This is an optimization exercise on Yosys and OpenROAD, whose aim is small area, a short achievable clock period and few clock cycles per item, not a production implementation. RTL that was checked went through simulation tests only; none was proved equivalent to the original. Not every run is shown, and edits may drop behaviour that the tests do not exercise. Only the layout flow was run in runs 2 to 11; the RTL was not checked for function there.

==> config.mk <==
export PLATFORM = sky130hd
export DESIGN_NAME = ALU_16bit
export DESIGN_NICKNAME = ALU_16bit
export VERILOG_FILES = /design/flow/design.v
export SDC_FILE = /design/flow/constraint.sdc
export NUM_CORES = 4
export LEC_CHECK = 0
export CAP_MARGIN = 20
export CORE_MARGIN = 2
export CORE_UTILIZATION = 40
export SLEW_MARGIN = 20
==> constraint.sdc <==
create_clock -name core_clock -period 6.0 [get_ports {clk}]
set_input_delay 1.2000 -clock core_clock [delete_from_list [all_inputs] [get_ports {clk}]]
set_output_delay 1.2000 -clock core_clock [all_outputs]
set_load 0.01 [all_outputs]
==> design.v <==
`timescale 1ns / 1ps
module CLA_4bit(
    input  signed [3:0] A,
    input  signed [3:0] B,
    input        Cin,
    output signed [3:0] Sum,
    output       Cout
);
    wire [3:0] G, P;  
    wire [4:1] C;     
    assign G = A & B;
    assign P = A ^ B;
    assign C[1] = G[0] | (P[0] & Cin);
    assign C[2] = G[1] | (P[1] & G[0]) | (P[1] & P[0] & Cin);
    assign C[3] = G[2] | (P[2] & G[1]) | (P[2] & P[1] & G[0]) | (P[2] & P[1] & P[0] & Cin);
    assign Cout = G[3] | (P[3] & G[2]) | (P[3] & P[2] & G[1]) | (P[3] & P[2] & P[1] & G[0]) | (P[3] & P[2] & P[1] & P[0] & Cin);
    assign Sum = P ^ {C[3:1], Cin};
endmodule
module CLA_16bit(
    input  signed [15:0] A,
    input  signed [15:0] B,
    input         Cin,
    output  signed [15:0] Sum,
    output        Cout
);
    wire [3:0] C_block; 
    CLA_4bit CLA0 (.A(A[3:0]),   .B(B[3:0]),   .Cin(Cin),      .Sum(Sum[3:0]),   .Cout(C_block[0]));
    CLA_4bit CLA1 (.A(A[7:4]),   .B(B[7:4]),   .Cin(C_block[0]),.Sum(Sum[7:4]),   .Cout(C_block[1]));
    CLA_4bit CLA2 (.A(A[11:8]),  .B(B[11:8]),  .Cin(C_block[1]),.Sum(Sum[11:8]),  .Cout(C_block[2]));
    CLA_4bit CLA3 (.A(A[15:12]), .B(B[15:12]), .Cin(C_block[2]),.Sum(Sum[15:12]), .Cout(C_block[3]));
    assign Cout = C_block[3];
endmodule
`timescale 1ns / 1ps
module Adder_16bit (
    input  signed [15:0] A,
    input  signed [15:0] B,
    input         Cin,   
    output signed [15:0] Sum,
    output        Cout    
);
    CLA_16bit cla_add (
        .A(A),
        .B(B),
        .Cin(Cin),
        .Sum(Sum),
        .Cout(Cout)
    );
endmodule
`timescale 1ns / 1ps
module Subtractor_16bit (
    input  signed [15:0] A,
    input  signed [15:0] B,
    input         Bin,   
    output signed [15:0] Diff,
    output        Bout    
);
    wire signed [15:0] B_inverted;
    wire        Cout;     
    wire        Cin;  
    assign B_inverted = ~B;
    assign Cin = ~Bin;
    CLA_16bit cla_sub (
        .A   (A),
        .B   (B_inverted),
        .Cin (Cin),
        .Sum (Diff),
        .Cout(Cout)
    );
    assign Bout = ~Cout;
endmodule
module Comparator_16bit (
    input  signed [15:0] A,
    input  signed [15:0] B,
    output wire signed [1:0] comp_out   
);
    wire signed [15:0] Diff;
    wire        Bout;
    Subtractor_16bit sub (
        .A   (A),
        .B   (B),
        .Bin (1'b0),
        .Diff(Diff),
        .Bout(Bout)
    );
    wire sign     = Diff[15];
    wire zero     = (Diff == 16'sd0);
    wire overflow = (A[15] ^ B[15]) & (A[15] ^ Diff[15]);
    wire lt = (sign ^ overflow);
    wire gt = ~zero & ~lt;
    assign comp_out = (lt  == 1'b1) ? -2'sd1 :
							 (gt  == 1'b1) ?  2'sd1 : 2'sd0;
endmodule
`timescale 1ns / 1ps
module Shifter16_Left (
    input  wire [15:0] in,      
    input  wire [3:0]  ctrl,   
    output reg  [15:0] out     
);
    always @(*) begin
        case (ctrl)
            4'd0:  out = in;
            4'd1:  out = in << 1;
            4'd2:  out = in << 2;
            4'd3:  out = in << 3;
            4'd4:  out = in << 4;
            4'd5:  out = in << 5;
            4'd6:  out = in << 6;
            4'd7:  out = in << 7;
            4'd8:  out = in << 8;
            4'd9:  out = in << 9;
            4'd10: out = in << 10;
            4'd11: out = in << 11;
            4'd12: out = in << 12;
            4'd13: out = in << 13;
            4'd14: out = in << 14;
            4'd15: out = in << 15;
            default: out = {16{1'bx}};
        endcase
    end
endmodule
module Shifter16_Right (
    input  wire [15:0] in,     
    input  wire [3:0]  ctrl,   
    output reg  [15:0] out      
);
    always @(*) begin
        case (ctrl)
            4'd0:  out = in;
            4'd1:  out = in >> 1;
            4'd2:  out = in >> 2;
            4'd3:  out = in >> 3;
            4'd4:  out = in >> 4;
            4'd5:  out = in >> 5;
            4'd6:  out = in >> 6;
            4'd7:  out = in >> 7;
            4'd8:  out = in >> 8;
            4'd9:  out = in >> 9;
            4'd10: out = in >> 10;
            4'd11: out = in >> 11;
            4'd12: out = in >> 12;
            4'd13: out = in >> 13;
            4'd14: out = in >> 14;
            4'd15: out = in >> 15;
            default: out = {16{1'bx}};
        endcase
    end
endmodule
module Rotate16_Left (
    input  wire [15:0] in,
    input  wire [3:0]  ctrl,
    output reg  [15:0] out
);
    always @(*) begin
        case (ctrl)
            4'd0:  out = in;
            4'd1:  out = {in[14:0], in[15]};
            4'd2:  out = {in[13:0], in[15:14]};
            4'd3:  out = {in[12:0], in[15:13]};
            4'd4:  out = {in[11:0], in[15:12]};
            4'd5:  out = {in[10:0], in[15:11]};
            4'd6:  out = {in[9:0],  in[15:10]};
            4'd7:  out = {in[8:0],  in[15:9]};
            4'd8:  out = {in[7:0],  in[15:8]};
            4'd9:  out = {in[6:0],  in[15:7]};
            4'd10: out = {in[5:0],  in[15:6]};
            4'd11: out = {in[4:0],  in[15:5]};
            4'd12: out = {in[3:0],  in[15:4]};
            4'd13: out = {in[2:0],  in[15:3]};
            4'd14: out = {in[1:0],  in[15:2]};
            4'd15: out = {in[0],    in[15:1]};
            default: out = {16{1'bx}};
        endcase
    end
endmodule
module Rotate16_Right (
    input  wire [15:0] in,
    input  wire [3:0]  ctrl,
    output reg  [15:0] out
);
    always @(*) begin
        case (ctrl)
            4'd0:  out = in;
            4'd1:  out = {in[0],    in[15:1]};
            4'd2:  out = {in[1:0],  in[15:2]};
            4'd3:  out = {in[2:0],  in[15:3]};
            4'd4:  out = {in[3:0],  in[15:4]};
            4'd5:  out = {in[4:0],  in[15:5]};
            4'd6:  out = {in[5:0],  in[15:6]};
            4'd7:  out = {in[6:0],  in[15:7]};
            4'd8:  out = {in[7:0],  in[15:8]};
            4'd9:  out = {in[8:0],  in[15:9]};
            4'd10: out = {in[9:0],  in[15:10]};
            4'd11: out = {in[10:0], in[15:11]};
            4'd12: out = {in[11:0], in[15:12]};
            4'd13: out = {in[12:0], in[15:13]};
            4'd14: out = {in[13:0], in[15:14]};
            4'd15: out = {in[14:0], in[15]};
            default: out = {16{1'bx}};
        endcase
    end
endmodule
`timescale 1ns / 1ps
module Multiplier_16bit(
    input             clk,
    input             rst,
    input             start,
    input  signed [15:0] X,     
    input  signed [15:0] Y,     
    output reg signed [31:0] Z,  
    output reg        valid
);
    reg pres_state, next_state;
    reg [3:0] count, next_count;
    reg signed [34:0] P, next_P;    
    reg signed [34:0] P_temp;
    reg signed [31:0] next_Z;
    reg               next_valid;
    wire signed [34:0] M_ext = {{2{Y[15]}}, Y, 17'b0};
    wire [2:0] triple = {P[2], P[1], P[0]};
    parameter IDLE  = 1'b0,
              START = 1'b1;
    always @(posedge clk or negedge rst) begin
        if (!rst) begin
            P          <= 35'd0;
            count      <= 4'd0;
            pres_state <= IDLE;
            Z          <= 32'd0;
            valid      <= 1'b0;
        end else begin
            P          <= next_P;
            count      <= next_count;
            pres_state <= next_state;
            Z          <= next_Z;
            valid      <= next_valid;
        end
    end
    always @(*) begin
        next_state = pres_state;
        next_P     = P;
        next_count = count;
        next_Z     = Z;
        next_valid = 1'b0;
        case (pres_state)
            IDLE: begin
                if (start) begin
                    next_state = START;
                    next_P     = {19'd0, X, 1'b0};   
                    next_count = 4'd0;
                end else begin
                    next_Z = 32'd0;
                end
            end
            START: begin
                case (triple)
                    3'b001, 3'b010: P_temp = P + M_ext;          
                    3'b011:         P_temp = P + (M_ext <<< 1);  
                    3'b100:         P_temp = P - (M_ext <<< 1);  
                    3'b101, 3'b110: P_temp = P - M_ext;          
                    default:        P_temp = P;                  
                endcase
                next_P     = P_temp >>> 2;
                next_count = count + 4'd1;
                if (count == 4'd7) begin
                    next_state = IDLE;
                    next_Z     = next_P[32:1];
                    next_valid = 1'b1;
                end
            end
        endcase
    end
endmodule
`timescale 1ns / 1ps
module Divider_16bit (
    input  wire        clk,   
    input  wire        rst,   
    input  wire        start, 
    input  wire signed [15:0] A,       
    input  wire signed [15:0] B,       
    output wire signed [15:0] quot,    
    output wire signed [15:0] rem,     
    output reg               valid   
);
    reg [31:0] Z, next_Z;
    reg [31:0] Z_temp, Z_temp1;
    reg        pres_state, next_state;
    reg [3:0]  count, next_count;
    reg signed [15:0] quot_reg, rem_reg;
    assign quot = quot_reg;
    assign rem  = rem_reg;
    reg sign_A, sign_B, sign_q, sign_r;
    reg [15:0] A_abs, B_abs;
    localparam IDLE  = 1'b0;
    localparam START = 1'b1;
    always @(posedge clk or negedge rst) begin
        if (!rst) begin
            Z          <= 32'd0;
            pres_state <= IDLE;
            count      <= 4'd0;
            valid      <= 1'b0;
            quot_reg   <= 16'd0;
            rem_reg    <= 16'd0;
            sign_A     <= 1'b0;
            sign_B     <= 1'b0;
            sign_q     <= 1'b0;
            sign_r     <= 1'b0;
            A_abs      <= 16'd0;
            B_abs      <= 16'd0;
        end else begin
            if (pres_state == IDLE && start) begin
                sign_A <= A[15];
                sign_B <= B[15];
                sign_q <= A[15] ^ B[15];
                sign_r <= A[15];
                A_abs  <= A[15] ? -A : A;
                B_abs  <= B[15] ? -B : B;
            end
            Z          <= next_Z;
            pres_state <= next_state;
            count      <= next_count;
            valid      <= (pres_state == START) ? (&count) : 1'b0;
            if ((pres_state == START) && (&count)) begin
                if (sign_q)
                    quot_reg <= -$signed(next_Z[15:0]);
                else
                    quot_reg <=  $signed(next_Z[15:0]);
                if (sign_r)
                    rem_reg <= -$signed(next_Z[31:16]);
                else
                    rem_reg <=  $signed(next_Z[31:16]);
            end
        end
    end
    always @(*) begin
        next_Z     = Z;
        next_state = pres_state;
        next_count = count;
        case (pres_state)
            IDLE: begin
                if (start) begin
                    next_state = START;
                    next_count = 4'd0;
                    next_Z     = {16'd0, (A[15] ? -A : A)};   
                end
            end
            START: begin
                next_count = count + 1'b1;
                Z_temp  = Z << 1;
                Z_temp1 = {Z_temp[31:16] - B_abs, Z_temp[15:0]};
                if (Z_temp1[31]) begin
                    next_Z = { Z_temp[31:16], Z_temp[15:1], 1'b0 };
                end else begin
                    next_Z = { Z_temp1[31:16], Z_temp[15:1], 1'b1 };
                end
                if (&count)
                    next_state = IDLE;
            end
            default: next_state = IDLE;
        endcase
    end
endmodule
`timescale 1ns / 1ps
module ALU_16bit (
    input              clk,
    input              rst,
    input              start,
    input       [3:0]  op,         
    input  signed [15:0] A,
    input  signed [15:0] B,
    output reg signed [15:0] Z_low,
    output reg signed [15:0] Z_high,
    output reg         valid
);
    wire start_mul = (op == 4'b0010) && start;
    wire start_div = (op == 4'b0011) && start && (B != 16'sd0);   
    wire signed [15:0] sum;
    wire               cout;
    Adder_16bit adder (
        .A   (A),
        .B   (B),
        .Cin (1'b0),
        .Sum (sum),
        .Cout(cout)
    );
    wire signed [15:0] diff;
    wire               bout;
    Subtractor_16bit subtractor (
        .A   (A),
        .B   (B),
        .Bin (1'b0),
        .Diff(diff),
        .Bout(bout)
    );
    wire signed [31:0] mul_z;
    wire               mul_valid;
    Multiplier_16bit multiplier (
        .clk   (clk),
        .rst   (rst),
        .start (start_mul),
        .X     (A),
        .Y     (B),
        .Z     (mul_z),
        .valid (mul_valid)
    );
    wire signed [15:0] quot;
    wire signed [15:0] rem;
    wire               div_valid;
    Divider_16bit divider (
        .clk   (clk),
        .rst   (rst),
        .start (start_div),
        .A     (A),
        .B     (B),
        .quot  (quot),
        .rem   (rem),
        .valid (div_valid)
    );
    wire signed [1:0] comp_result;
    Comparator_16bit comparator (
        .A(A),
        .B(B),
        .comp_out(comp_result)
    );
    wire [15:0] shl_out;
    wire [15:0] shr_out;
    Shifter16_Left  shl (
        .in   (A),            
        .ctrl (B[3:0]),
        .out  (shl_out)
    );
    Shifter16_Right shr (
        .in   (A),            
        .ctrl (B[3:0]),
        .out  (shr_out)
    );
    wire [15:0] rol_out;
    wire [15:0] ror_out;
    Rotate16_Left  rol (
        .in   (A),           
        .ctrl (B[3:0]),
        .out  (rol_out)
    );
    Rotate16_Right ror (
        .in   (A),           
        .ctrl (B[3:0]),
        .out  (ror_out)
    );
    always @(posedge clk or negedge rst) begin
        if (!rst) begin
            Z_low  <= 16'sd0;
            Z_high <= 16'sd0;
            valid  <= 1'b0;
        end else begin
            case (op)
                4'b0000: begin  
                    Z_low  <= sum;
                    Z_high <= {{16{sum[15]}}};
                    valid  <= start;
                end
                4'b0001: begin  
                    Z_low  <= diff;
                    Z_high <= {{16{diff[15]}}};
                    valid  <= start;
                end
                4'b0010: begin  
                    if (mul_valid) begin
                        Z_low  <= mul_z[15:0];
                        Z_high <= mul_z[31:16];
                        valid  <= 1'b1;
                    end else begin
                        valid <= 1'b0;
                    end
                end
                4'b0011: begin  
                    if (start && B == 16'sd0) begin
                        Z_low  <= -16'sd1;
                        Z_high <= A;
                        valid  <= 1'b1;
                    end else if (div_valid) begin
                        Z_low  <= quot;
                        Z_high <= rem;
                        valid  <= 1'b1;
                    end else begin
                        valid <= 1'b0;
                    end
                end
                4'b0100: begin  
                    Z_low  <= {{14{comp_result[1]}}, comp_result};
                    Z_high <= 16'sd0;
                    valid  <= start;
                end
                4'b0101: begin  
                    Z_low  <= ~(A & B);
                    Z_high <= 16'sd0;
                    valid  <= start;
                end
                4'b0110: begin  
                    Z_low  <= A & B;
                    Z_high <= 16'sd0;
                    valid  <= start;
                end
                4'b0111: begin  
                    Z_low  <= ~(A | B);
                    Z_high <= 16'sd0;
                    valid  <= start;
                end
                4'b1000: begin  
                    Z_low  <= A | B;
                    Z_high <= 16'sd0;
                    valid  <= start;
                end
                4'b1001: begin  
                    Z_low  <= A ^ B;
                    Z_high <= 16'sd0;
                    valid  <= start;
                end
                4'b1010: begin  
                    Z_low  <= shl_out;
                    Z_high <= 16'sd0;
                    valid  <= start;
                end
                4'b1011: begin  
                    Z_low  <= shr_out;
                    Z_high <= 16'sd0;
                    valid  <= start;
                end
                4'b1100: begin  
                    Z_low  <= rol_out;
                    Z_high <= 16'sd0;
                    valid  <= start;
                end
                4'b1101: begin  
                    Z_low  <= ror_out;
                    Z_high <= 16'sd0;
                    valid  <= start;
                end
                default: begin
                    Z_low  <= 16'sd0;
                    Z_high <= 16'sd0;
                    valid  <= 1'b0;
                end
            endcase
        end
    end
endmodule
==> run.sh <==
#!/bin/bash
# synth_recipe.tcl (not shown) runs the flow's synth.tcl, then flattens the netlist and writes it again
# the make line also repeats each setting of config.mk as NAME=value (left out here)
make -C /OpenROAD-flow-scripts/flow DESIGN_CONFIG=/design/flow/config.mk WORK_HOME=/design/flow/orfs CLKGATE_MAP_FILE= SYNTH_SCRIPT=/design/flow/synth_recipe.tcl finish
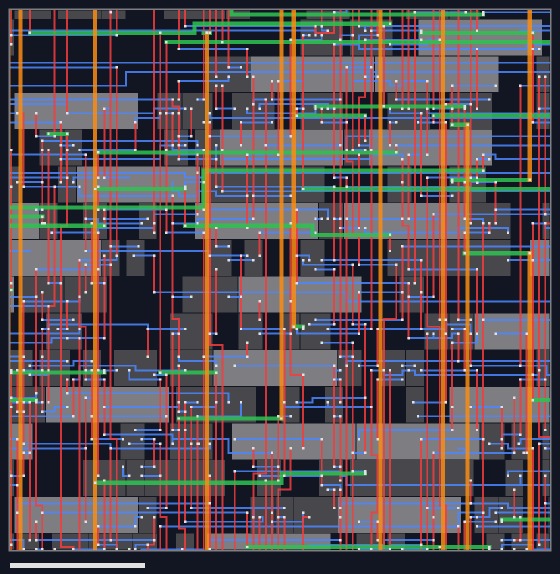
Run 1: close-up of the layout
The bar under the picture is 10 um long. Region (88, 45) to (128, 85) um. Cells in grey, sequential cells in the stronger grey; small squares are vias.
- red: met2
- blue: met1
- orange: met4
- green: met3
- most frequent: dfrtp_1 (19), o21ai_0 (16), nand2_1 (15)
- sequential cells in the window: 19
- netlist names of flops here include: divider.quot_reg (9), Z_low (6), divider.Z (4)
- cells with their middle in the window: 92

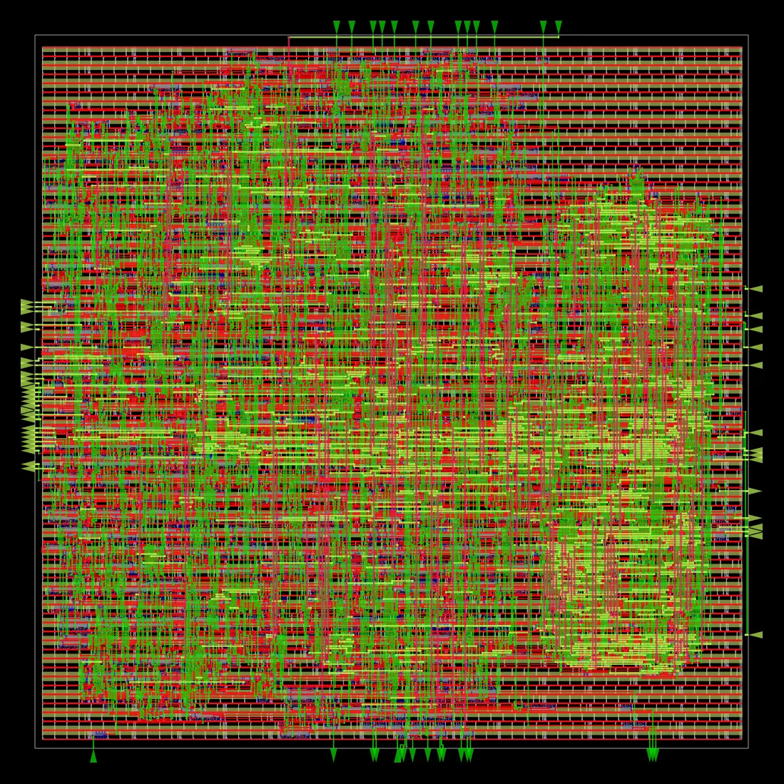
Run 1: signal routing as the flow saved it
max layer used: met4
GRT Total Usage: 33.08%
WL final: 78.48 mm
drt wl/cell: 26.15 um
met3 WL: 6.901 mm

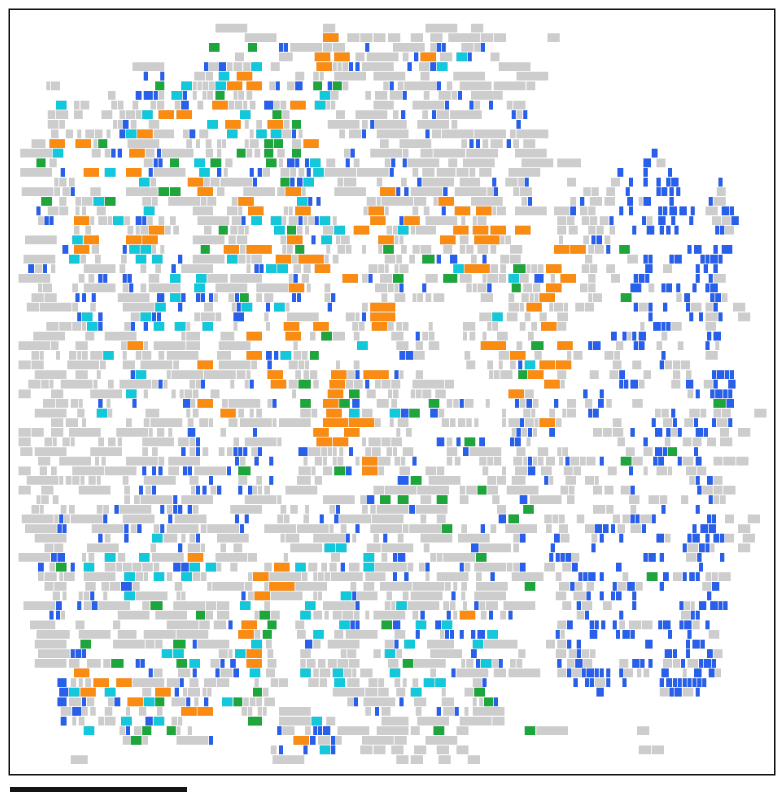
Run 1: logic cells by family
The bar under the picture is 50 um long.
- blue: NAND gates (cells 620; where spread over the die)
- green: AND-OR and OR-AND gates (cells 86)
- cyan: XOR/XNOR gates (cells 121)
- orange: adder and majority cells (cells 121)
most common cell after layout, fill and taps aside: nand2_1
post-layout instance count excluding filler cells: 3001
fraction of area in multi-input gates: 60.46%

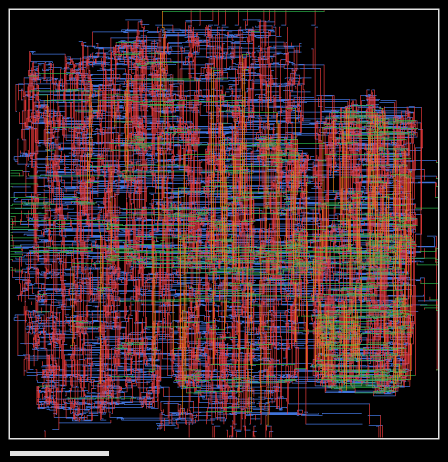
Run 1: routed metal, one colour a layer
The bar under the picture is 50 um long.
- orange: met4 (wire length 5030 um)
- red: met2 (wire length 35.5 mm)
- green: met3 (wire length 6900 um)
- blue: met1 (wire length 31.0 mm)
vias: 19488

==> notes.md, run 1 <==
status timing/DRC/antenna clean; startpoint type of the worst setup path primary input; Max Slew Vio Count 0; H-tree depth 4; worst r2r path cells 13; post-route ant nets 0; final setup fails 0; largest area contributor in the netlist dfrtp_1; CTS tree yes; Max Cap Viol 0; Non-clk invs ~100; Post-Place Cells 2965; Detailed Place HPWL 55.91 mm; Yosys Warn Count 7; hold_ws 0.4829 ns; wl on met1 ~31 mm; Synth cell types 77; Taps Inserted 592; Post-CTS Resized 0; Worst Hold Path EP divider.quot_reg[1]; R2R Path Start divider.B_abs[6]; Worst path depth 17; Clock buffer cells 17; Area growth syn-to-layout 11.42%; RSZ-0062 raised after global routing no; M2 GR Usage a little over half; most frequent cells in the layout nand2_1 (463), o21ai_0 (198), dfrtp_1 (191), nor2_1 (151), a21oi_1 (119); fraction of area in registers 24.01%; CP max-delay cell a2111oi_0; Yosys top cell area share a little over a quarter; # diodes 2; drt pass-1 iters 6; EDFF count, synth 0; Slew HR 22.49%; Worst-path clk slew roughly 0.090 ns; Post-CTS Setup Inserts 0; fin crit share 95.16%; Starting Density 40.53%; total grt overflow 0; Worst Tran Pin Value 1.133 ns; register area share after synthesis 26.75%; pin count of the biggest net entering global routing 153; final count of hold timing violations 0; global placement routability congestion 1.011; Largest Register multiplier.P; CP Cell Sequence clkdlybuf4s50_1, inv_1, ha_1, nor2b_1, o21ai_0, a311oi_1, o31a_1, o21bai_1, a211o_1, a31oi_1, fa_1, nand2_1, nor3_1, buf_4, a2111oi_0, nand4_1, a22o_1; chip height 215.9 um; placed instance area 19370 um2; routing usage on met3 about 5.6%; Clock buf/inv share 3.051%; leading registers by flop count multiplier.P (33), divider.Z (32), multiplier.Z (32)
Testbench counts for the RTL of run 1, summed over its fixed seeds: cycles 68,425, items 24,000.
Run 1, wiring heat map:
22 x 22 tiles, from black (low) to pale yellow (high), scaled to the fullest tile. Values are wire area over tile area, all layers added.
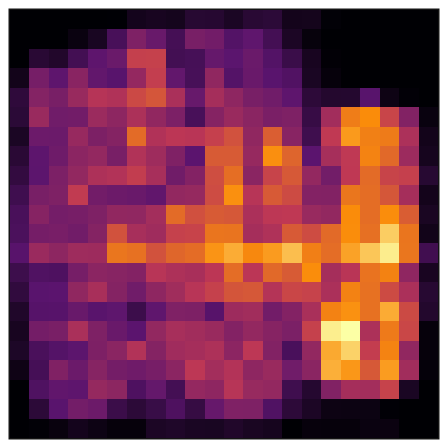

==> run 2: a larger rewrite; changed files in full <==
==> design.v <==
`timescale 1ns / 1ps
module ALU_16bit (
    input              clk,
    input              rst,
    input              start,
    input       [3:0]  op,
    input  signed [15:0] A,
    input  signed [15:0] B,
    output reg signed [15:0] Z_low,
    output reg signed [15:0] Z_high,
    output reg         valid
);
    reg        s_mul;      
    reg        s_norm;     
    reg        s_iter;     
    reg        s_fixq;     
    reg        s_fixr;     
    reg  [3:0] cnt;
    wire idle   = ~(s_mul | s_norm | s_iter | s_fixq | s_fixr);
    wire go     = start & idle;
    wire op_mul = (op == 4'b0010);
    wire op_div = (op == 4'b0011);
    wire sign_a = A[15];
    wire sign_b = B[15];
    wire sign_q = A[15] ^ B[15];
    function [4:0] clz16;
        input [15:0] x;
        integer i;
        reg found;
        begin
            clz16 = 5'd16;
            found = 1'b0;
            for (i = 15; i >= 0; i = i - 1)
                if (!found && x[i]) begin
                    clz16 = 15 - i;
                    found = 1'b1;
                end
        end
    endfunction
    wire [4:0] ca = clz16(A ^ {16{sign_a}});
    wire [4:0] cb = clz16(B ^ {16{sign_b}});
    wire signed [6:0] k_est = 7'sd15 - $signed({2'b00, cb}) + $signed({2'b00, ca}) - $signed({6'b0, sign_a});
    wire div_zero    = (B == 16'd0);
    wire div_trivial = (k_est > 7'sd15);           
    wire [3:0] k_ld  = k_est[6] ? 4'd0 : k_est[3:0];
    wire [16:0] a_ext = {A, 1'b0};
    wire [2:0]  trip  = s_mul ? a_ext[{cnt[2:0], 1'b0} +: 3] : {A[1:0], 1'b0};
    wire b_one  = (trip == 3'b001) | (trip == 3'b010) | (trip == 3'b101) | (trip == 3'b110);
    wire b_two  = (trip == 3'b011) | (trip == 3'b100);
    wire b_neg  = trip[2] & ~(trip == 3'b111);
    wire [17:0] b_ext  = {{2{B[15]}}, B};
    wire [17:0] b_ext2 = {B[15], B, 1'b0};
    reg  [17:0] ax;        
    reg  [17:0] by;        
    reg         inv_y;
    reg         cin;
    wire [15:0] r_sh = {Z_high[14:0], Z_low[15]};    
    always @(*) begin
        ax    = {{2{A[15]}}, A};
        by    = b_ext;
        inv_y = 1'b0;
        cin   = 1'b0;
        if (s_mul | (idle & op_mul)) begin
            ax    = s_mul ? {{2{Z_high[15]}}, Z_high} : 18'd0;
            by    = b_two ? b_ext2 : (b_one ? b_ext : 18'd0);
            inv_y = b_neg;
            cin   = b_neg;
        end else if (s_iter) begin
            ax    = {2'b00, r_sh};
            by    = b_ext;
            inv_y = ~sign_b;            
            cin   = ~sign_b;
        end else if (s_fixq) begin
            ax    = {2'b11, ~Z_low};
            by    = 18'd0;
            cin   = 1'b1;
        end else if (s_fixr) begin
            ax    = {2'b11, ~Z_high};
            by    = 18'd0;
            cin   = 1'b1;
        end else if (op_div) begin
            ax    = {{2{A[15]}}, A} ^ {18{sign_a}};    
            by    = 18'd0;
            cin   = sign_a;
        end else begin
            inv_y = op[0] | op[2];
            cin   = op[0] | op[2];
        end
    end
    wire [17:0] sum = ax + (by ^ {18{inv_y}}) + {17'd0, cin};
    wire [3:0]  s_amt  = B[3:0];
    wire        right  = op[0];            
    wire [3:0]  r_amt  = s_norm ? cnt : (right ? (4'd0 - s_amt) : s_amt);
    wire [15:0] r_in   = s_norm ? Z_low : A;
    wire [31:0] r_dbl  = {r_in, r_in} << r_amt;
    wire [15:0] rot    = r_dbl[31:16];
    wire [15:0] hmask  = 16'hFFFF << r_amt;           
    wire [15:0] shr_m  = 16'hFFFF >> s_amt;
    wire        lt  = sum[17];
    wire        eq  = (A == B);
    reg  [15:0] res;
    always @(*) begin
        case (op)
            4'b0000, 4'b0001: res = sum[15:0];
            4'b0100: res = lt ? 16'hFFFF : {15'd0, ~eq};
            4'b0101: res = ~(A & B);
            4'b0110: res = A & B;
            4'b0111: res = ~(A | B);
            4'b1000: res = A | B;
            4'b1001: res = A ^ B;
            4'b1010: res = rot & hmask;
            4'b1011: res = rot & shr_m;
            default: res = rot;           
        endcase
    end
    wire        take = ~sum[17];                           
    always @(posedge clk or negedge rst) begin
        if (!rst) begin
            valid  <= 1'b0;
            s_mul  <= 1'b0;
            s_norm <= 1'b0;
            s_iter <= 1'b0;
            s_fixq <= 1'b0;
            s_fixr <= 1'b0;
            cnt    <= 4'd0;
        end else begin
            valid  <= 1'b0;
            if (go) begin
                if (op_mul) begin
                    s_mul <= 1'b1;
                    cnt   <= 4'd1;
                end else if (op_div) begin
                    if (div_zero | div_trivial) begin
                        valid <= 1'b1;
                    end else begin
                        s_norm <= 1'b1;
                        cnt    <= k_ld;
                    end
                end else begin
                    valid <= 1'b1;
                end
            end
            if (s_mul) begin
                cnt <= cnt + 4'd1;
                if (cnt == 4'd7) begin
                    s_mul <= 1'b0;
                    valid <= 1'b1;
                end
            end
            if (s_norm) begin
                s_norm <= 1'b0;
                s_iter <= 1'b1;
                cnt    <= ~cnt;
            end
            if (s_iter) begin
                cnt <= cnt - 4'd1;
                if (cnt == 4'd0) begin
                    s_iter <= 1'b0;
                    if (sign_q)
                        s_fixq <= 1'b1;
                    else if (sign_a)
                        s_fixr <= 1'b1;
                    else
                        valid <= 1'b1;
                end
            end
            if (s_fixq) begin
                s_fixq <= 1'b0;
                if (sign_a)
                    s_fixr <= 1'b1;
                else
                    valid <= 1'b1;
            end
            if (s_fixr) begin
                s_fixr <= 1'b0;
                valid  <= 1'b1;
            end
        end
    end
    always @(posedge clk) begin
        if (s_mul | (go & op_mul)) begin
            Z_high <= sum[17:2];
            Z_low  <= {sum[1:0], Z_low[15:2]};
        end else if (s_norm) begin
            Z_high <= rot & ~hmask;
            Z_low  <= rot & hmask;
        end else if (s_iter) begin
            Z_high <= take ? sum[15:0] : r_sh;
            Z_low  <= {Z_low[14:0], take};
        end else if (s_fixq) begin
            Z_low  <= sum[15:0];
        end else if (s_fixr) begin
            Z_high <= sum[15:0];
        end else if (op_div) begin
            Z_high <= A;
            Z_low  <= div_zero ? 16'hFFFF : (div_trivial ? 16'd0 : sum[15:0]);
        end else begin
            Z_high <= (op[3:1] == 3'b000) ? {16{sum[15]}} : 16'd0;
            Z_low  <= res;
        end
    end
endmodule
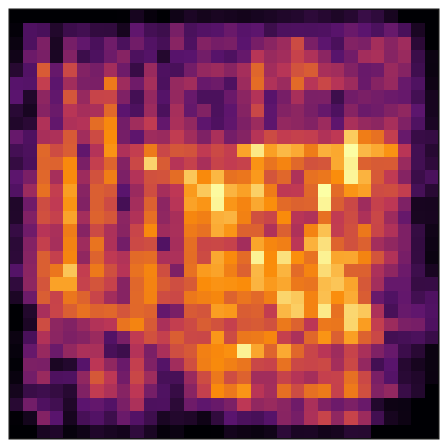
Run 2: wiring heat map
32 x 32 tiles, from black (low) to pale yellow (high), scaled to the fullest tile. Values are wire area over tile area, all layers added.
- densest ninth of the die: centre
- mean over tiles: 0.37
- fullest tile: 0.89

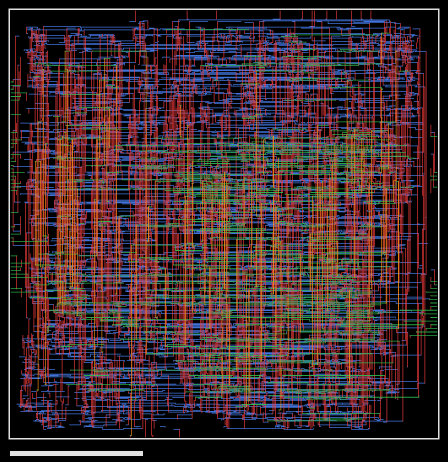
Run 2: routed metal, one colour a layer
The bar under the picture is 50 um long.
- orange: met4 (wire length 3710 um)
- blue: met1 (wire length 21.6 mm)
- red: met2 (wire length 23.6 mm)
- green: met3 (wire length 6300 um)
vias: 12615
drt wl/cell: 28.96 um

==> run 2 against run 1 <==
Net effect:
- still clean on timing, DRC and antenna
- synthesized cell count fell by 43%
- area after synthesis fell by 45%
- global-route usage rose by 8.4 points
- critical path type unchanged
==> notes.md, run 2 <==
status timing/DRC/antenna clean; Clock buffer cells 5; pin count of the biggest net entering global routing slightly below 60; total grt overflow 0; hold_ws 0.7424 ns; Worst-path clk slew roughly 0.080 ns; CP max-delay cell clkdlybuf4s50_1; CP Cell Sequence clkdlybuf4s50_1, inv_1, mux4_2, nand2_2, a32oi_4, ha_4, mux2_4, and2_4, buf_12, a22oi_1, xor2_1, ha_2, o21a_1, o21a_1, o2111ai_2, buf_4, buf_4, nand3_1, xnor2_1, buf_4, a211o_1, o211ai_1, a31oi_1; routing usage on met3 9.013%; fraction of area in multi-input gates 63.14%; max layer used met4; leading registers by flop count Z_high (16), Z_low (16), cnt (4); Max Slew Vio Count 0; most common cell after layout, fill and taps aside buf_4; # diodes 1; CTS tree yes; post-layout instance count excluding filler cells 1906; Non-clk invs 65; worst r2r path cells 23; R2R Path Start cnt[0]; chip height 160.6 um; EDFF count, synth 32; Starting Density 40.59%; M2 GR Usage 64.07%; fraction of area in registers under 10%; final setup fails 0; Synth cell types 90; met3 WL about 6.3 mm; fin crit share a little over nine tenths; Area growth syn-to-layout 29.78%
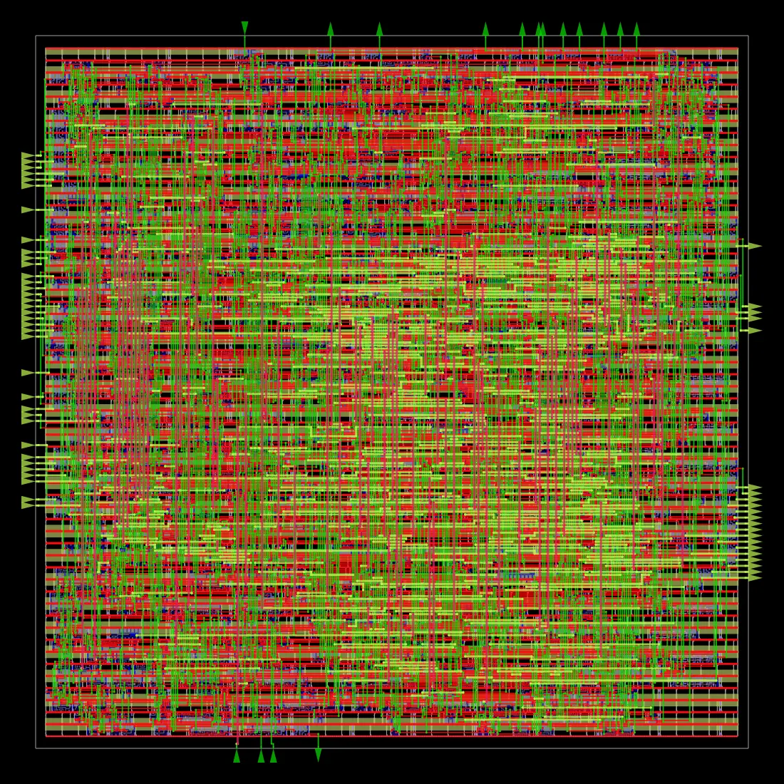
Run 2: signal routing as the flow saved it
WL final: 55.20 mm
wl on met1: 21.63 mm

Run 2, logic cells by family:
The bar under the picture is 50 um long.
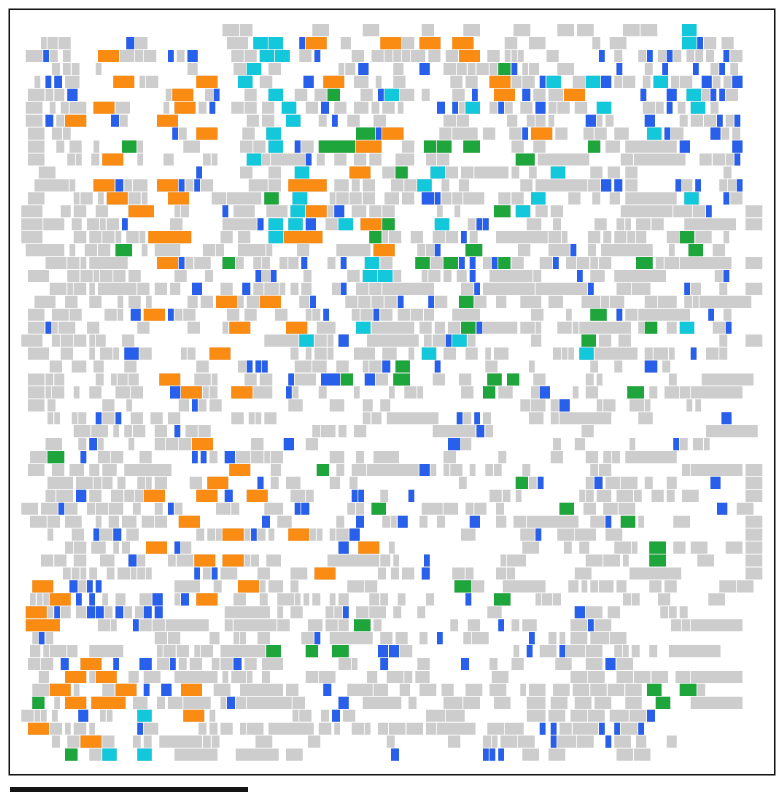

--- run 3 (changed files replaced; the others as in run 2) ---
==> design.v <==
`timescale 1ns / 1ps
module ALU_16bit (
    input              clk,
    input              rst,
    input              start,
    input       [3:0]  op,
    input  signed [15:0] A,
    input  signed [15:0] B,
    output reg signed [15:0] Z_low,
    output reg signed [15:0] Z_high,
    output reg         valid
);
    reg        s_mul;      
    reg        s_norm;     
    reg        s_iter;     
    reg        s_fix;      
    reg  [3:0] cnt;
    reg        d_one, d_two, d_neg;    
    wire idle   = ~(s_mul | s_norm | s_iter | s_fix);
    wire go     = start & idle;
    wire op_mul = (op == 4'b0010);
    wire op_div = (op == 4'b0011);
    wire sign_a = A[15];
    wire sign_b = B[15];
    wire sign_q = A[15] ^ B[15];
    function [4:0] clz16;
        input [15:0] x;
        integer i;
        reg found;
        begin
            clz16 = 5'd16;
            found = 1'b0;
            for (i = 15; i >= 0; i = i - 1)
                if (!found && x[i]) begin
                    clz16 = 15 - i;
                    found = 1'b1;
                end
        end
    endfunction
    wire [4:0] ca = clz16(A ^ {16{sign_a}});
    wire [4:0] cb = clz16(B ^ {16{sign_b}});
    wire signed [6:0] k_est = 7'sd15 - $signed({2'b00, cb}) + $signed({2'b00, ca}) - $signed({6'b0, sign_a});
    wire div_zero    = (B == 16'd0);
    wire div_trivial = (k_est > 7'sd15);           
    wire [3:0] k_ld  = k_est[6] ? 4'd0 : k_est[3:0];
    wire [16:0] a_ext  = {A, 1'b0};
    wire [2:0]  nxt_i  = go ? 3'd1 : (cnt[2:0] + 3'd1);
    wire [2:0]  trip_n = a_ext[{nxt_i, 1'b0} +: 3];
    wire n_one = trip_n[1] ^ trip_n[0];
    wire n_two = (trip_n == 3'b011) | (trip_n == 3'b100);
    wire n_neg = trip_n[2] & ~(trip_n[1] & trip_n[0]);
    wire b_one = s_mul ? d_one : A[0];
    wire b_two = s_mul ? d_two : (A[1] & ~A[0]);
    wire b_neg = s_mul ? d_neg : A[1];
    wire [15:0] r_sh = {Z_high[14:0], Z_low[15]};        
    wire        fix_neg = s_fix & sign_a;
    wire [17:0] it_x = s_iter ? {2'b00, r_sh}
                     : s_mul  ? {{2{Z_high[15]}}, Z_high}
                     : s_fix  ? ({2'b00, Z_high} ^ {18{fix_neg}})
                     : 18'd0;
    wire        dv   = s_iter;
    wire [17:0] it_y0 = ({18{dv | b_one}} & {{2{B[15]}}, B})
                      | ({18{~dv & b_two}} & {B[15], B, 1'b0});
    wire        it_inv = dv ? ~sign_b : b_neg;
    wire        it_use = dv | s_mul | ~s_fix;
    wire [17:0] it_y = (it_y0 & {18{it_use}}) ^ {18{it_inv & it_use}};
    wire        it_c = (it_inv & it_use) | fix_neg;
    wire [18:0] it_s = {it_x, 1'b1} + {it_y, it_c};
    wire [17:0] it_sum = it_s[18:1];
    wire [15:0] negq = ~Z_low + 16'd1;
    wire        sub  = op[0] | op[2];              
    wire [17:0] ad_s = {A[15], A, 1'b1} + ({B[15], B, sub} ^ {{17{sub}}, 1'b0});
    wire [16:0] add  = ad_s[17:1];
    wire        right  = op[0];                    
    wire [15:0] abs_lo = sign_a ? negq : Z_low;
    wire [15:0] r_in   = s_norm ? abs_lo : (right ? {A[14:0], A[15]} : A);
    wire [3:0]  r_amt  = s_norm ? cnt : (B[3:0] ^ {4{right}});
    wire [31:0] r_dbl  = {r_in, r_in} << r_amt;
    wire [15:0] rot    = r_dbl[31:16];
    wire [15:0] hmask  = 16'hFFFF << r_amt;        
    wire [15:0] shr_m  = 16'hFFFF >> B[3:0];
    wire        lt  = add[16];
    wire        eq  = (A == B);
    reg  [15:0] res;
    always @(*) begin
        case (op)
            4'b0000, 4'b0001: res = add[15:0];
            4'b0100: res = lt ? 16'hFFFF : {15'd0, ~eq};
            4'b0101: res = ~(A & B);
            4'b0110: res = A & B;
            4'b0111: res = ~(A | B);
            4'b1000: res = A | B;
            4'b1001: res = A ^ B;
            4'b1010: res = rot & hmask;
            4'b1011: res = rot & shr_m;
            default: res = rot;           
        endcase
    end
    wire take = ~it_sum[17];              
    always @(posedge clk or negedge rst) begin
        if (!rst) begin
            valid  <= 1'b0;
            s_mul  <= 1'b0;
            s_norm <= 1'b0;
            s_iter <= 1'b0;
            s_fix  <= 1'b0;
            cnt    <= 4'd0;
            d_one  <= 1'b0;
            d_two  <= 1'b0;
            d_neg  <= 1'b0;
        end else begin
            valid <= 1'b0;
            d_one <= n_one;
            d_two <= n_two;
            d_neg <= n_neg;
            if (go) begin
                if (op_mul) begin
                    s_mul <= 1'b1;
                    cnt   <= 4'd1;
                end else if (op_div) begin
                    if (div_zero | div_trivial) begin
                        valid <= 1'b1;
                    end else begin
                        s_norm <= 1'b1;
                        cnt    <= k_ld;
                    end
                end else begin
                    valid <= 1'b1;
                end
            end
            if (s_mul) begin
                cnt <= cnt + 4'd1;
                if (cnt[2:0] == 3'd7) begin
                    s_mul <= 1'b0;
                    valid <= 1'b1;
                end
            end
            if (s_norm) begin
                s_norm <= 1'b0;
                s_iter <= 1'b1;
                cnt    <= ~cnt;
            end
            if (s_iter) begin
                cnt <= cnt - 4'd1;
                if (cnt == 4'd0) begin
                    s_iter <= 1'b0;
                    if (sign_q | sign_a)
                        s_fix <= 1'b1;
                    else
                        valid <= 1'b1;
                end
            end
            if (s_fix) begin
                s_fix <= 1'b0;
                valid <= 1'b1;
            end
        end
    end
    always @(posedge clk) begin
        if (s_mul | (idle & op_mul)) begin
            Z_high <= it_sum[17:2];
            Z_low  <= {it_sum[1:0], Z_low[15:2]};
        end else if (s_norm) begin
            Z_high <= rot & ~hmask;
            Z_low  <= rot & hmask;
        end else if (s_iter) begin
            Z_high <= take ? it_sum[15:0] : r_sh;
            Z_low  <= {Z_low[14:0], take};
        end else if (s_fix) begin
            Z_high <= it_sum[15:0];
            Z_low  <= sign_q ? negq : Z_low;
        end else if (op_div) begin
            Z_high <= A;
            Z_low  <= div_zero ? 16'hFFFF : (div_trivial ? 16'd0 : A);
        end else begin
            Z_high <= (op[3:1] == 3'b000) ? {16{add[15]}} : 16'd0;
            Z_low  <= res;
        end
    end
endmodule
==> config.mk <==
export PLATFORM = sky130hd
export DESIGN_NAME = ALU_16bit
export DESIGN_NICKNAME = ALU_16bit
export VERILOG_FILES = /design/flow/design.v
export SDC_FILE = /design/flow/constraint.sdc
export NUM_CORES = 4
export LEC_CHECK = 0
export ABC_AREA = 1
export CAP_MARGIN = 20
export CORE_MARGIN = 2
export CORE_UTILIZATION = 40
export SLEW_MARGIN = 20
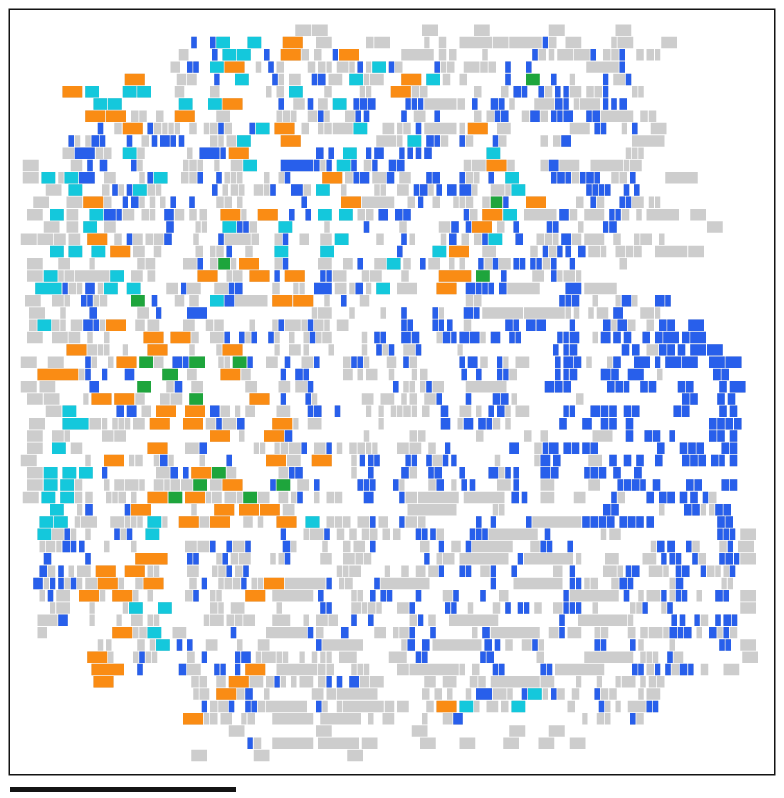
Run 3: logic cells by family
The bar under the picture is 50 um long.
- orange: adder and majority cells (cells 89)
- blue: NAND gates (cells 704; where spread over the die)
- cyan: XOR/XNOR gates (cells 84)
- green: AND-OR and OR-AND gates (cells 16)
post-layout instance count excluding filler cells: 2212
fraction of area in multi-input gates: 69.76%

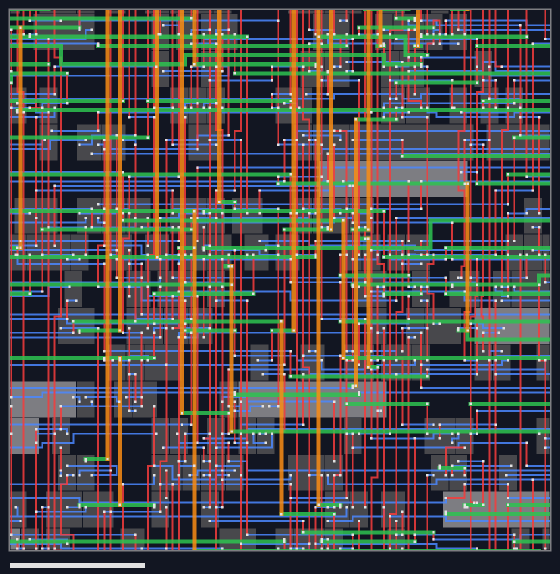
Run 3: close-up of the layout
The bar under the picture is 10 um long. Region (65, 31) to (105, 71) um. Cells in grey, sequential cells in the stronger grey; small squares are vias.
- orange: met4
- red: met2
- green: met3
- blue: met1
- most frequent: nand2_1 (55), inv_1 (16), a21oi_1 (10)
- netlist names of flops here include: Z_low (4), d_one (1)
- sequential cells in the window: 5
- cells with their middle in the window: 135

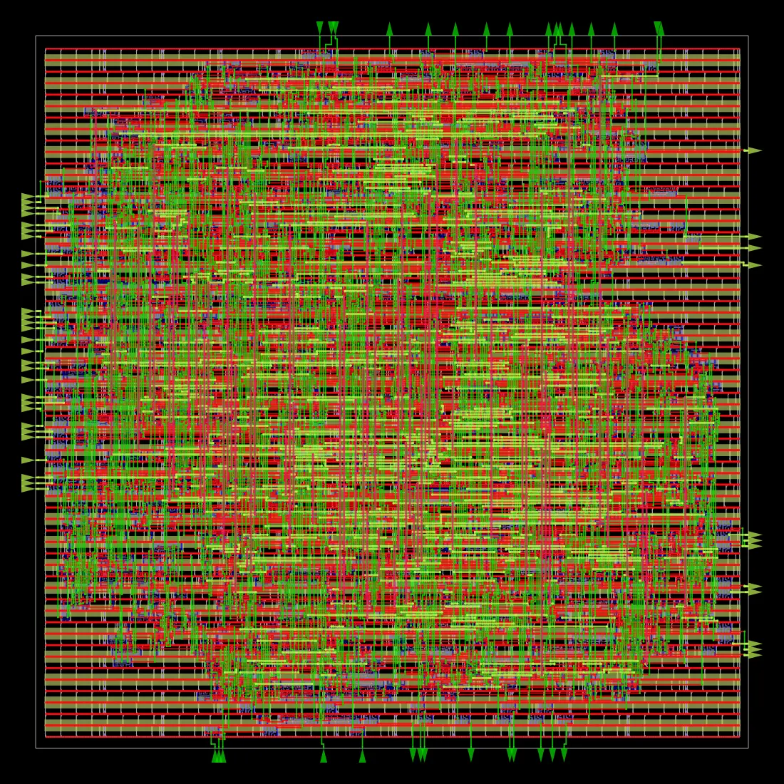
Run 3: signal routing as the flow saved it
WL final: 48.86 mm
wire length on met2: 20.44 mm
vias: 13358

==> run 3 against run 2 <==
Net effect:
- utilization down 7.4 points
- area after synthesis up 11%
- first-iteration DRC count up 4.9%
- wire length down 11%
- critical path depth up 7
- register-to-register slack better by 0.95 ns
- critical endpoint is now Z_low[4]
- via count up 5.9%
- clock skew down 0.0059 ns
==> notes.md, run 3 <==
status timing/DRC/antenna clean; met3 WL 5.316 mm; chip height 169.0 um; R2R Path Start s_mul; routing usage on met3 5.401%; Post-Place Cells ~2200; Non-clk invs 232; Max Slew Vio Count 0; H-tree depth 2; most frequent cells in the layout nand2_1 (436), inv_1 (210), nand3_1 (192), nor2_1 (122), a21oi_1 (120); Starting Density 40.54%; fin crit share 92.69%; global placement routability congestion 1.037; GRT Total Usage 33.49%; Detailed Place HPWL around 38 mm; largest area contributor in the netlist nand2_1; most common cell after layout, fill and taps aside nand2_1; M2 GR Usage 51.30%; register area share after synthesis 10.11%; total grt overflow 0; post-route ant nets 0; Worst Hold Path EP cnt[1]; worst r2r path cells 23; fraction of area in registers 9.046%; Worst path depth 30; wl on met1 20.28 mm; Area growth syn-to-layout 11.71%; max layer used met4; Synth cell types slightly below 70; final count of hold timing violations 0; # diodes 0; Worst Tran Pin Value 0.8028 ns; hold_ws approximately 0.6 ns; Taps Inserted 341; Clock buf/inv share 1.367%
Run 3, wiring heat map:
34 x 34 tiles, from black (low) to pale yellow (high), scaled to the fullest tile. Values are wire area over tile area, all layers added.
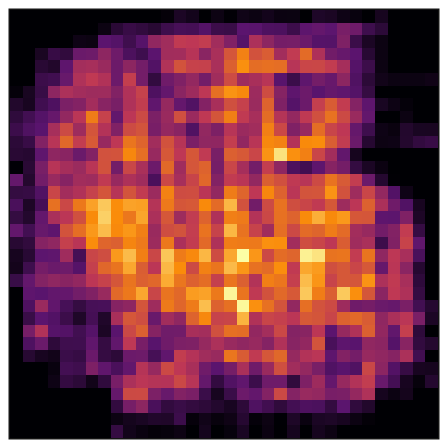

## Run 4: files that changed since run 3, shown whole
==> design.v <==
`timescale 1ns / 1ps
module Lzc16 (
    input  [15:0] x,
    output [3:0]  n
);
    wire       z3 = ~|x[15:8];
    wire [7:0] y8 = z3 ? x[7:0] : x[15:8];
    wire       z2 = ~|y8[7:4];
    wire [3:0] y4 = z2 ? y8[3:0] : y8[7:4];
    wire       z1 = ~|y4[3:2];
    wire [1:0] y2 = z1 ? y4[1:0] : y4[3:2];
    wire       z0 = ~y2[1];
    assign n = {z3, z2, z1, z0};
endmodule
`timescale 1ns / 1ps
module ALU_16bit (
    input              clk,
    input              rst,
    input              start,
    input       [3:0]  op,
    input  signed [15:0] A,
    input  signed [15:0] B,
    output reg signed [15:0] Z_low,
    output reg signed [15:0] Z_high,
    output reg         valid
);
    reg        s_mul;      
    reg        s_norm;     
    reg        s_iter;     
    reg        s_fix;      
    reg  [4:0] cnt;
    reg        d_one, d_two, d_neg;    
    reg        triv;       
    wire idle   = ~(s_mul | s_norm | s_iter | s_fix);
    wire go     = start & idle;
    wire op_mul = (op == 4'b0010);
    wire op_div = (op == 4'b0011);
    wire sign_a = A[15];
    wire sign_b = B[15];
    wire sign_q = A[15] ^ B[15];
    wire dz     = ~|B;
    wire [15:0] xa = {A[14:0] ^ {15{sign_a}}, 1'b1};
    wire [15:0] xb = {B[14:0] ^ {15{sign_b}}, 1'b1};
    wire [3:0]  ca1, cb1;
    Lzc16 lza (.x(xa), .n(ca1));
    Lzc16 lzb (.x(xb), .n(cb1));
    wire [4:0]  t_k   = {1'b0, ca1} + {1'b0, ~cb1} + {4'd0, ~sign_a};
    wire        trivial = t_k[4] & (|t_k[3:0]);        
    wire        t_zero = A[15] & ~A[14] & (&B);
    wire [4:0]  t_ld  = {t_k[4:1], t_k[0] | t_zero};
    wire [16:0] a_ext  = {A, 1'b0};
    wire [2:0]  nxt_i  = s_mul ? (cnt[2:0] + 3'd1) : 3'd1;
    wire [2:0]  trip_n = a_ext[{nxt_i, 1'b0} +: 3];
    wire n_one = trip_n[1] ^ trip_n[0];
    wire n_two = (trip_n == 3'b011) | (trip_n == 3'b100);
    wire n_neg = trip_n[2] & ~(trip_n[1] & trip_n[0]);
    wire        sub    = op[0] | op[2];           
    wire [15:0] r_sh   = {Z_high[14:0], Z_low[15]};
    wire        fix_neg = s_fix & sign_a;
    reg  [17:0] ax;
    reg         e1, e2, inv;
    always @(*) begin
        if (s_mul) begin
            ax = {{2{Z_high[15]}}, Z_high};
            e1 = d_one;  e2 = d_two;  inv = d_neg;
        end else if (s_iter) begin
            ax = {2'b00, r_sh};
            e1 = 1'b1;   e2 = 1'b0;   inv = ~sign_b;
        end else if (s_fix) begin
            ax = {2'b00, Z_high} ^ {18{fix_neg}};
            e1 = 1'b0;   e2 = 1'b0;   inv = 1'b0;
        end else if (op_mul) begin
            ax = 18'd0;
            e1 = A[0];   e2 = A[1] & ~A[0];   inv = A[1];
        end else begin
            ax = {{2{A[15]}}, A};
            e1 = ~op_div; e2 = 1'b0;  inv = sub & ~op_div;
        end
    end
    wire [17:0] by  = (({18{e1}} & {{2{B[15]}}, B}) | ({18{e2}} & {B[15], B, 1'b0})) ^ {18{inv}};
    wire [18:0] s19 = {ax, 1'b1} + {by, inv | fix_neg};
    wire [17:0] sum = s19[18:1];
    wire [15:0] negq = ~Z_low + 16'd1;
    wire        right  = op[0];                    
    wire [15:0] abs_lo = sign_a ? negq : Z_low;
    wire [15:0] r_in   = s_norm ? {abs_lo[0], abs_lo[15:1]} : (right ? {A[14:0], A[15]} : A);
    wire [3:0]  r_amt  = s_norm ? cnt[3:0] : (B[3:0] ^ {4{right}});
    wire [31:0] r_dbl  = {r_in, r_in} << r_amt;
    wire [15:0] rot    = r_dbl[31:16];
    wire [15:0] hmask  = 16'hFFFF << r_amt;        
    wire [15:0] nmask  = {1'b1, cnt[4] ? 15'd0 : hmask[15:1]};    
    wire [15:0] shr_m  = 16'hFFFF >> B[3:0];
    wire        lt  = sum[17];
    wire        eq  = (A == B);
    wire        op_cmp = (op == 4'b0100);
    wire        op_log = (op[3:2] == 2'b01 & op[1:0] != 2'b00) | (op[3:1] == 3'b100);   
    wire        op_shl = (op == 4'b1010);
    wire        op_shr = (op == 4'b1011);
    wire        op_rot = (op[3:1] == 3'b110);
    wire        op_sum = (op[3:2] == 2'b00);                                           
    wire        g_t11 = (op == 4'b0110) | (op == 4'b1000);                      
    wire        g_t01 = (op == 4'b0101) | (op == 4'b1000) | (op == 4'b1001);   
    wire        g_t00 = (op == 4'b0101) | (op == 4'b0111);                      
    wire [15:0] l_and = A & B;
    wire [15:0] l_or  = A | B;
    wire [15:0] logic_r = (l_and & {16{g_t11}}) | (l_or & ~l_and & {16{g_t01}}) | (~l_or & {16{g_t00}});
    wire [15:0] sh_m  = ({16{op_shl}} & hmask) | ({16{op_shr}} & shr_m) | {16{op_rot}};
    wire [15:0] res   = ({16{op_sum}} & sum[15:0])
                      | ({16{op_log}} & logic_r)
                      | (sh_m & rot)
                      | {{15{op_cmp & lt}}, op_cmp & (lt | ~eq)};
    wire take = ~sum[17];                 
    always @(posedge clk or negedge rst) begin
        if (!rst) begin
            valid  <= 1'b0;
            s_mul  <= 1'b0;
            s_norm <= 1'b0;
            s_iter <= 1'b0;
            s_fix  <= 1'b0;
            cnt    <= 5'd0;
        end else begin
            valid <= 1'b0;
            if (go) begin
                if (op_mul) begin
                    s_mul <= 1'b1;
                    cnt   <= 5'd1;
                end else if (op_div) begin
                    s_norm <= 1'b1;
                    cnt    <= t_ld;
                end else begin
                    valid <= 1'b1;
                end
            end
            if (s_mul) begin
                cnt <= cnt + 5'd1;
                if (cnt[2:0] == 3'd7) begin
                    s_mul <= 1'b0;
                    valid <= 1'b1;
                end
            end
            if (s_norm) begin
                s_norm <= 1'b0;
                cnt    <= 5'd16 - cnt;
                if (triv)
                    valid  <= 1'b1;
                else
                    s_iter <= 1'b1;
            end
            if (s_iter) begin
                cnt <= cnt - 5'd1;
                if (cnt[3:0] == 4'd0) begin
                    s_iter <= 1'b0;
                    if (sign_q | sign_a)
                        s_fix <= 1'b1;
                    else
                        valid <= 1'b1;
                end
            end
            if (s_fix) begin
                s_fix <= 1'b0;
                valid <= 1'b1;
            end
        end
    end
    always @(posedge clk) begin
        d_one <= n_one;
        d_two <= n_two;
        d_neg <= n_neg;
        triv  <= trivial | dz;
        if (s_mul | (idle & op_mul)) begin
            Z_high <= sum[17:2];
            Z_low  <= {sum[1:0], Z_low[15:2]};
        end else if (s_norm) begin
            Z_high <= triv ? A : (rot & ~nmask);
            Z_low  <= triv ? {16{dz}} : (rot & nmask);
        end else if (s_iter) begin
            Z_high <= take ? sum[15:0] : r_sh;
            Z_low  <= {Z_low[14:0], take};
        end else if (s_fix) begin
            Z_high <= sum[15:0];
            Z_low  <= sign_q ? negq : Z_low;
        end else begin
            Z_high <= op_div ? A : ((op[3:1] == 3'b000) ? {16{sum[15]}} : 16'd0);
            Z_low  <= res;
        end
    end
endmodule
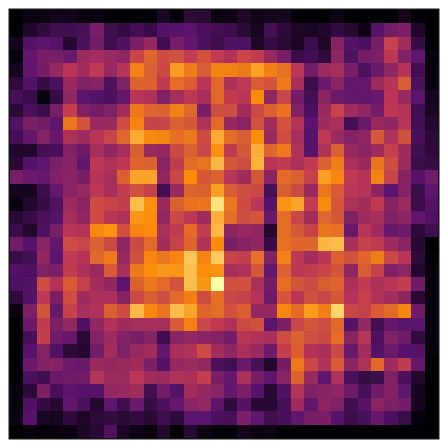
Run 4: wiring heat map
32 x 32 tiles, from black (low) to pale yellow (high), scaled to the fullest tile. Values are wire area over tile area, all layers added.
- densest ninth of the die: centre
- tiles over half the peak: 31%
- nearly empty tiles: 4.7%

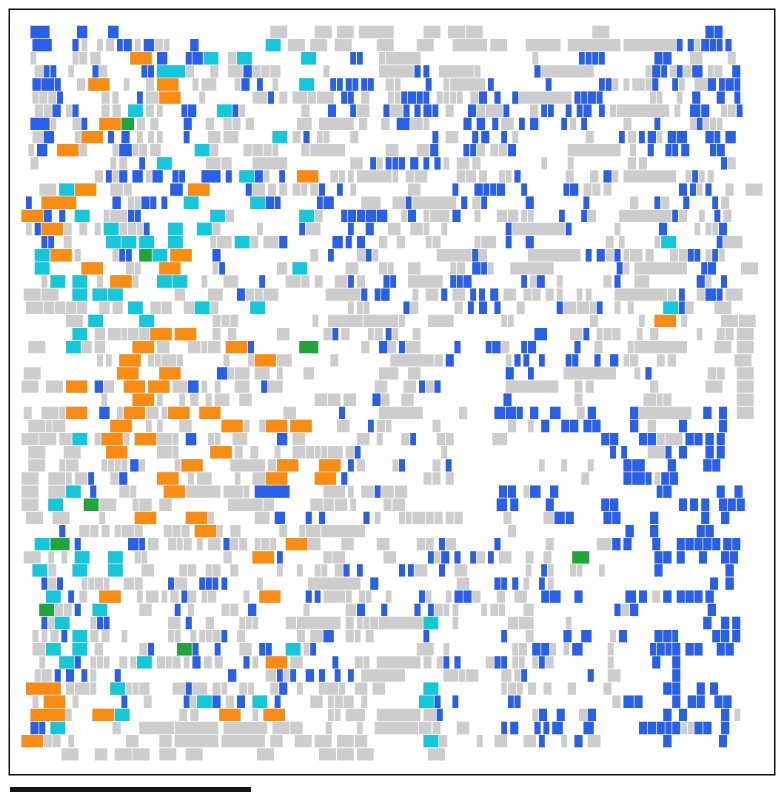
Run 4: logic cells by family
The bar under the picture is 50 um long.
- green: AND-OR and OR-AND gates (cells 8)
- orange: adder and majority cells (cells 65)
- cyan: XOR/XNOR gates (cells 73)
- blue: NAND gates (cells 597; where spread over the die)

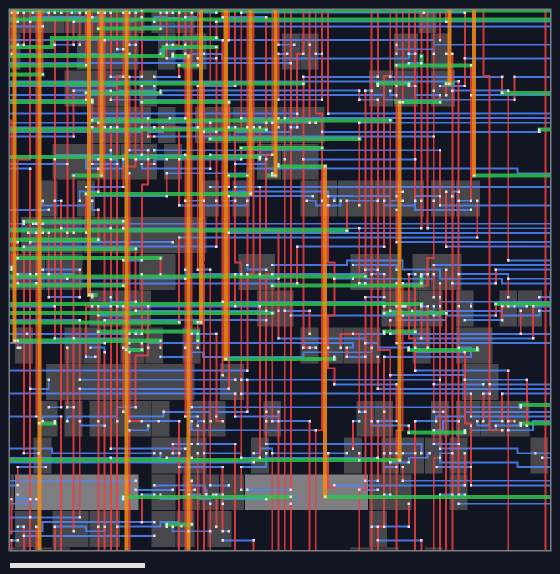
Run 4: close-up of the layout
The bar under the picture is 10 um long. Region (59, 27) to (99, 67) um. Cells in grey, sequential cells in the stronger grey; small squares are vias.
- green: met3
- orange: met4
- blue: met1
- red: met2
- netlist names of flops here include: s_fix (1), s_norm (1)
- most frequent: nand2_1 (25), inv_1 (17), a21oi_1 (10)
- sequential cells in the window: 2
- cells with their middle in the window: 115

==> run 4 against run 3 <==
Net effect:
- first-iteration DRC count decreased by 6.8%
- via count decreased by 7.1%
- still clean on timing, DRC and antenna
- sequential share of layout area increased by 1.4 points
- flip-flop and latch count is 2 higher
==> notes.md, run 4 <==
status timing/DRC/antenna clean; max layer used met4; hold_ws 0.7129 ns; total grt overflow 0; Slew HR 31.79%; final count of hold timing violations 0; Worst path depth 23; most common cell after layout, fill and taps aside nand2_1; Post-CTS Resized 0; largest area contributor in the netlist nand2_1; wl on met1 20.16 mm; CP Cell Sequence clkdlybuf4s50_1, nor2_4, nand3_1, nor4_1, a21oi_2, o22ai_1, xnor2_1, ha_1, nand2_1, o21ai_0, a31oi_1, nand2_1, nand2_1, nand2_1, nand2_2, nand2_2, inv_2, nor2_4, o211ai_1, nand2_1, nand3_1, o21ai_1, inv_1; fraction of area in registers approximately a tenth; CTS tree yes; Worst Hold Path EP cnt[1]; drt wl/cell about 25 um; Synth cell types between 50 and 60; WL final 50.78 mm; Clock buf/inv share 1.607%; Detailed Place HPWL 40.67 mm; fraction of area in multi-input gates 66.84%; placed instance area 10630 um2; leading registers by flop count Z_high (16), Z_low (16), cnt (5); Post-Place Cells a little under 2000; RSZ-0062 raised after global routing no; CP max-delay cell clkdlybuf4s50_1; M2 GR Usage 63.79%; chip height ~160 um; Yosys top cell area share 12.35%; GRT Total Usage 40.10%; Clock buffer cells 5; Worst Tran Pin Value 1.023 ns; Post-CTS Setup Inserts 0; Max Slew Vio Count 0; post-layout instance count excluding filler cells ~2000; # diodes 0; Worst-path clk slew approximately 0.080 ns; Taps Inserted 319; routing usage on met3 under 10%; Area growth syn-to-layout 13.71%; met3 WL between 4 and 5 mm
Run 4, routed metal, one colour a layer:
The bar under the picture is 50 um long.
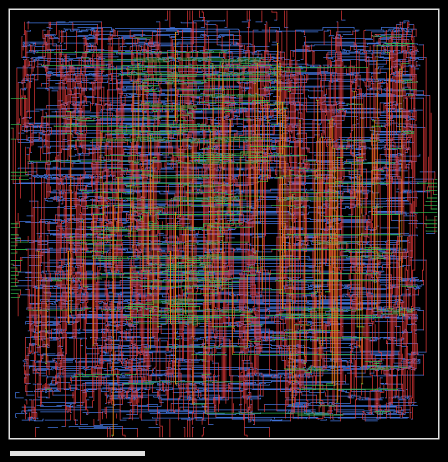

## Run 5: what changed since run 4
--- a/config.mk
+++ b/config.mk
@@ -10,3 +10,4 @@
 export CORE_MARGIN = 2
 export CORE_UTILIZATION = 40
+export SETUP_SLACK_MARGIN = 2.0
 export SLEW_MARGIN = 20
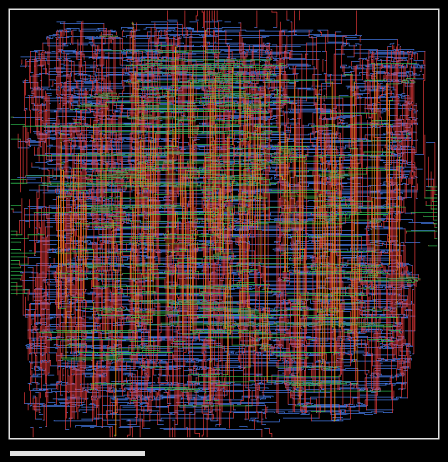
Run 5: routed metal, one colour a layer
The bar under the picture is 50 um long.
- red: met2 (wire length 22.3 mm)
- orange: met4 (wire length 4710 um)
- blue: met1 (wire length 19900 um)
- green: met3 (wire length 5630 um)
vias: 13015
drt wl/cell: 25.17 um

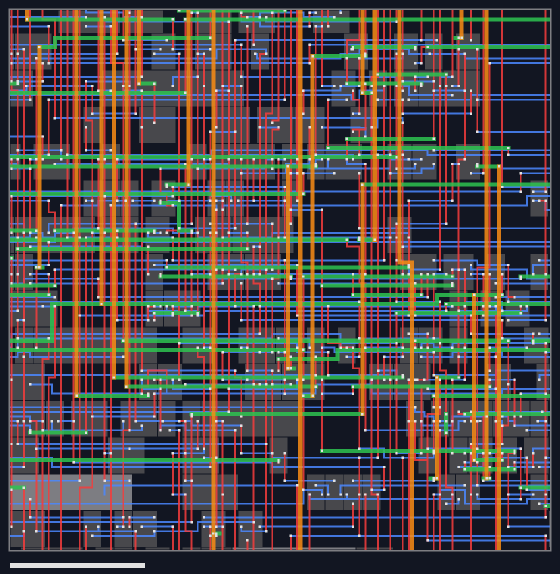
Run 5: close-up of the layout
The bar under the picture is 10 um long. Region (59, 27) to (99, 67) um. Cells in grey, sequential cells in the stronger grey; small squares are vias.
- red: met2
- orange: met4
- green: met3
- blue: met1
- most frequent: nand2_1 (31), buf_4 (16)
- cells with their middle in the window: 126
- netlist names of flops here include: s_mul (1)
- sequential cells in the window: 1

==> run 5 against run 4 <==
Net effect:
- still clean on timing, DRC and antenna
- critical path depth is 2 lower
- synthesized cell count stayed put
- first-iteration DRC count up 8.2%
- non-clock buffer count grew 89
- sequential share of layout area fell by 1.5 points
- cell count rose by 4.7%
- flip-flop and latch count stayed put
- via count up 4.9%
- cell area grew 17%
- critical path type is now flop to flop
- critical endpoint is now Z_high[15]
==> notes.md, run 5 <==
M2 GR Usage between 60% and 70%; Post-CTS Resized between 150 and 200; Taps Inserted between 300 and 400; Yosys Warn Count 1; Detailed Place HPWL 39.54 mm; CP Cell Sequence buf_4, nor2_1, nand2_1, nand2_2, nand2_8, xnor2_1, ha_4, inv_2, nor3_4, nand2_2, nand2_2, nand4_1, buf_4, nand3b_1, nand4_1, buf_4, o211ai_1, o211ai_1, nand2_1, nand2_1, a22oi_2; fin crit share roughly 74%; Worst-path clk slew 0.09 ns; Yosys top cell area share approximately an eighth; met3 WL 5.629 mm; GRT Total Usage 40.90%; final count of hold timing violations 0; chip height 158.2 um; R2R Path Start s_iter; leading registers by flop count Z_high (16), Z_low (16), cnt (5); max layer used met4; Worst Tran Pin Value about 1.0 ns; post-route ant nets 0; wire length on met2 22.26 mm; Clock buf/inv share 1.377%; CP max-delay cell nor2_1; drt pass-1 iters 7; status timing/DRC/antenna clean
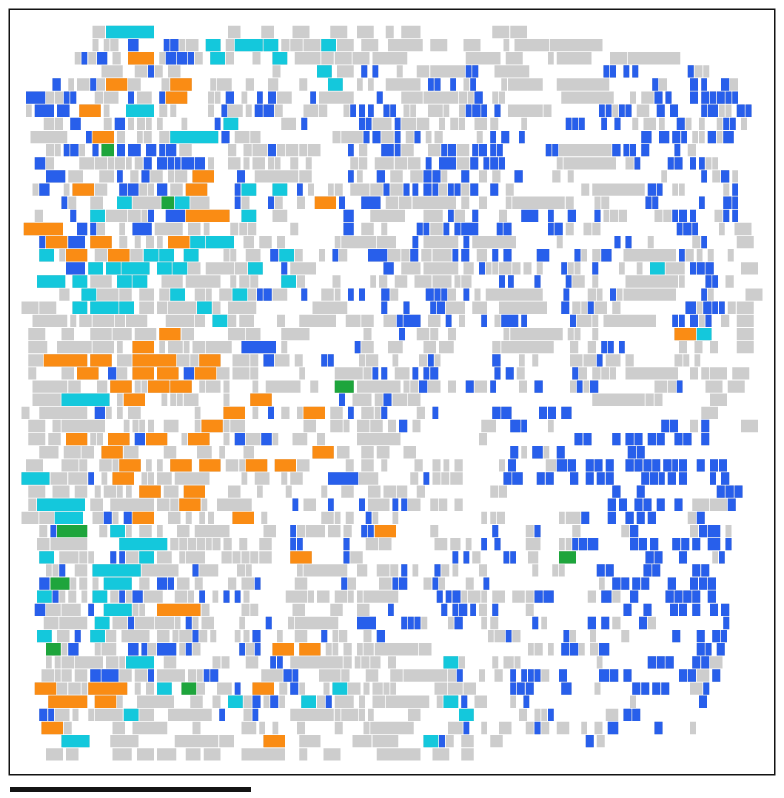
Run 5: logic cells by family
The bar under the picture is 50 um long.
- green: AND-OR and OR-AND gates (cells 8)
- orange: adder and majority cells (cells 65)
- cyan: XOR/XNOR gates (cells 73)
- blue: NAND gates (cells 597; where spread over the die)

Run 5, wiring heat map:
32 x 32 tiles, from black (low) to pale yellow (high), scaled to the fullest tile. Values are wire area over tile area, all layers added.
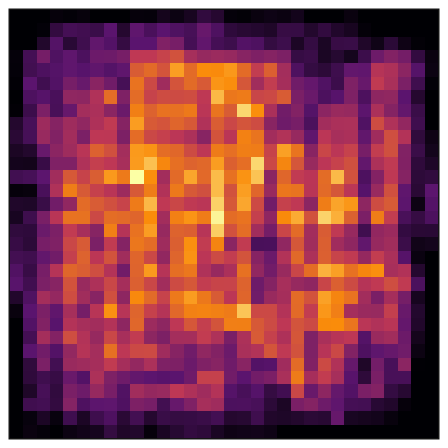

## Run 6: what changed since run 5
==> flow/run.sh (new file) <==
#!/bin/bash
# The standard layout, except that the ports are buffered with buf_2 cells
# instead of the default delay-type buffer.  Each tool's output is in
# standard.log (make) and orfs/logs/.
export BUFFER_PORTS_ARGS="-buffer_cell sky130_fd_sc_hd__buf_2"
bash standard.sh > standard.log 2>&1
==> standard.sh (new file) <==
#!/bin/bash
# synth_recipe.tcl (not shown) runs the flow's synth.tcl, then flattens the netlist and writes it again
# the make line also repeats each setting of config.mk as NAME=value (left out here)
make -C /OpenROAD-flow-scripts/flow DESIGN_CONFIG=/design/flow/config.mk WORK_HOME=/design/flow/orfs CLKGATE_MAP_FILE= SYNTH_SCRIPT=/design/flow/synth_recipe.tcl "${@:-finish}"
--- a/config.mk
+++ b/config.mk
@@ -10,4 +10,3 @@
 export CORE_MARGIN = 2
 export CORE_UTILIZATION = 40
-export SETUP_SLACK_MARGIN = 2.0
 export SLEW_MARGIN = 20
removed: run.sh
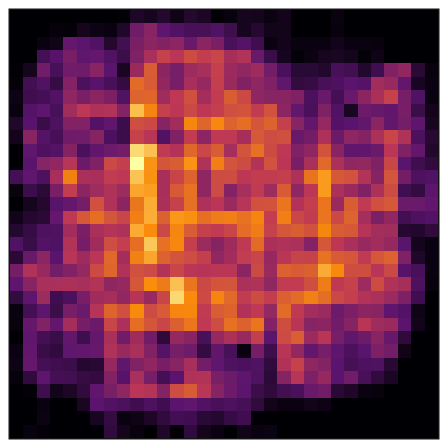
Run 6: wiring heat map
32 x 32 tiles, from black (low) to pale yellow (high), scaled to the fullest tile. Values are wire area over tile area, all layers added.
- tiles over half the peak: 24%
- nearly empty tiles: 13%
- fullest tile: 1.0

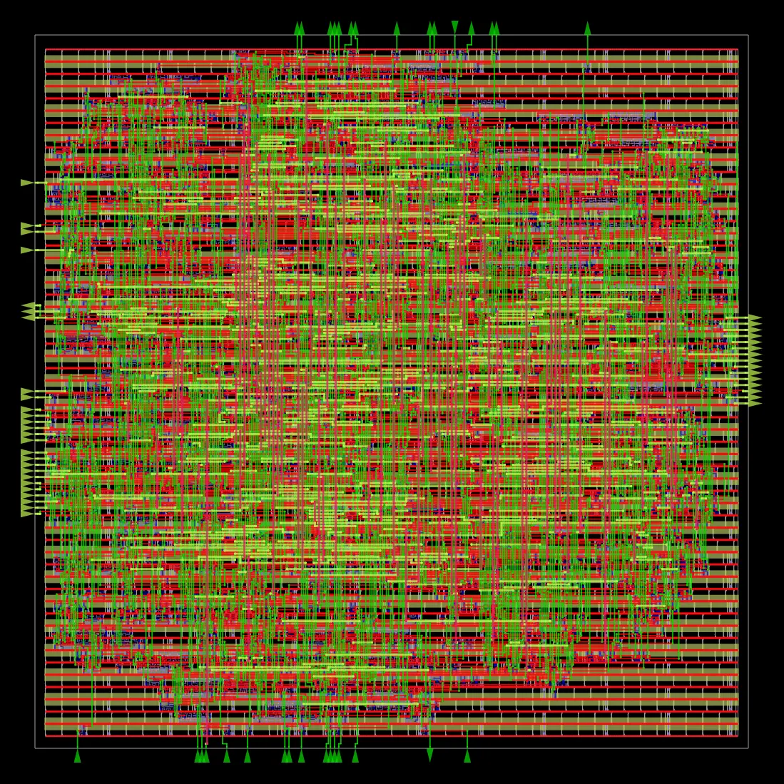
Run 6: signal routing as the flow saved it
wire length on met2: 20.42 mm
met3 WL: 5.051 mm

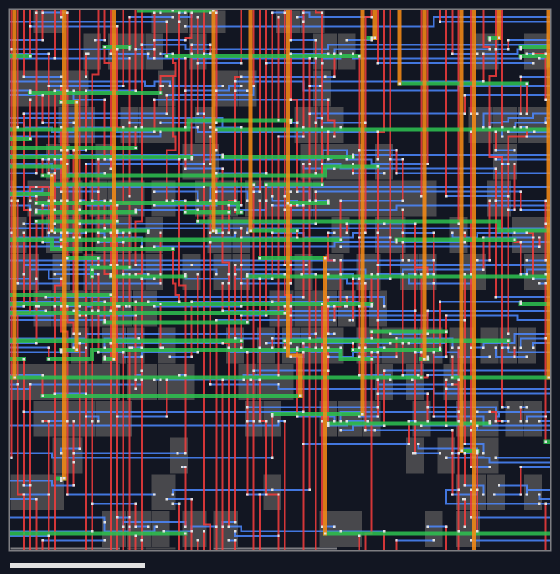
Run 6: close-up of the layout
The bar under the picture is 10 um long. Region (59, 27) to (99, 67) um. Cells in grey, sequential cells in the stronger grey; small squares are vias.
- blue: met1
- green: met3
- orange: met4
- red: met2
- cells with their middle in the window: 136
- sequential cells in the window: 0
- most frequent: nand2_1 (35), inv_1 (16), o21ai_0 (14)

==> run 6 against run 5 <==
Net effect:
- still clean on timing, DRC and antenna
- global-route usage is 3.1 points lower
- maximum frequency is 17% lower
- register-to-register slack worse by 0.28 ns
- critical path type is now primary input to flop
- highest routed layer unchanged
==> notes.md, run 6 <==
CTS tree yes; register area share after synthesis 11.89%; R2R Path Start s_mul; Area growth syn-to-layout 7.811%; hold_ws 0.6797 ns; leading registers by flop count Z_high (16), Z_low (16), cnt (5); chip height about 160 um; Worst path depth 22; Post-CTS Resized 0; drt pass-1 iters 6; pin count of the biggest net entering global routing 53; largest area contributor in the netlist nand2_1; Taps Inserted 319; Worst Tran Pin Value 1.062 ns; Clock buf/inv share 1.390%; Post-Place Cells 1961; wl on met1 19.00 mm; drt wl/cell 24.21 um; Non-clk invs between 200 and 250; fraction of area in registers 11.03%; status timing/DRC/antenna clean; Yosys Warn Count 1; Max Cap Viol 0; Post-CTS Setup Inserts 0; Starting Density 40.66%; Synth cell types 58; vias 12297; global placement routability congestion 1.125; final count of hold timing violations 0
Run 6, logic cells by family:
The bar under the picture is 50 um long.
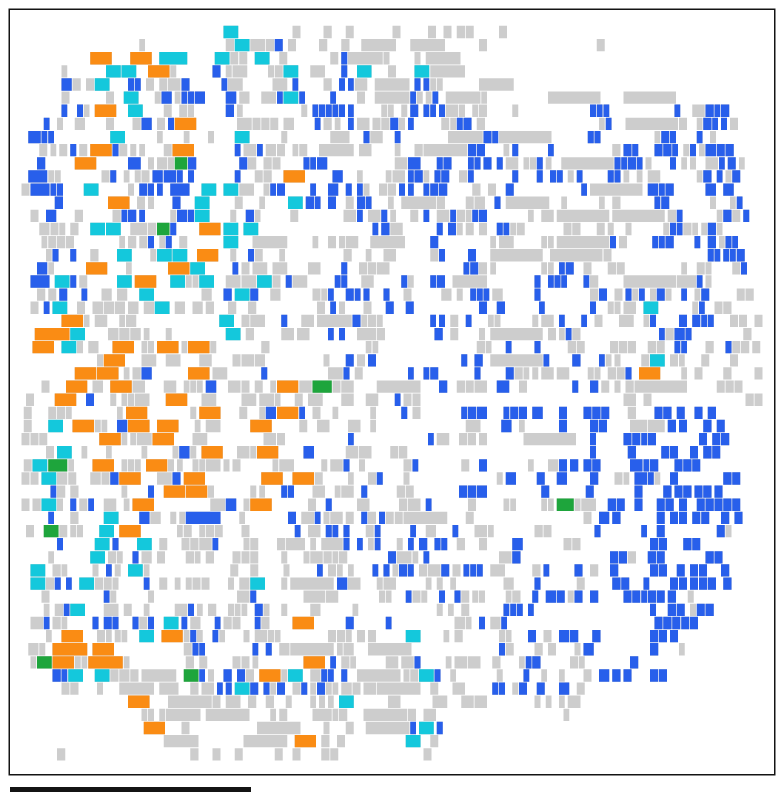

==> run 7: a larger rewrite; changed files in full <==
removed: flow/run.sh
removed: standard.sh
==> design.v <==
`timescale 1ns / 1ps
module Lzc16 (
    input  [15:0] x,
    output [3:0]  n
);
    wire       z3 = ~|x[15:8];
    wire [7:0] y8 = z3 ? x[7:0] : x[15:8];
    wire       z2 = ~|y8[7:4];
    wire [3:0] y4 = z2 ? y8[3:0] : y8[7:4];
    wire       z1 = ~|y4[3:2];
    wire [1:0] y2 = z1 ? y4[1:0] : y4[3:2];
    wire       z0 = ~y2[1];
    assign n = {z3, z2, z1, z0};
endmodule
module PrefixOr16 (
    input  [15:0] x,
    output [15:0] y
);
    wire [15:0] l1 = x  | {x[14:0], 1'b0};
    wire [15:0] l2 = l1 | {l1[13:0], 2'b0};
    wire [15:0] l3 = l2 | {l2[11:0], 4'b0};
    assign y       = l3 | {l3[7:0], 8'b0};
endmodule
`timescale 1ns / 1ps
module ALU_16bit (
    input              clk,
    input              rst,
    input              start,
    input       [3:0]  op,
    input  signed [15:0] A,
    input  signed [15:0] B,
    output reg signed [15:0] Z_low,
    output reg signed [15:0] Z_high,
    output reg         valid
);
    reg        s_mul;      
    reg        s_norm;     
    reg        s_iter;     
    reg        s_fix;      
    reg  [4:0] cnt;
    reg        d_one, d_two, d_neg;    
    reg        f_one, f_two, f_neg;    
    reg        triv;       
    wire idle   = ~(s_mul | s_norm | s_iter | s_fix);
    wire go     = start & idle;
    wire op_mul = (op == 4'b0010);
    wire op_div = (op == 4'b0011);
    wire sign_a = A[15];
    wire sign_b = B[15];
    wire sign_q = A[15] ^ B[15];
    wire dz     = ~|B;
    wire [15:0] xa = {A[14:0] ^ {15{sign_a}}, 1'b1};
    wire [15:0] xb = {B[14:0] ^ {15{sign_b}}, 1'b1};
    wire [3:0]  ca1, cb1;
    Lzc16 lza (.x(xa), .n(ca1));
    Lzc16 lzb (.x(xb), .n(cb1));
    wire [4:0]  t_k   = {1'b0, ca1} + {1'b0, ~cb1} + {4'd0, ~sign_a};
    wire        trivial = t_k[4] & (|t_k[3:0]);        
    wire        t_zero = A[15] & ~A[14] & (&B);
    wire [4:0]  t_ld  = {t_k[4:1], t_k[0] | t_zero};
    wire [16:0] a_ext  = {A, 1'b0};
    wire [1:0]  nxt_j  = s_mul ? (cnt[1:0] + 2'd1) : 2'd1;
    wire [2:0]  trp_lo = a_ext[{nxt_j, 2'b00} +: 3];
    wire [2:0]  trp_hi = a_ext[{nxt_j, 2'b10} +: 3];
    wire n_one = trp_lo[1] ^ trp_lo[0];
    wire n_two = (trp_lo == 3'b011) | (trp_lo == 3'b100);
    wire n_neg = trp_lo[2] & ~(trp_lo[1] & trp_lo[0]);
    wire m_one = trp_hi[1] ^ trp_hi[0];
    wire m_two = (trp_hi == 3'b011) | (trp_hi == 3'b100);
    wire m_neg = trp_hi[2] & ~(trp_hi[1] & trp_hi[0]);
    wire [15:0] r_sh   = {Z_high[14:0], Z_low[15]};
    wire        fix_neg = s_fix & sign_a;
    reg  [19:0] ax;
    reg         e1, e2, inv;
    reg         h1, h2, hinv;
    always @(*) begin
        h1 = 1'b0;   h2 = 1'b0;   hinv = 1'b0;
        if (s_mul) begin
            ax = {{4{Z_high[15]}}, Z_high};
            e1 = d_one;  e2 = d_two;  inv = d_neg;
            h1 = f_one;  h2 = f_two;  hinv = f_neg;
        end else if (s_iter) begin
            ax = {4'b0000, r_sh};
            e1 = 1'b1;   e2 = 1'b0;   inv = ~sign_b;
        end else if (s_fix) begin
            ax = {4'b0000, Z_high} ^ {20{fix_neg}};
            e1 = 1'b0;   e2 = 1'b0;   inv = 1'b0;
        end else begin
            ax = {20{A[1]}} & {{3{B[15]}}, B, 1'b0};
            e1 = A[0];   e2 = 1'b0;   inv = 1'b0;
            h1 = A[2];   h2 = A[3] & ~A[2];   hinv = A[3];
        end
    end
    wire        mul_any = s_mul | idle;
    wire [17:0] by18 = (({18{e1}} & {{2{B[15]}}, B}) | ({18{e2}} & {B[15], B, 1'b0})) ^ {18{inv}};
    wire [19:0] by  = {{2{by18[17]}}, by18};
    wire [17:0] hy  = ((({18{h1}} & {{2{B[15]}}, B}) | ({18{h2}} & {B[15], B, 1'b0})) ^ {18{hinv}});
    wire [19:0] ty  = mul_any ? {hy, hinv, inv} : 20'd0;
    wire [19:0] cs_s = ax ^ by ^ ty;
    wire [19:0] cs_c = {(ax[18:0] & by[18:0]) | (ax[18:0] & ty[18:0]) | (by[18:0] & ty[18:0]), mul_any & hinv};
    wire        a_ci = mul_any ? hinv : (inv | fix_neg);
    wire [20:0] s21 = {cs_s, 1'b1} + {cs_c, a_ci};
    wire [19:0] sum = s21[20:1];
    wire        sub  = op[0] | op[2];              
    wire [17:0] ad_s = {A[15], A, 1'b1} + ({B[15], B, sub} ^ {{17{sub}}, 1'b0});
    wire [16:0] add  = ad_s[17:1];
    wire        cn_on = s_norm ? sign_a : sign_q;    
    wire [15:0] zl_or;                                
    PrefixOr16 zpo (.x(Z_low), .y(zl_or));
    wire [15:0] zl_cn = Z_low ^ ({zl_or[14:0], 1'b0} & {16{cn_on}});
    wire        right  = op[0];                    
    wire [15:0] r_in   = s_norm ? {zl_cn[0], zl_cn[15:1]} : (right ? {A[14:0], A[15]} : A);
    wire [3:0]  r_amt  = s_norm ? cnt[3:0] : (B[3:0] ^ {4{right}});
    wire [31:0] r_dbl  = {r_in, r_in} << r_amt;
    wire [15:0] rot    = r_dbl[31:16];
    wire [15:0] hmask  = 16'hFFFF << r_amt;        
    wire [15:0] nmask  = {1'b1, cnt[4] ? 15'd0 : hmask[15:1]};    
    wire [15:0] shr_m  = 16'hFFFF >> B[3:0];
    wire        lt  = add[16];
    wire        eq  = (A == B);
    wire        op_cmp = (op == 4'b0100);
    wire        op_log = (op[3:2] == 2'b01 & op[1:0] != 2'b00) | (op[3:1] == 3'b100);   
    wire        op_shl = (op == 4'b1010);
    wire        op_shr = (op == 4'b1011);
    wire        op_rot = (op[3:1] == 3'b110);
    wire        op_sum = (op[3:1] == 3'b000);                                          
    wire        g_t11 = (op == 4'b0110) | (op == 4'b1000);                      
    wire        g_t01 = (op == 4'b0101) | (op == 4'b1000) | (op == 4'b1001);   
    wire        g_t00 = (op == 4'b0101) | (op == 4'b0111);                      
    wire [15:0] l_and = A & B;
    wire [15:0] l_or  = A | B;
    wire [15:0] logic_r = (l_and & {16{g_t11}}) | (l_or & ~l_and & {16{g_t01}}) | (~l_or & {16{g_t00}});
    wire [15:0] sh_m  = ({16{op_shl}} & hmask) | ({16{op_shr}} & shr_m) | {16{op_rot}};
    wire [15:0] res   = ({16{op_sum}} & add[15:0])
                      | ({16{op_div}} & A)
                      | ({16{op_log}} & logic_r)
                      | (sh_m & rot)
                      | {{15{op_cmp & lt}}, op_cmp & (lt | ~eq)};
    wire take = ~sum[19];                 
    always @(posedge clk or negedge rst) begin
        if (!rst) begin
            valid  <= 1'b0;
            s_mul  <= 1'b0;
            s_norm <= 1'b0;
            s_iter <= 1'b0;
            s_fix  <= 1'b0;
            cnt    <= 5'd0;
        end else begin
            valid <= 1'b0;
            if (go) begin
                if (op_mul) begin
                    s_mul <= 1'b1;
                    cnt   <= 5'd1;
                end else if (op_div) begin
                    s_norm <= 1'b1;
                    cnt    <= t_ld;
                end else begin
                    valid <= 1'b1;
                end
            end
            if (s_mul) begin
                cnt <= cnt + 5'd1;
                if (cnt[1:0] == 2'd3) begin
                    s_mul <= 1'b0;
                    valid <= 1'b1;
                end
            end
            if (s_norm) begin
                s_norm <= 1'b0;
                cnt    <= 5'd16 - cnt;
                if (triv)
                    valid  <= 1'b1;
                else
                    s_iter <= 1'b1;
            end
            if (s_iter) begin
                cnt <= cnt - 5'd1;
                if (cnt[3:0] == 4'd0) begin
                    s_iter <= 1'b0;
                    if (sign_q | sign_a)
                        s_fix <= 1'b1;
                    else
                        valid <= 1'b1;
                end
            end
            if (s_fix) begin
                s_fix <= 1'b0;
                valid <= 1'b1;
            end
        end
    end
    always @(posedge clk) begin
        d_one <= n_one;
        d_two <= n_two;
        d_neg <= n_neg;
        f_one <= m_one;
        f_two <= m_two;
        f_neg <= m_neg;
        triv  <= trivial | dz;
        if (s_mul | (idle & op_mul)) begin
            Z_high <= sum[19:4];
            Z_low  <= {sum[3:0], Z_low[15:4]};
        end else if (s_norm) begin
            Z_high <= triv ? A : (rot & ~nmask);
            Z_low  <= triv ? {16{dz}} : (rot & nmask);
        end else if (s_iter) begin
            Z_high <= take ? sum[15:0] : r_sh;
            Z_low  <= {Z_low[14:0], take};
        end else if (s_fix) begin
            Z_high <= sum[15:0];
            Z_low  <= zl_cn;
        end else begin
            Z_high <= op_div ? A : (op_sum ? {16{add[15]}} : 16'd0);
            Z_low  <= res;
        end
    end
endmodule
==> run.sh <==
#!/bin/bash
# synth_recipe.tcl (not shown) runs the flow's synth.tcl, then flattens the netlist and writes it again
# the make line also repeats each setting of config.mk as NAME=value (left out here)
make -C /OpenROAD-flow-scripts/flow DESIGN_CONFIG=/design/flow/config.mk WORK_HOME=/design/flow/orfs CLKGATE_MAP_FILE= SYNTH_SCRIPT=/design/flow/synth_recipe.tcl finish
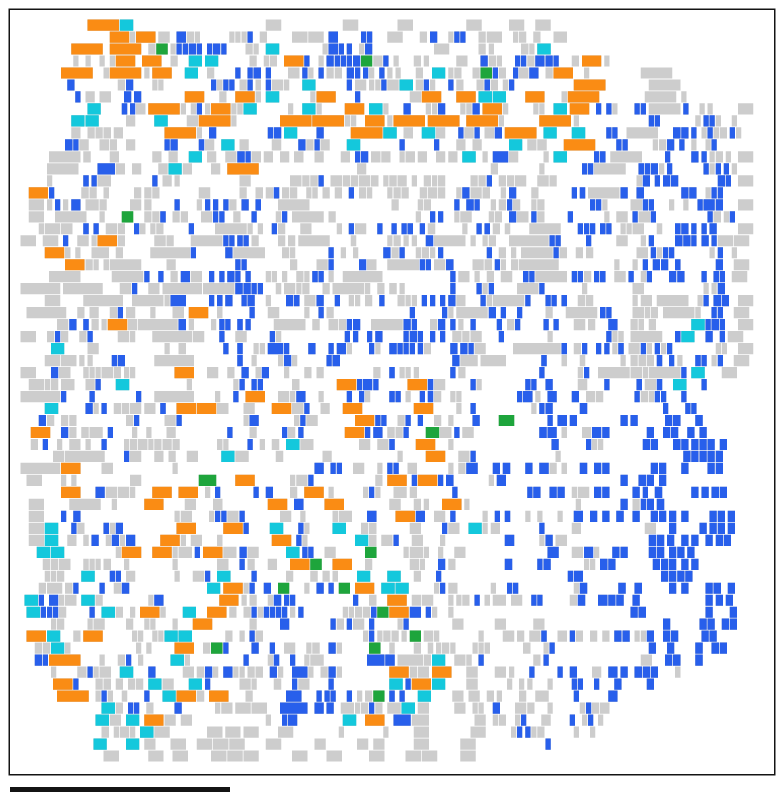
Run 7: logic cells by family
The bar under the picture is 50 um long.
- blue: NAND gates (cells 789; where spread over the die)
- cyan: XOR/XNOR gates (cells 83; where spread over the die)
- green: AND-OR and OR-AND gates (cells 16)
- orange: adder and majority cells (cells 102)
fraction of area in multi-input gates: 70.30%
post-layout instance count excluding filler cells: 2428

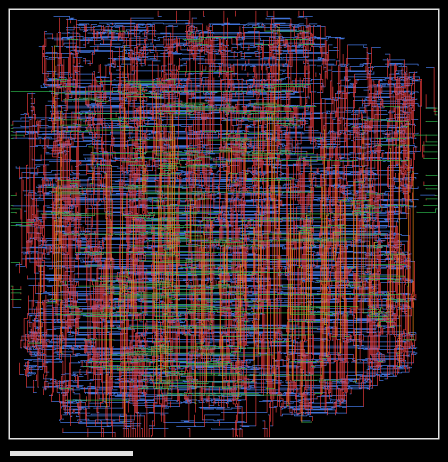
Run 7: routed metal, one colour a layer
The bar under the picture is 50 um long.
- blue: met1 (wire length 22.9 mm)
- green: met3 (wire length 4750 um)
- red: met2 (wire length 24.6 mm)
- orange: met4 (wire length 3810 um)
drt wl/cell: 23.08 um
GRT Total Usage: 36.34%
WL final: 56.05 mm

==> run 7 against run 6 <==
Net effect:
- highest routed layer unchanged
- global-route usage shrank 1.4 points
- clock-buffer cell count grew 2
- worst hold slack lost 0.15 ns
- utilization grew 1.4 points
- non-clock buffer count grew 34
- critical path type unchanged
- synthesized cell count grew 22%
- sequential share of layout area shrank 3.0 points
- still clean
- critical path depth grew 2
==> notes.md, run 7 <==
Slew HR 29.57%; CTS tree yes; pin count of the biggest net entering global routing 45; Worst Tran Pin Value 1.053 ns; Starting Density between 40% and 50%; Max Slew Vio Count 0; Yosys top cell area share between 10% and 20%; Clock buf/inv share 1.300%; CP Cell Sequence clkdlybuf4s50_1, inv_1, o21ai_0, o21ai_1, buf_4, o22ai_1, xor2_1, fa_1, inv_1, ha_1, a21oi_1, o21ai_0, a21oi_1, nand3_1, nand2_1, nand2_1, nand2_1, nand2_1, nand2_1, nand2_1, nand2_1, nand3_1, nand2_1, nand2_1; wl on met1 22.90 mm; Worst Hold Path EP Z_low[6]; Non-clk invs 258; drt pass-1 iters 6; status timing/DRC/antenna clean; hold_ws 0.5344 ns; M2 GR Usage 58.48%; Post-Place Cells between 2000 and 2500; most common cell after layout, fill and taps aside nand2_1; Worst-path clk slew 0.07 ns; fraction of area in registers slightly above 8%; R2R Path Start s_mul; routing usage on met3 4.671%; RSZ-0062 raised after global routing no; placed instance area roughly 13000 um2; startpoint type of the worst setup path primary input
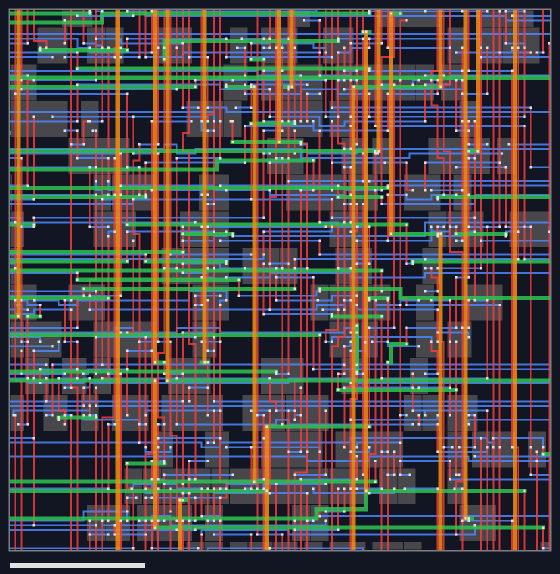
Run 7: close-up of the layout
The bar under the picture is 10 um long. Region (67, 32) to (107, 72) um. Cells in grey, sequential cells in the stronger grey; small squares are vias.
- orange: met4
- blue: met1
- red: met2
- green: met3
- most frequent: nand2_1 (24), inv_1 (13), nor2_1 (11)
- cells with their middle in the window: 113
- sequential cells in the window: 0

Run 7, signal routing as the flow saved it:
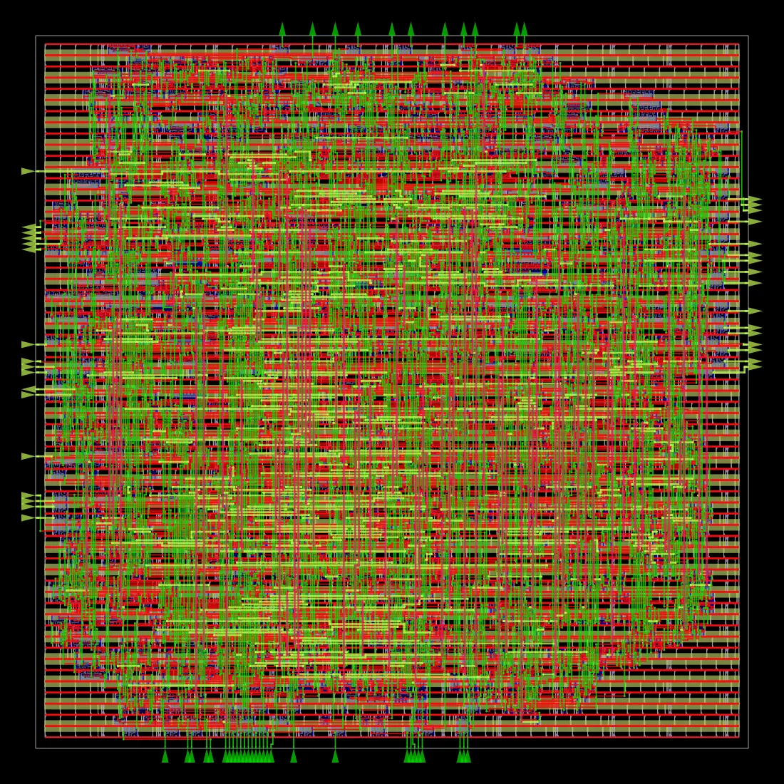

## Run 8: what changed since run 7
==> flow/run.sh (new file) <==
#!/bin/bash
# The standard layout, except that the ports are buffered with buf_2 cells
# instead of the default delay-type buffer.  Each tool's output is in
# standard.log (make) and orfs/logs/.
export BUFFER_PORTS_ARGS="-buffer_cell sky130_fd_sc_hd__buf_2"
bash standard.sh > standard.log 2>&1
==> standard.sh (new file) <==
#!/bin/bash
# synth_recipe.tcl (not shown) runs the flow's synth.tcl, then flattens the netlist and writes it again
# the make line also repeats each setting of config.mk as NAME=value (left out here)
make -C /OpenROAD-flow-scripts/flow DESIGN_CONFIG=/design/flow/config.mk WORK_HOME=/design/flow/orfs CLKGATE_MAP_FILE= SYNTH_SCRIPT=/design/flow/synth_recipe.tcl "${@:-finish}"
--- a/config.mk
+++ b/config.mk
@@ -10,3 +10,4 @@
 export CORE_MARGIN = 2
 export CORE_UTILIZATION = 40
+export SETUP_SLACK_MARGIN = 1.0
 export SLEW_MARGIN = 20
removed: run.sh
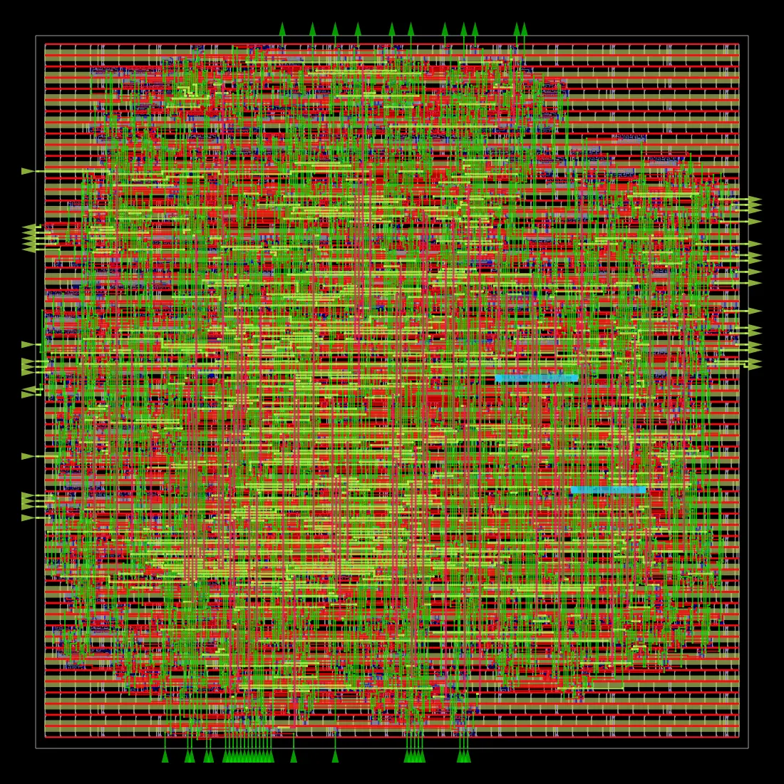
Run 8: signal routing as the flow saved it
max layer used: met5
wire length on met2: 24.54 mm

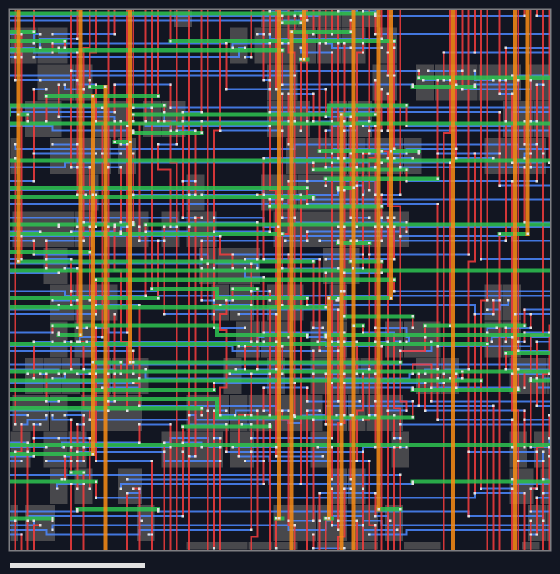
Run 8: close-up of the layout
The bar under the picture is 10 um long. Region (67, 32) to (107, 72) um. Cells in grey, sequential cells in the stronger grey; small squares are vias.
- red: met2
- orange: met4
- blue: met1
- green: met3
- most frequent: nand2_1 (22), inv_1 (16), nor2_1 (15)
- sequential cells in the window: 0
- cells with their middle in the window: 114

==> run 8 against run 7 <==
Net effect:
- still clean
- die area is the same
- first-iteration DRC count grew 1.6%
- utilization decreased by 0.61 points
- clock skew decreased by 0.0031 ns
- critical endpoint is now Z_high[8]
==> notes.md, run 8 <==
status timing/DRC/antenna clean; register area share after synthesis slightly above 9%; final setup fails 0; Non-clk invs 259; leading registers by flop count Z_high (16), Z_low (16), cnt (5); Clock buffer cells 8; WL final 55.98 mm; Detailed Place HPWL roughly 44 mm; GRT Total Usage 35.94%; Starting Density 40.33%; H-tree depth 2; met3 WL 5.778 mm; fraction of area in registers 8.204%; pin count of the biggest net entering global routing 45; R2R Path Start s_fix; most frequent cells in the layout nand2_1 (464), nand3_1 (268), inv_1 (227), nor2_1 (148), a21oi_1 (127); CTS tree yes; Worst Tran Pin Value around 1.1 ns; Post-Place Cells 2396; Area growth syn-to-layout 10.79%; M2 GR Usage a little under three fifths; post-route ant nets 0; most common cell after layout, fill and taps aside nand2_1; Post-CTS Setup Inserts 0; drt pass-1 iters 6; global placement routability congestion 1.045; Post-CTS Resized 14; drt wl/cell 23.13 um; Yosys Warn Count 1; startpoint type of the worst setup path primary input; routing usage on met3 7.105%; hold_ws 0.5329 ns; largest area contributor in the netlist nand2_1; final count of hold timing violations 0; wl on met1 22.25 mm; Worst path depth 26; chip height 173.4 um
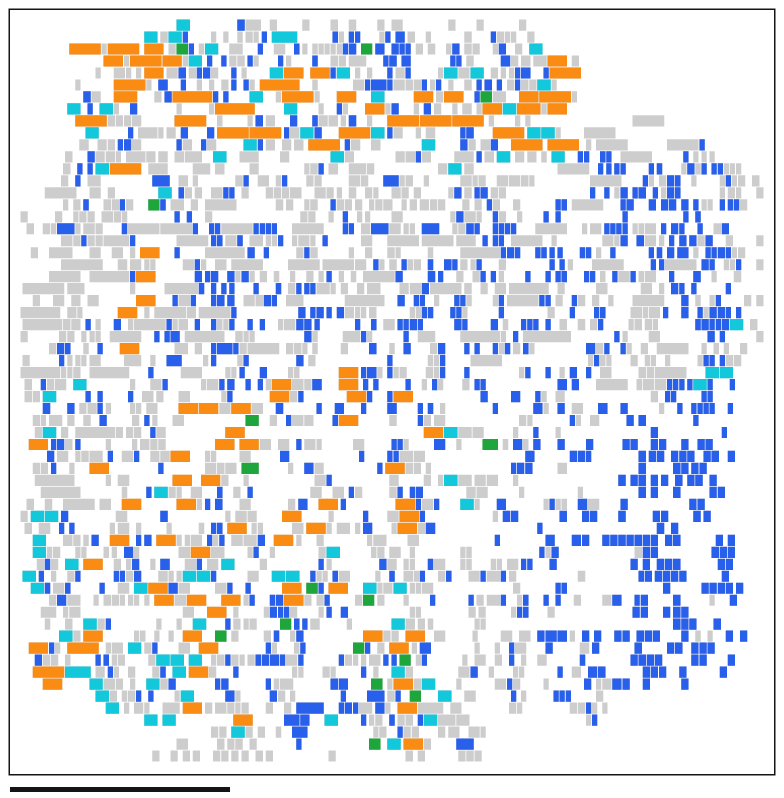
Run 8: logic cells by family
The bar under the picture is 50 um long.
- green: AND-OR and OR-AND gates (cells 16)
- cyan: XOR/XNOR gates (cells 83; where spread over the die)
- orange: adder and majority cells (cells 102)
- blue: NAND gates (cells 789; where spread over the die)
post-layout instance count excluding filler cells: 2420
fraction of area in multi-input gates: 72.82%

Run 8, wiring heat map:
35 x 35 tiles, from black (low) to pale yellow (high), scaled to the fullest tile. Values are wire area over tile area, all layers added.
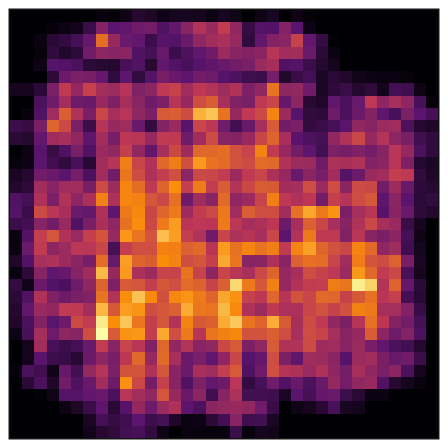

## Run 9: what changed since run 8
--- a/config.mk
+++ b/config.mk
@@ -10,4 +10,4 @@
 export CORE_MARGIN = 2
 export CORE_UTILIZATION = 40
-export SETUP_SLACK_MARGIN = 1.0
+export SETUP_SLACK_MARGIN = 2.0
 export SLEW_MARGIN = 20
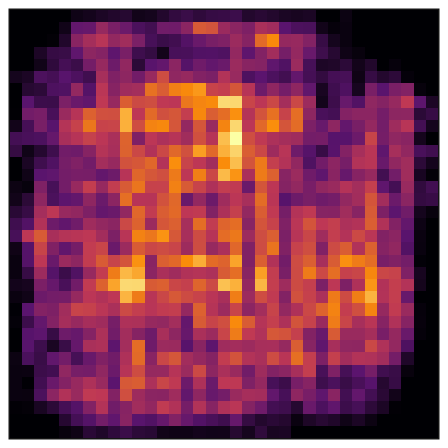
Run 9: wiring heat map
35 x 35 tiles, from black (low) to pale yellow (high), scaled to the fullest tile. Values are wire area over tile area, all layers added.
- fullest tile: 0.98
- densest ninth of the die: centre
- nearly empty tiles: 10%
- emptiest ninth of the die: upper right
drt wl/cell: 23.86 um
GRT Total Usage: 37.52%

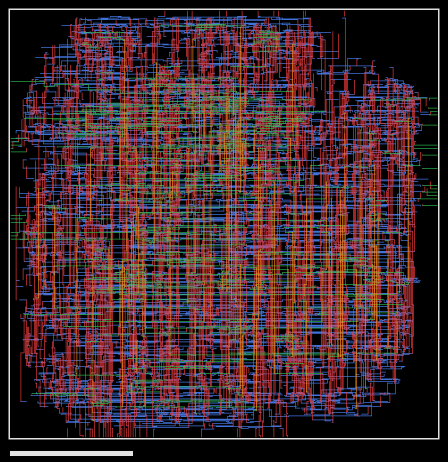
Run 9: routed metal, one colour a layer
The bar under the picture is 50 um long.
- red: met2 (wire length 26.5 mm)
- orange: met4 (wire length 3860 um)
- green: met3 (wire length 5500 um)
- blue: met1 (wire length 23.2 mm)
vias: 15113
WL final: 59.04 mm

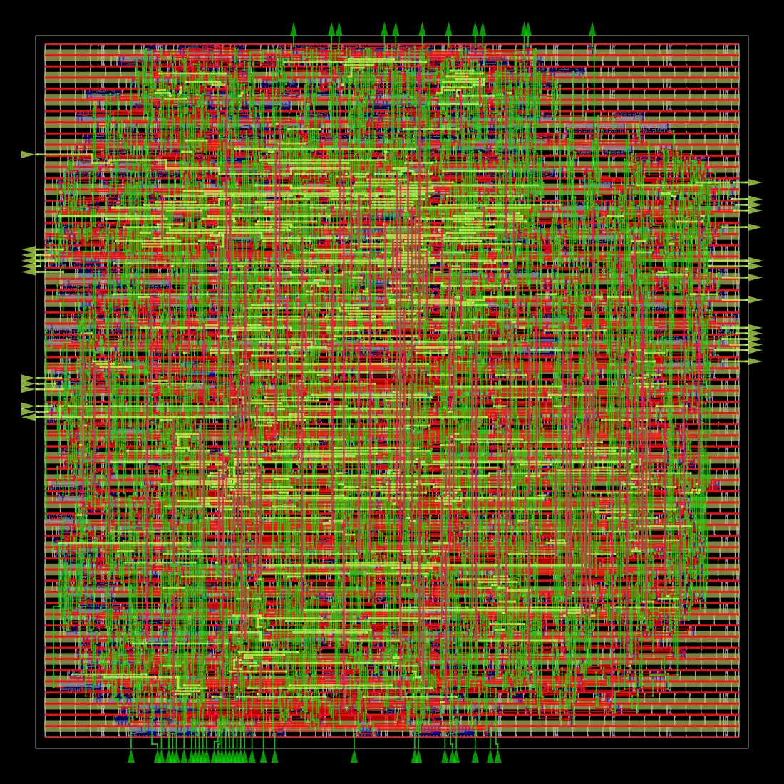
Run 9: signal routing as the flow saved it
max layer used: met4
wire length on met2: 26.47 mm

==> run 9 against run 8 <==
Net effect:
- setup slack better by 0.40 ns
- synthesized cell count stayed put
- via count is 3.7% higher
- first-iteration DRC count is 9.8% higher
- die area stayed put
- critical path type unchanged
- worst hold slack worse by 0.0042 ns
- still clean on timing, DRC and antenna
- sequential share of layout area is 1.0 points lower
- flip-flop and latch count stayed put
- clock-buffer cell count stayed put
==> notes.md, run 9 <==
status timing/DRC/antenna clean; Post-CTS Setup Inserts 38; Worst Hold Path EP Z_low[6]; final count of hold timing violations 0; Synth cell types 58; met3 WL 5.498 mm; Slew HR 38.16%; Area growth syn-to-layout 26.87%; Clock buf/inv share 1.151%; CTS tree yes; global placement routability congestion 1.048; chip height 173.4 um; EDFF count, synth 1; fin crit share between 70 and 80%; Post-Place Cells 2386; # diodes 0; Detailed Place HPWL 44.40 mm; routing usage on met3 6.162%; worst r2r path cells 25; fraction of area in registers under 10%; Worst path depth 23; post-layout instance count excluding filler cells 2474; most frequent cells in the layout nand2_1 (434), nand3_1 (255), inv_1 (215), nor2_1 (136), a21oi_1 (99); post-route ant nets 0; Post-CTS Resized 196; Taps Inserted 384; Clock buffer cells 8; Yosys top cell area share 15.27%; most common cell after layout, fill and taps aside nand2_1; Yosys Warn Count 1; Max Slew Vio Count 0; CP max-delay cell fa_1; M2 GR Usage a little over 60%; Max Cap Viol 0; placed instance area 12440 um2; R2R Path Start s_iter; Non-clk invs 261; startpoint type of the worst setup path primary input; H-tree depth 2; fraction of area in multi-input gates 71.64%; Starting Density 40.33%
Run 9, close-up of the layout:
The bar under the picture is 10 um long. Region (67, 32) to (107, 72) um. Cells in grey, sequential cells in the stronger grey; small squares are vias.
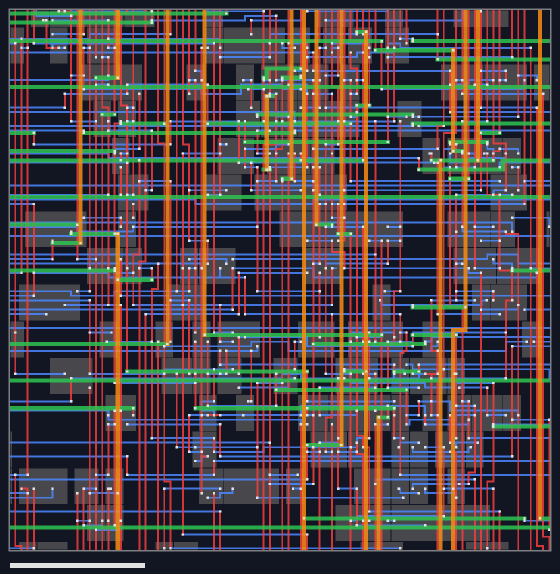

## Run 10: what changed since run 9
--- a/config.mk
+++ b/config.mk
@@ -10,4 +10,4 @@
 export CORE_MARGIN = 2
 export CORE_UTILIZATION = 40
-export SETUP_SLACK_MARGIN = 2.0
+export SETUP_SLACK_MARGIN = 1.5
 export SLEW_MARGIN = 20
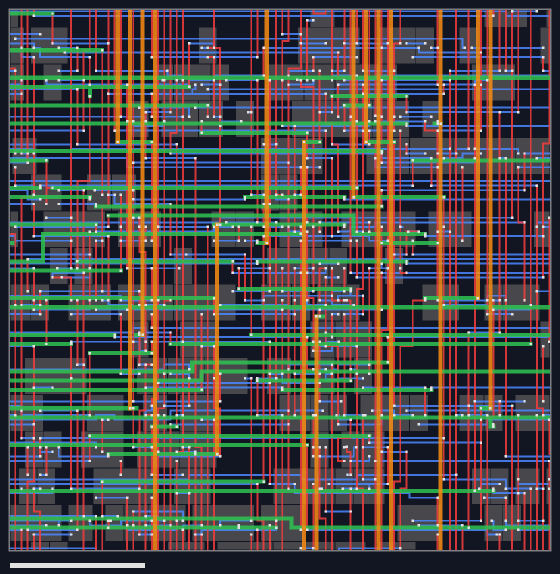
Run 10: close-up of the layout
The bar under the picture is 10 um long. Region (67, 32) to (107, 72) um. Cells in grey, sequential cells in the stronger grey; small squares are vias.
- red: met2
- blue: met1
- orange: met4
- green: met3
- most frequent: nand2_1 (22), inv_1 (14), nor2_1 (12)
- cells with their middle in the window: 119
- sequential cells in the window: 0

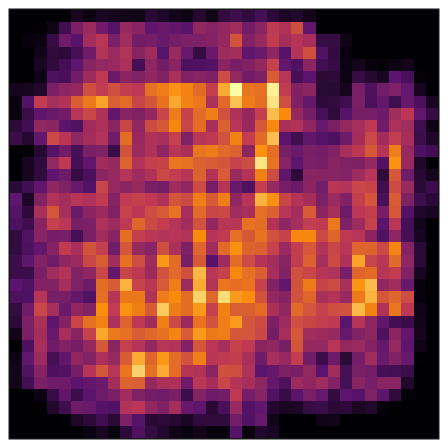
Run 10: wiring heat map
35 x 35 tiles, from black (low) to pale yellow (high), scaled to the fullest tile. Values are wire area over tile area, all layers added.
- tiles over half the peak: 27%
- mean over tiles: 0.33
- fullest tile: 0.92
- densest ninth of the die: centre
- nearly empty tiles: 10%

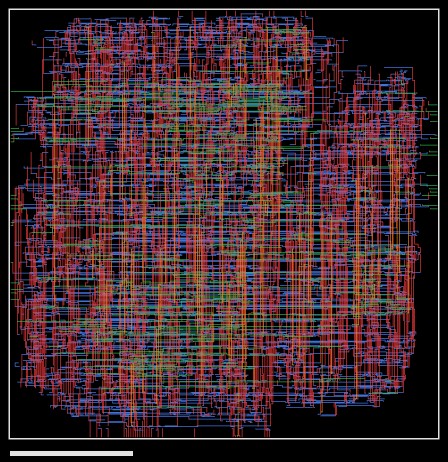
Run 10: routed metal, one colour a layer
The bar under the picture is 50 um long.
- green: met3 (wire length 5730 um)
- orange: met4 (wire length 3500 um)
- blue: met1 (wire length 22.9 mm)
- red: met2 (wire length 25.8 mm)
WL final: 57.93 mm
vias: 14967

==> run 10 against run 9 <==
Net effect:
- still clean on timing, DRC and antenna
- cell count about the same
- setup slack worse by 0.22 ns
- critical path depth grew 3
- worst hold slack gained 0.0045 ns
- clock-buffer cell count did not move
- synthesized cell count did not move
- cell area is 3.8% lower
- flip-flop and latch count unchanged
- global-route usage down 0.68 points
- highest routed layer unchanged
==> notes.md, run 10 <==
post-route ant nets 0; global placement routability congestion 1.038; Yosys top cell area share 15.27%; Taps Inserted 384; hold_ws 0.5332 ns; Worst Hold Path EP Z_low[6]; # diodes 1; CP max-delay cell fa_1; Yosys Warn Count 1; Non-clk invs between 200 and 300; Clock buffer cells 8; final count of hold timing violations 0; drt wl/cell roughly 23 um; routing usage on met3 between 6 and 7%; Post-CTS Resized ~140; Post-CTS Setup Inserts 34; fraction of area in multi-input gates 71.23%; met3 WL approximately 5.7 mm; post-layout instance count excluding filler cells 2476; pin count of the biggest net entering global routing between 40 and 50; CTS tree yes; placed instance area 12230 um2; worst r2r path cells 28; Detailed Place HPWL between 40 and 50 mm; Worst Tran Pin Value 1.083 ns; most common cell after layout, fill and taps aside nand2_1; drt pass-1 iters 6; fraction of area in registers under 10%; Max Slew Vio Count 0; leading registers by flop count Z_high (16), Z_low (16), cnt (5); status timing/DRC/antenna clean; Synth cell types 58; max layer used met4; most frequent cells in the layout nand2_1 (444), nand3_1 (259), inv_1 (218), nor2_1 (144), a21oi_1 (109); Slew HR 27.53%; Clock buf/inv share 1.196%; Worst-path clk slew 0.07 ns; total grt overflow 0; M2 GR Usage 59.90%; EDFF count, synth 1; register area share after synthesis 9.067%; fin crit share 77.99%; wire length on met2 25.82 mm; Area growth syn-to-layout 22.11%; wl on met1 22.88 mm; Max Cap Viol 0
Run 10, signal routing as the flow saved it:
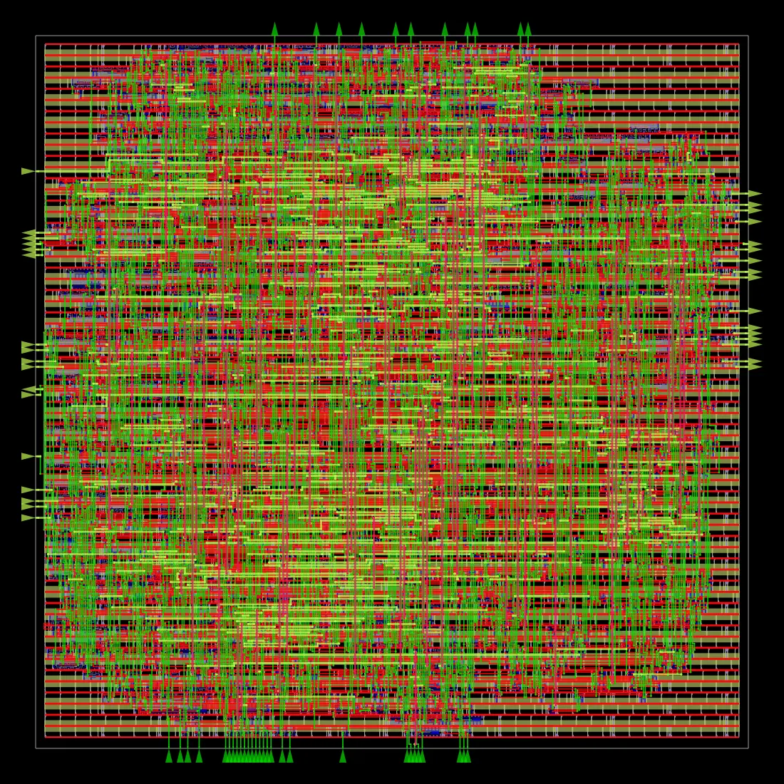

## Run 11: what changed since run 10
--- a/config.mk
+++ b/config.mk
@@ -10,4 +10,3 @@
 export CORE_MARGIN = 2
 export CORE_UTILIZATION = 40
-export SETUP_SLACK_MARGIN = 1.5
 export SLEW_MARGIN = 20
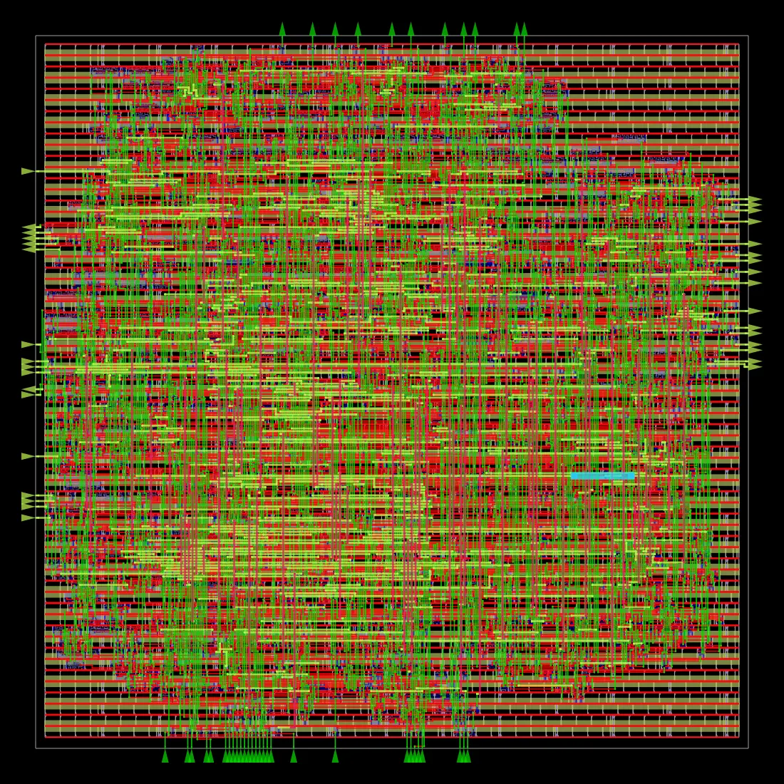
Run 11: signal routing as the flow saved it
max layer used: met5
wire length on met2: 24.46 mm

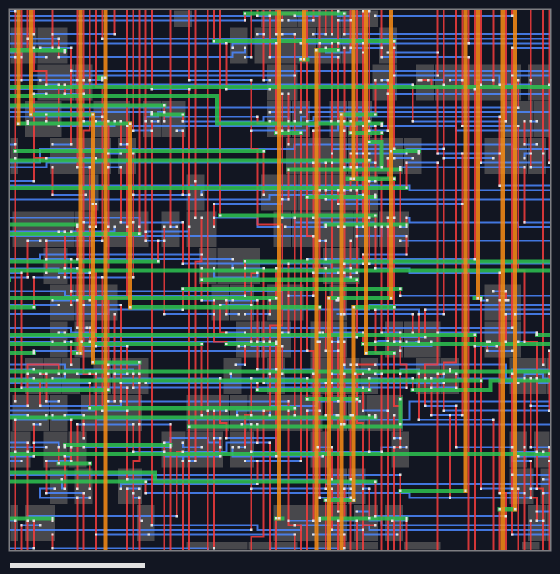
Run 11: close-up of the layout
The bar under the picture is 10 um long. Region (67, 32) to (107, 72) um. Cells in grey, sequential cells in the stronger grey; small squares are vias.
- orange: met4
- red: met2
- blue: met1
- green: met3
- most frequent: nand2_1 (22), inv_1 (16), nor2_1 (15)
- cells with their middle in the window: 114
- sequential cells in the window: 0

==> run 11 against run 10 <==
Net effect:
- cell area down 12%
- via count down 2.9%
- cell count down 2.8%
- synthesized cell count unchanged
- first-iteration DRC count up 15%
- non-clock buffer count down 66
- die area unchanged
- wire length down 4.4%
- utilization down 5.8 points
- highest routed layer is now met5
- worst hold slack better by 0.0050 ns
==> notes.md, run 11 <==
leading registers by flop count Z_high (16), Z_low (16), cnt (5); most frequent cells in the layout nand2_1 (467), nand3_1 (269), inv_1 (233), nor2_1 (151), a21oi_1 (132); most common cell after layout, fill and taps aside nand2_1; final count of hold timing violations 0; Worst-path clk slew 0.07 ns; Sequential cell area 1041 um2; Post-CTS Setup Inserts 0; wl on met1 22.20 mm; largest area contributor in the netlist nand2_1; Clock buf/inv share under 10%; Starting Density 40.33%; drt pass-1 iters 6; Synth cell types 58; drt wl/cell 23.01 um; Yosys top cell area share 15.27%; Detailed Place HPWL 44.34 mm; data required time of the critical path 6.25 ns; M2 GR Usage 56.87%; startpoint type of the worst setup path primary input; met3 WL 5.558 mm; register area share after synthesis between 9 and 10%; R2R Path Start s_iter; worst r2r path cells 25; Post-Place Cells 2396; Worst path depth 25; EDFF count, synth 1; Taps Inserted 384; # diodes 2; RSZ-0062 raised after global routing no; routing usage on met3 6.711%; Slew HR approximately 28%; post-route ant nets 0; CP max-delay cell fa_1; fin crit share a little over nine tenths; final setup fails 0; global placement routability congestion about 1.0; fraction of area in multi-input gates 73.32%; hold_ws 0.5382 ns; Std-Cell Rows 62; total grt overflow 0; Max Cap Viol 0; Max Slew Vio Count 0; chip height 173.4 um; Post-CTS Resized 0; fraction of area in registers between 8 and 9%; Worst Hold Path EP Z_low[8]; CTS tree yes; Area growth syn-to-layout 7.673%; status timing/DRC/antenna clean; Worst Tran Pin Value ~1.1 ns
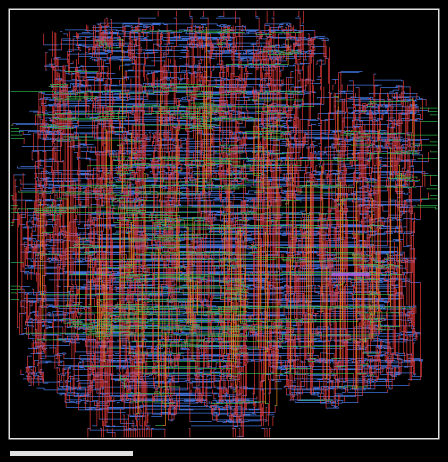
Run 11: routed metal, one colour a layer
The bar under the picture is 50 um long.
- red: met2 (wire length 24.5 mm)
- purple: met5 (wire length 13.8 um)
- orange: met4 (wire length 3120 um)
- blue: met1 (wire length 22.2 mm)
- green: met3 (wire length 5560 um)
GRT Total Usage: 35.94%
WL final: 55.36 mm
vias: 14529


==> layout pictures side by side <==
Routed metal, one colour a layer.
The bar under the picture is 50 um long.
image #1
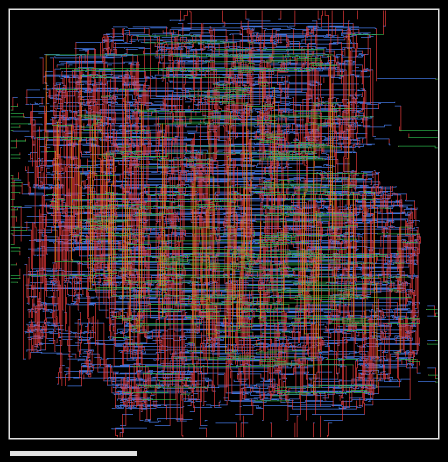
image #2
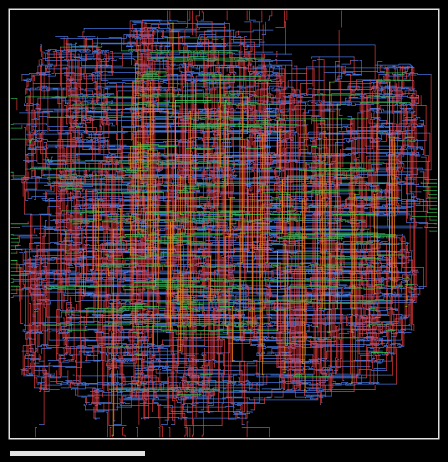
image #3
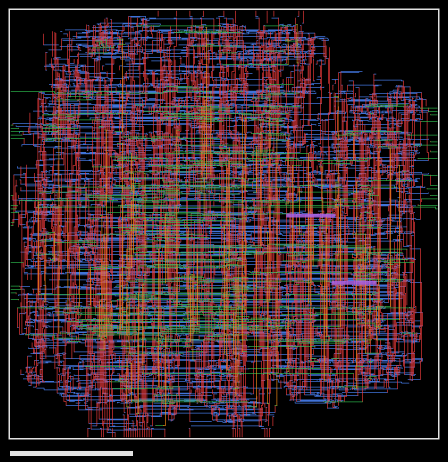
run 3: image #1
run 8: image #3
run 6: image #2

## re-timing with driven ports
The flow's constraints put no driver on any port. The routed layouts listed below were extracted and timed again, unchanged, in two steps.
Step 1 (the two cells are an assumption about what drives the block):
set clk [get_ports {clk}]
set_driving_cell -lib_cell sky130_fd_sc_hd__clkbuf_16 $clk
set_driving_cell -lib_cell sky130_fd_sc_hd__buf_2 [delete_from_list [all_inputs] $clk]
Step 2 also shifts input and output timing later by t, the mid clock arrival at the registers, as if the neighbouring blocks saw the same clock.
Slacks: ideal ports / drivers / drivers and shift; pairs: ideal ports / drivers.
| run | t, ns | setup slack, ns | worst hold slack (ns) | latest minus earliest clock arrival (ns) | worst data-port slew with drivers (ns) |
|---|---|---|---|---|---|
| run 1 | 0.514 | 0.290 / 0.301 / -0.213 | 0.483 / 0.483 / 0.483 | 0.018 / 0.018 | 0.05 |
| run 2 | 0.354 | 0.104 / 0.125 / -0.230 | 0.742 / 0.742 / 0.742 | 0.015 / 0.015 | 0.05 |
| run 3 | 0.347 | 0.439 / 0.465 / 0.119 | 0.598 / 0.598 / 0.598 | 0.009 / 0.009 | 0.04 |
| run 4 | 0.353 | 0.827 / 0.848 / 0.495 | 0.713 / 0.713 / 0.713 | 0.009 / 0.009 | 0.06 |
| run 5 | 0.357 | 1.537 / 1.537 / 1.183 | 0.700 / 0.700 / 0.700 | 0.014 / 0.014 | 0.19 |
| run 6 | 0.356 | 0.618 / 0.646 / 0.289 | 0.680 / 0.680 / 0.680 | 0.009 / 0.009 | 0.03 |
| run 7 | 0.345 | 0.342 / 0.355 / 0.010 | 0.534 / 0.534 / 0.534 | 0.008 / 0.008 | 0.04 |
| run 8 | 0.346 | 1.137 / 1.164 / 0.819 | 0.533 / 0.533 / 0.533 | 0.006 / 0.005 | 0.03 |
| run 9 | 0.348 | 1.541 / 1.554 / 1.205 | 0.529 / 0.529 / 0.529 | 0.006 / 0.005 | 0.06 |
| run 10 | 0.347 | 1.321 / 1.308 / 0.961 | 0.533 / 0.533 / 0.533 | 0.002 / 0.002 | 0.06 |
| run 11 | 0.346 | 0.334 / 0.358 / 0.012 | 0.538 / 0.538 / 0.538 | 0.006 / 0.006 | 0.03 |
Met with ideal ports but missed after step 2: setup timing in run 1 and run 2. For run 1, which loses most, drivers alone change the setup slack by +0.011 ns; drivers and shift together by -0.503 ns.
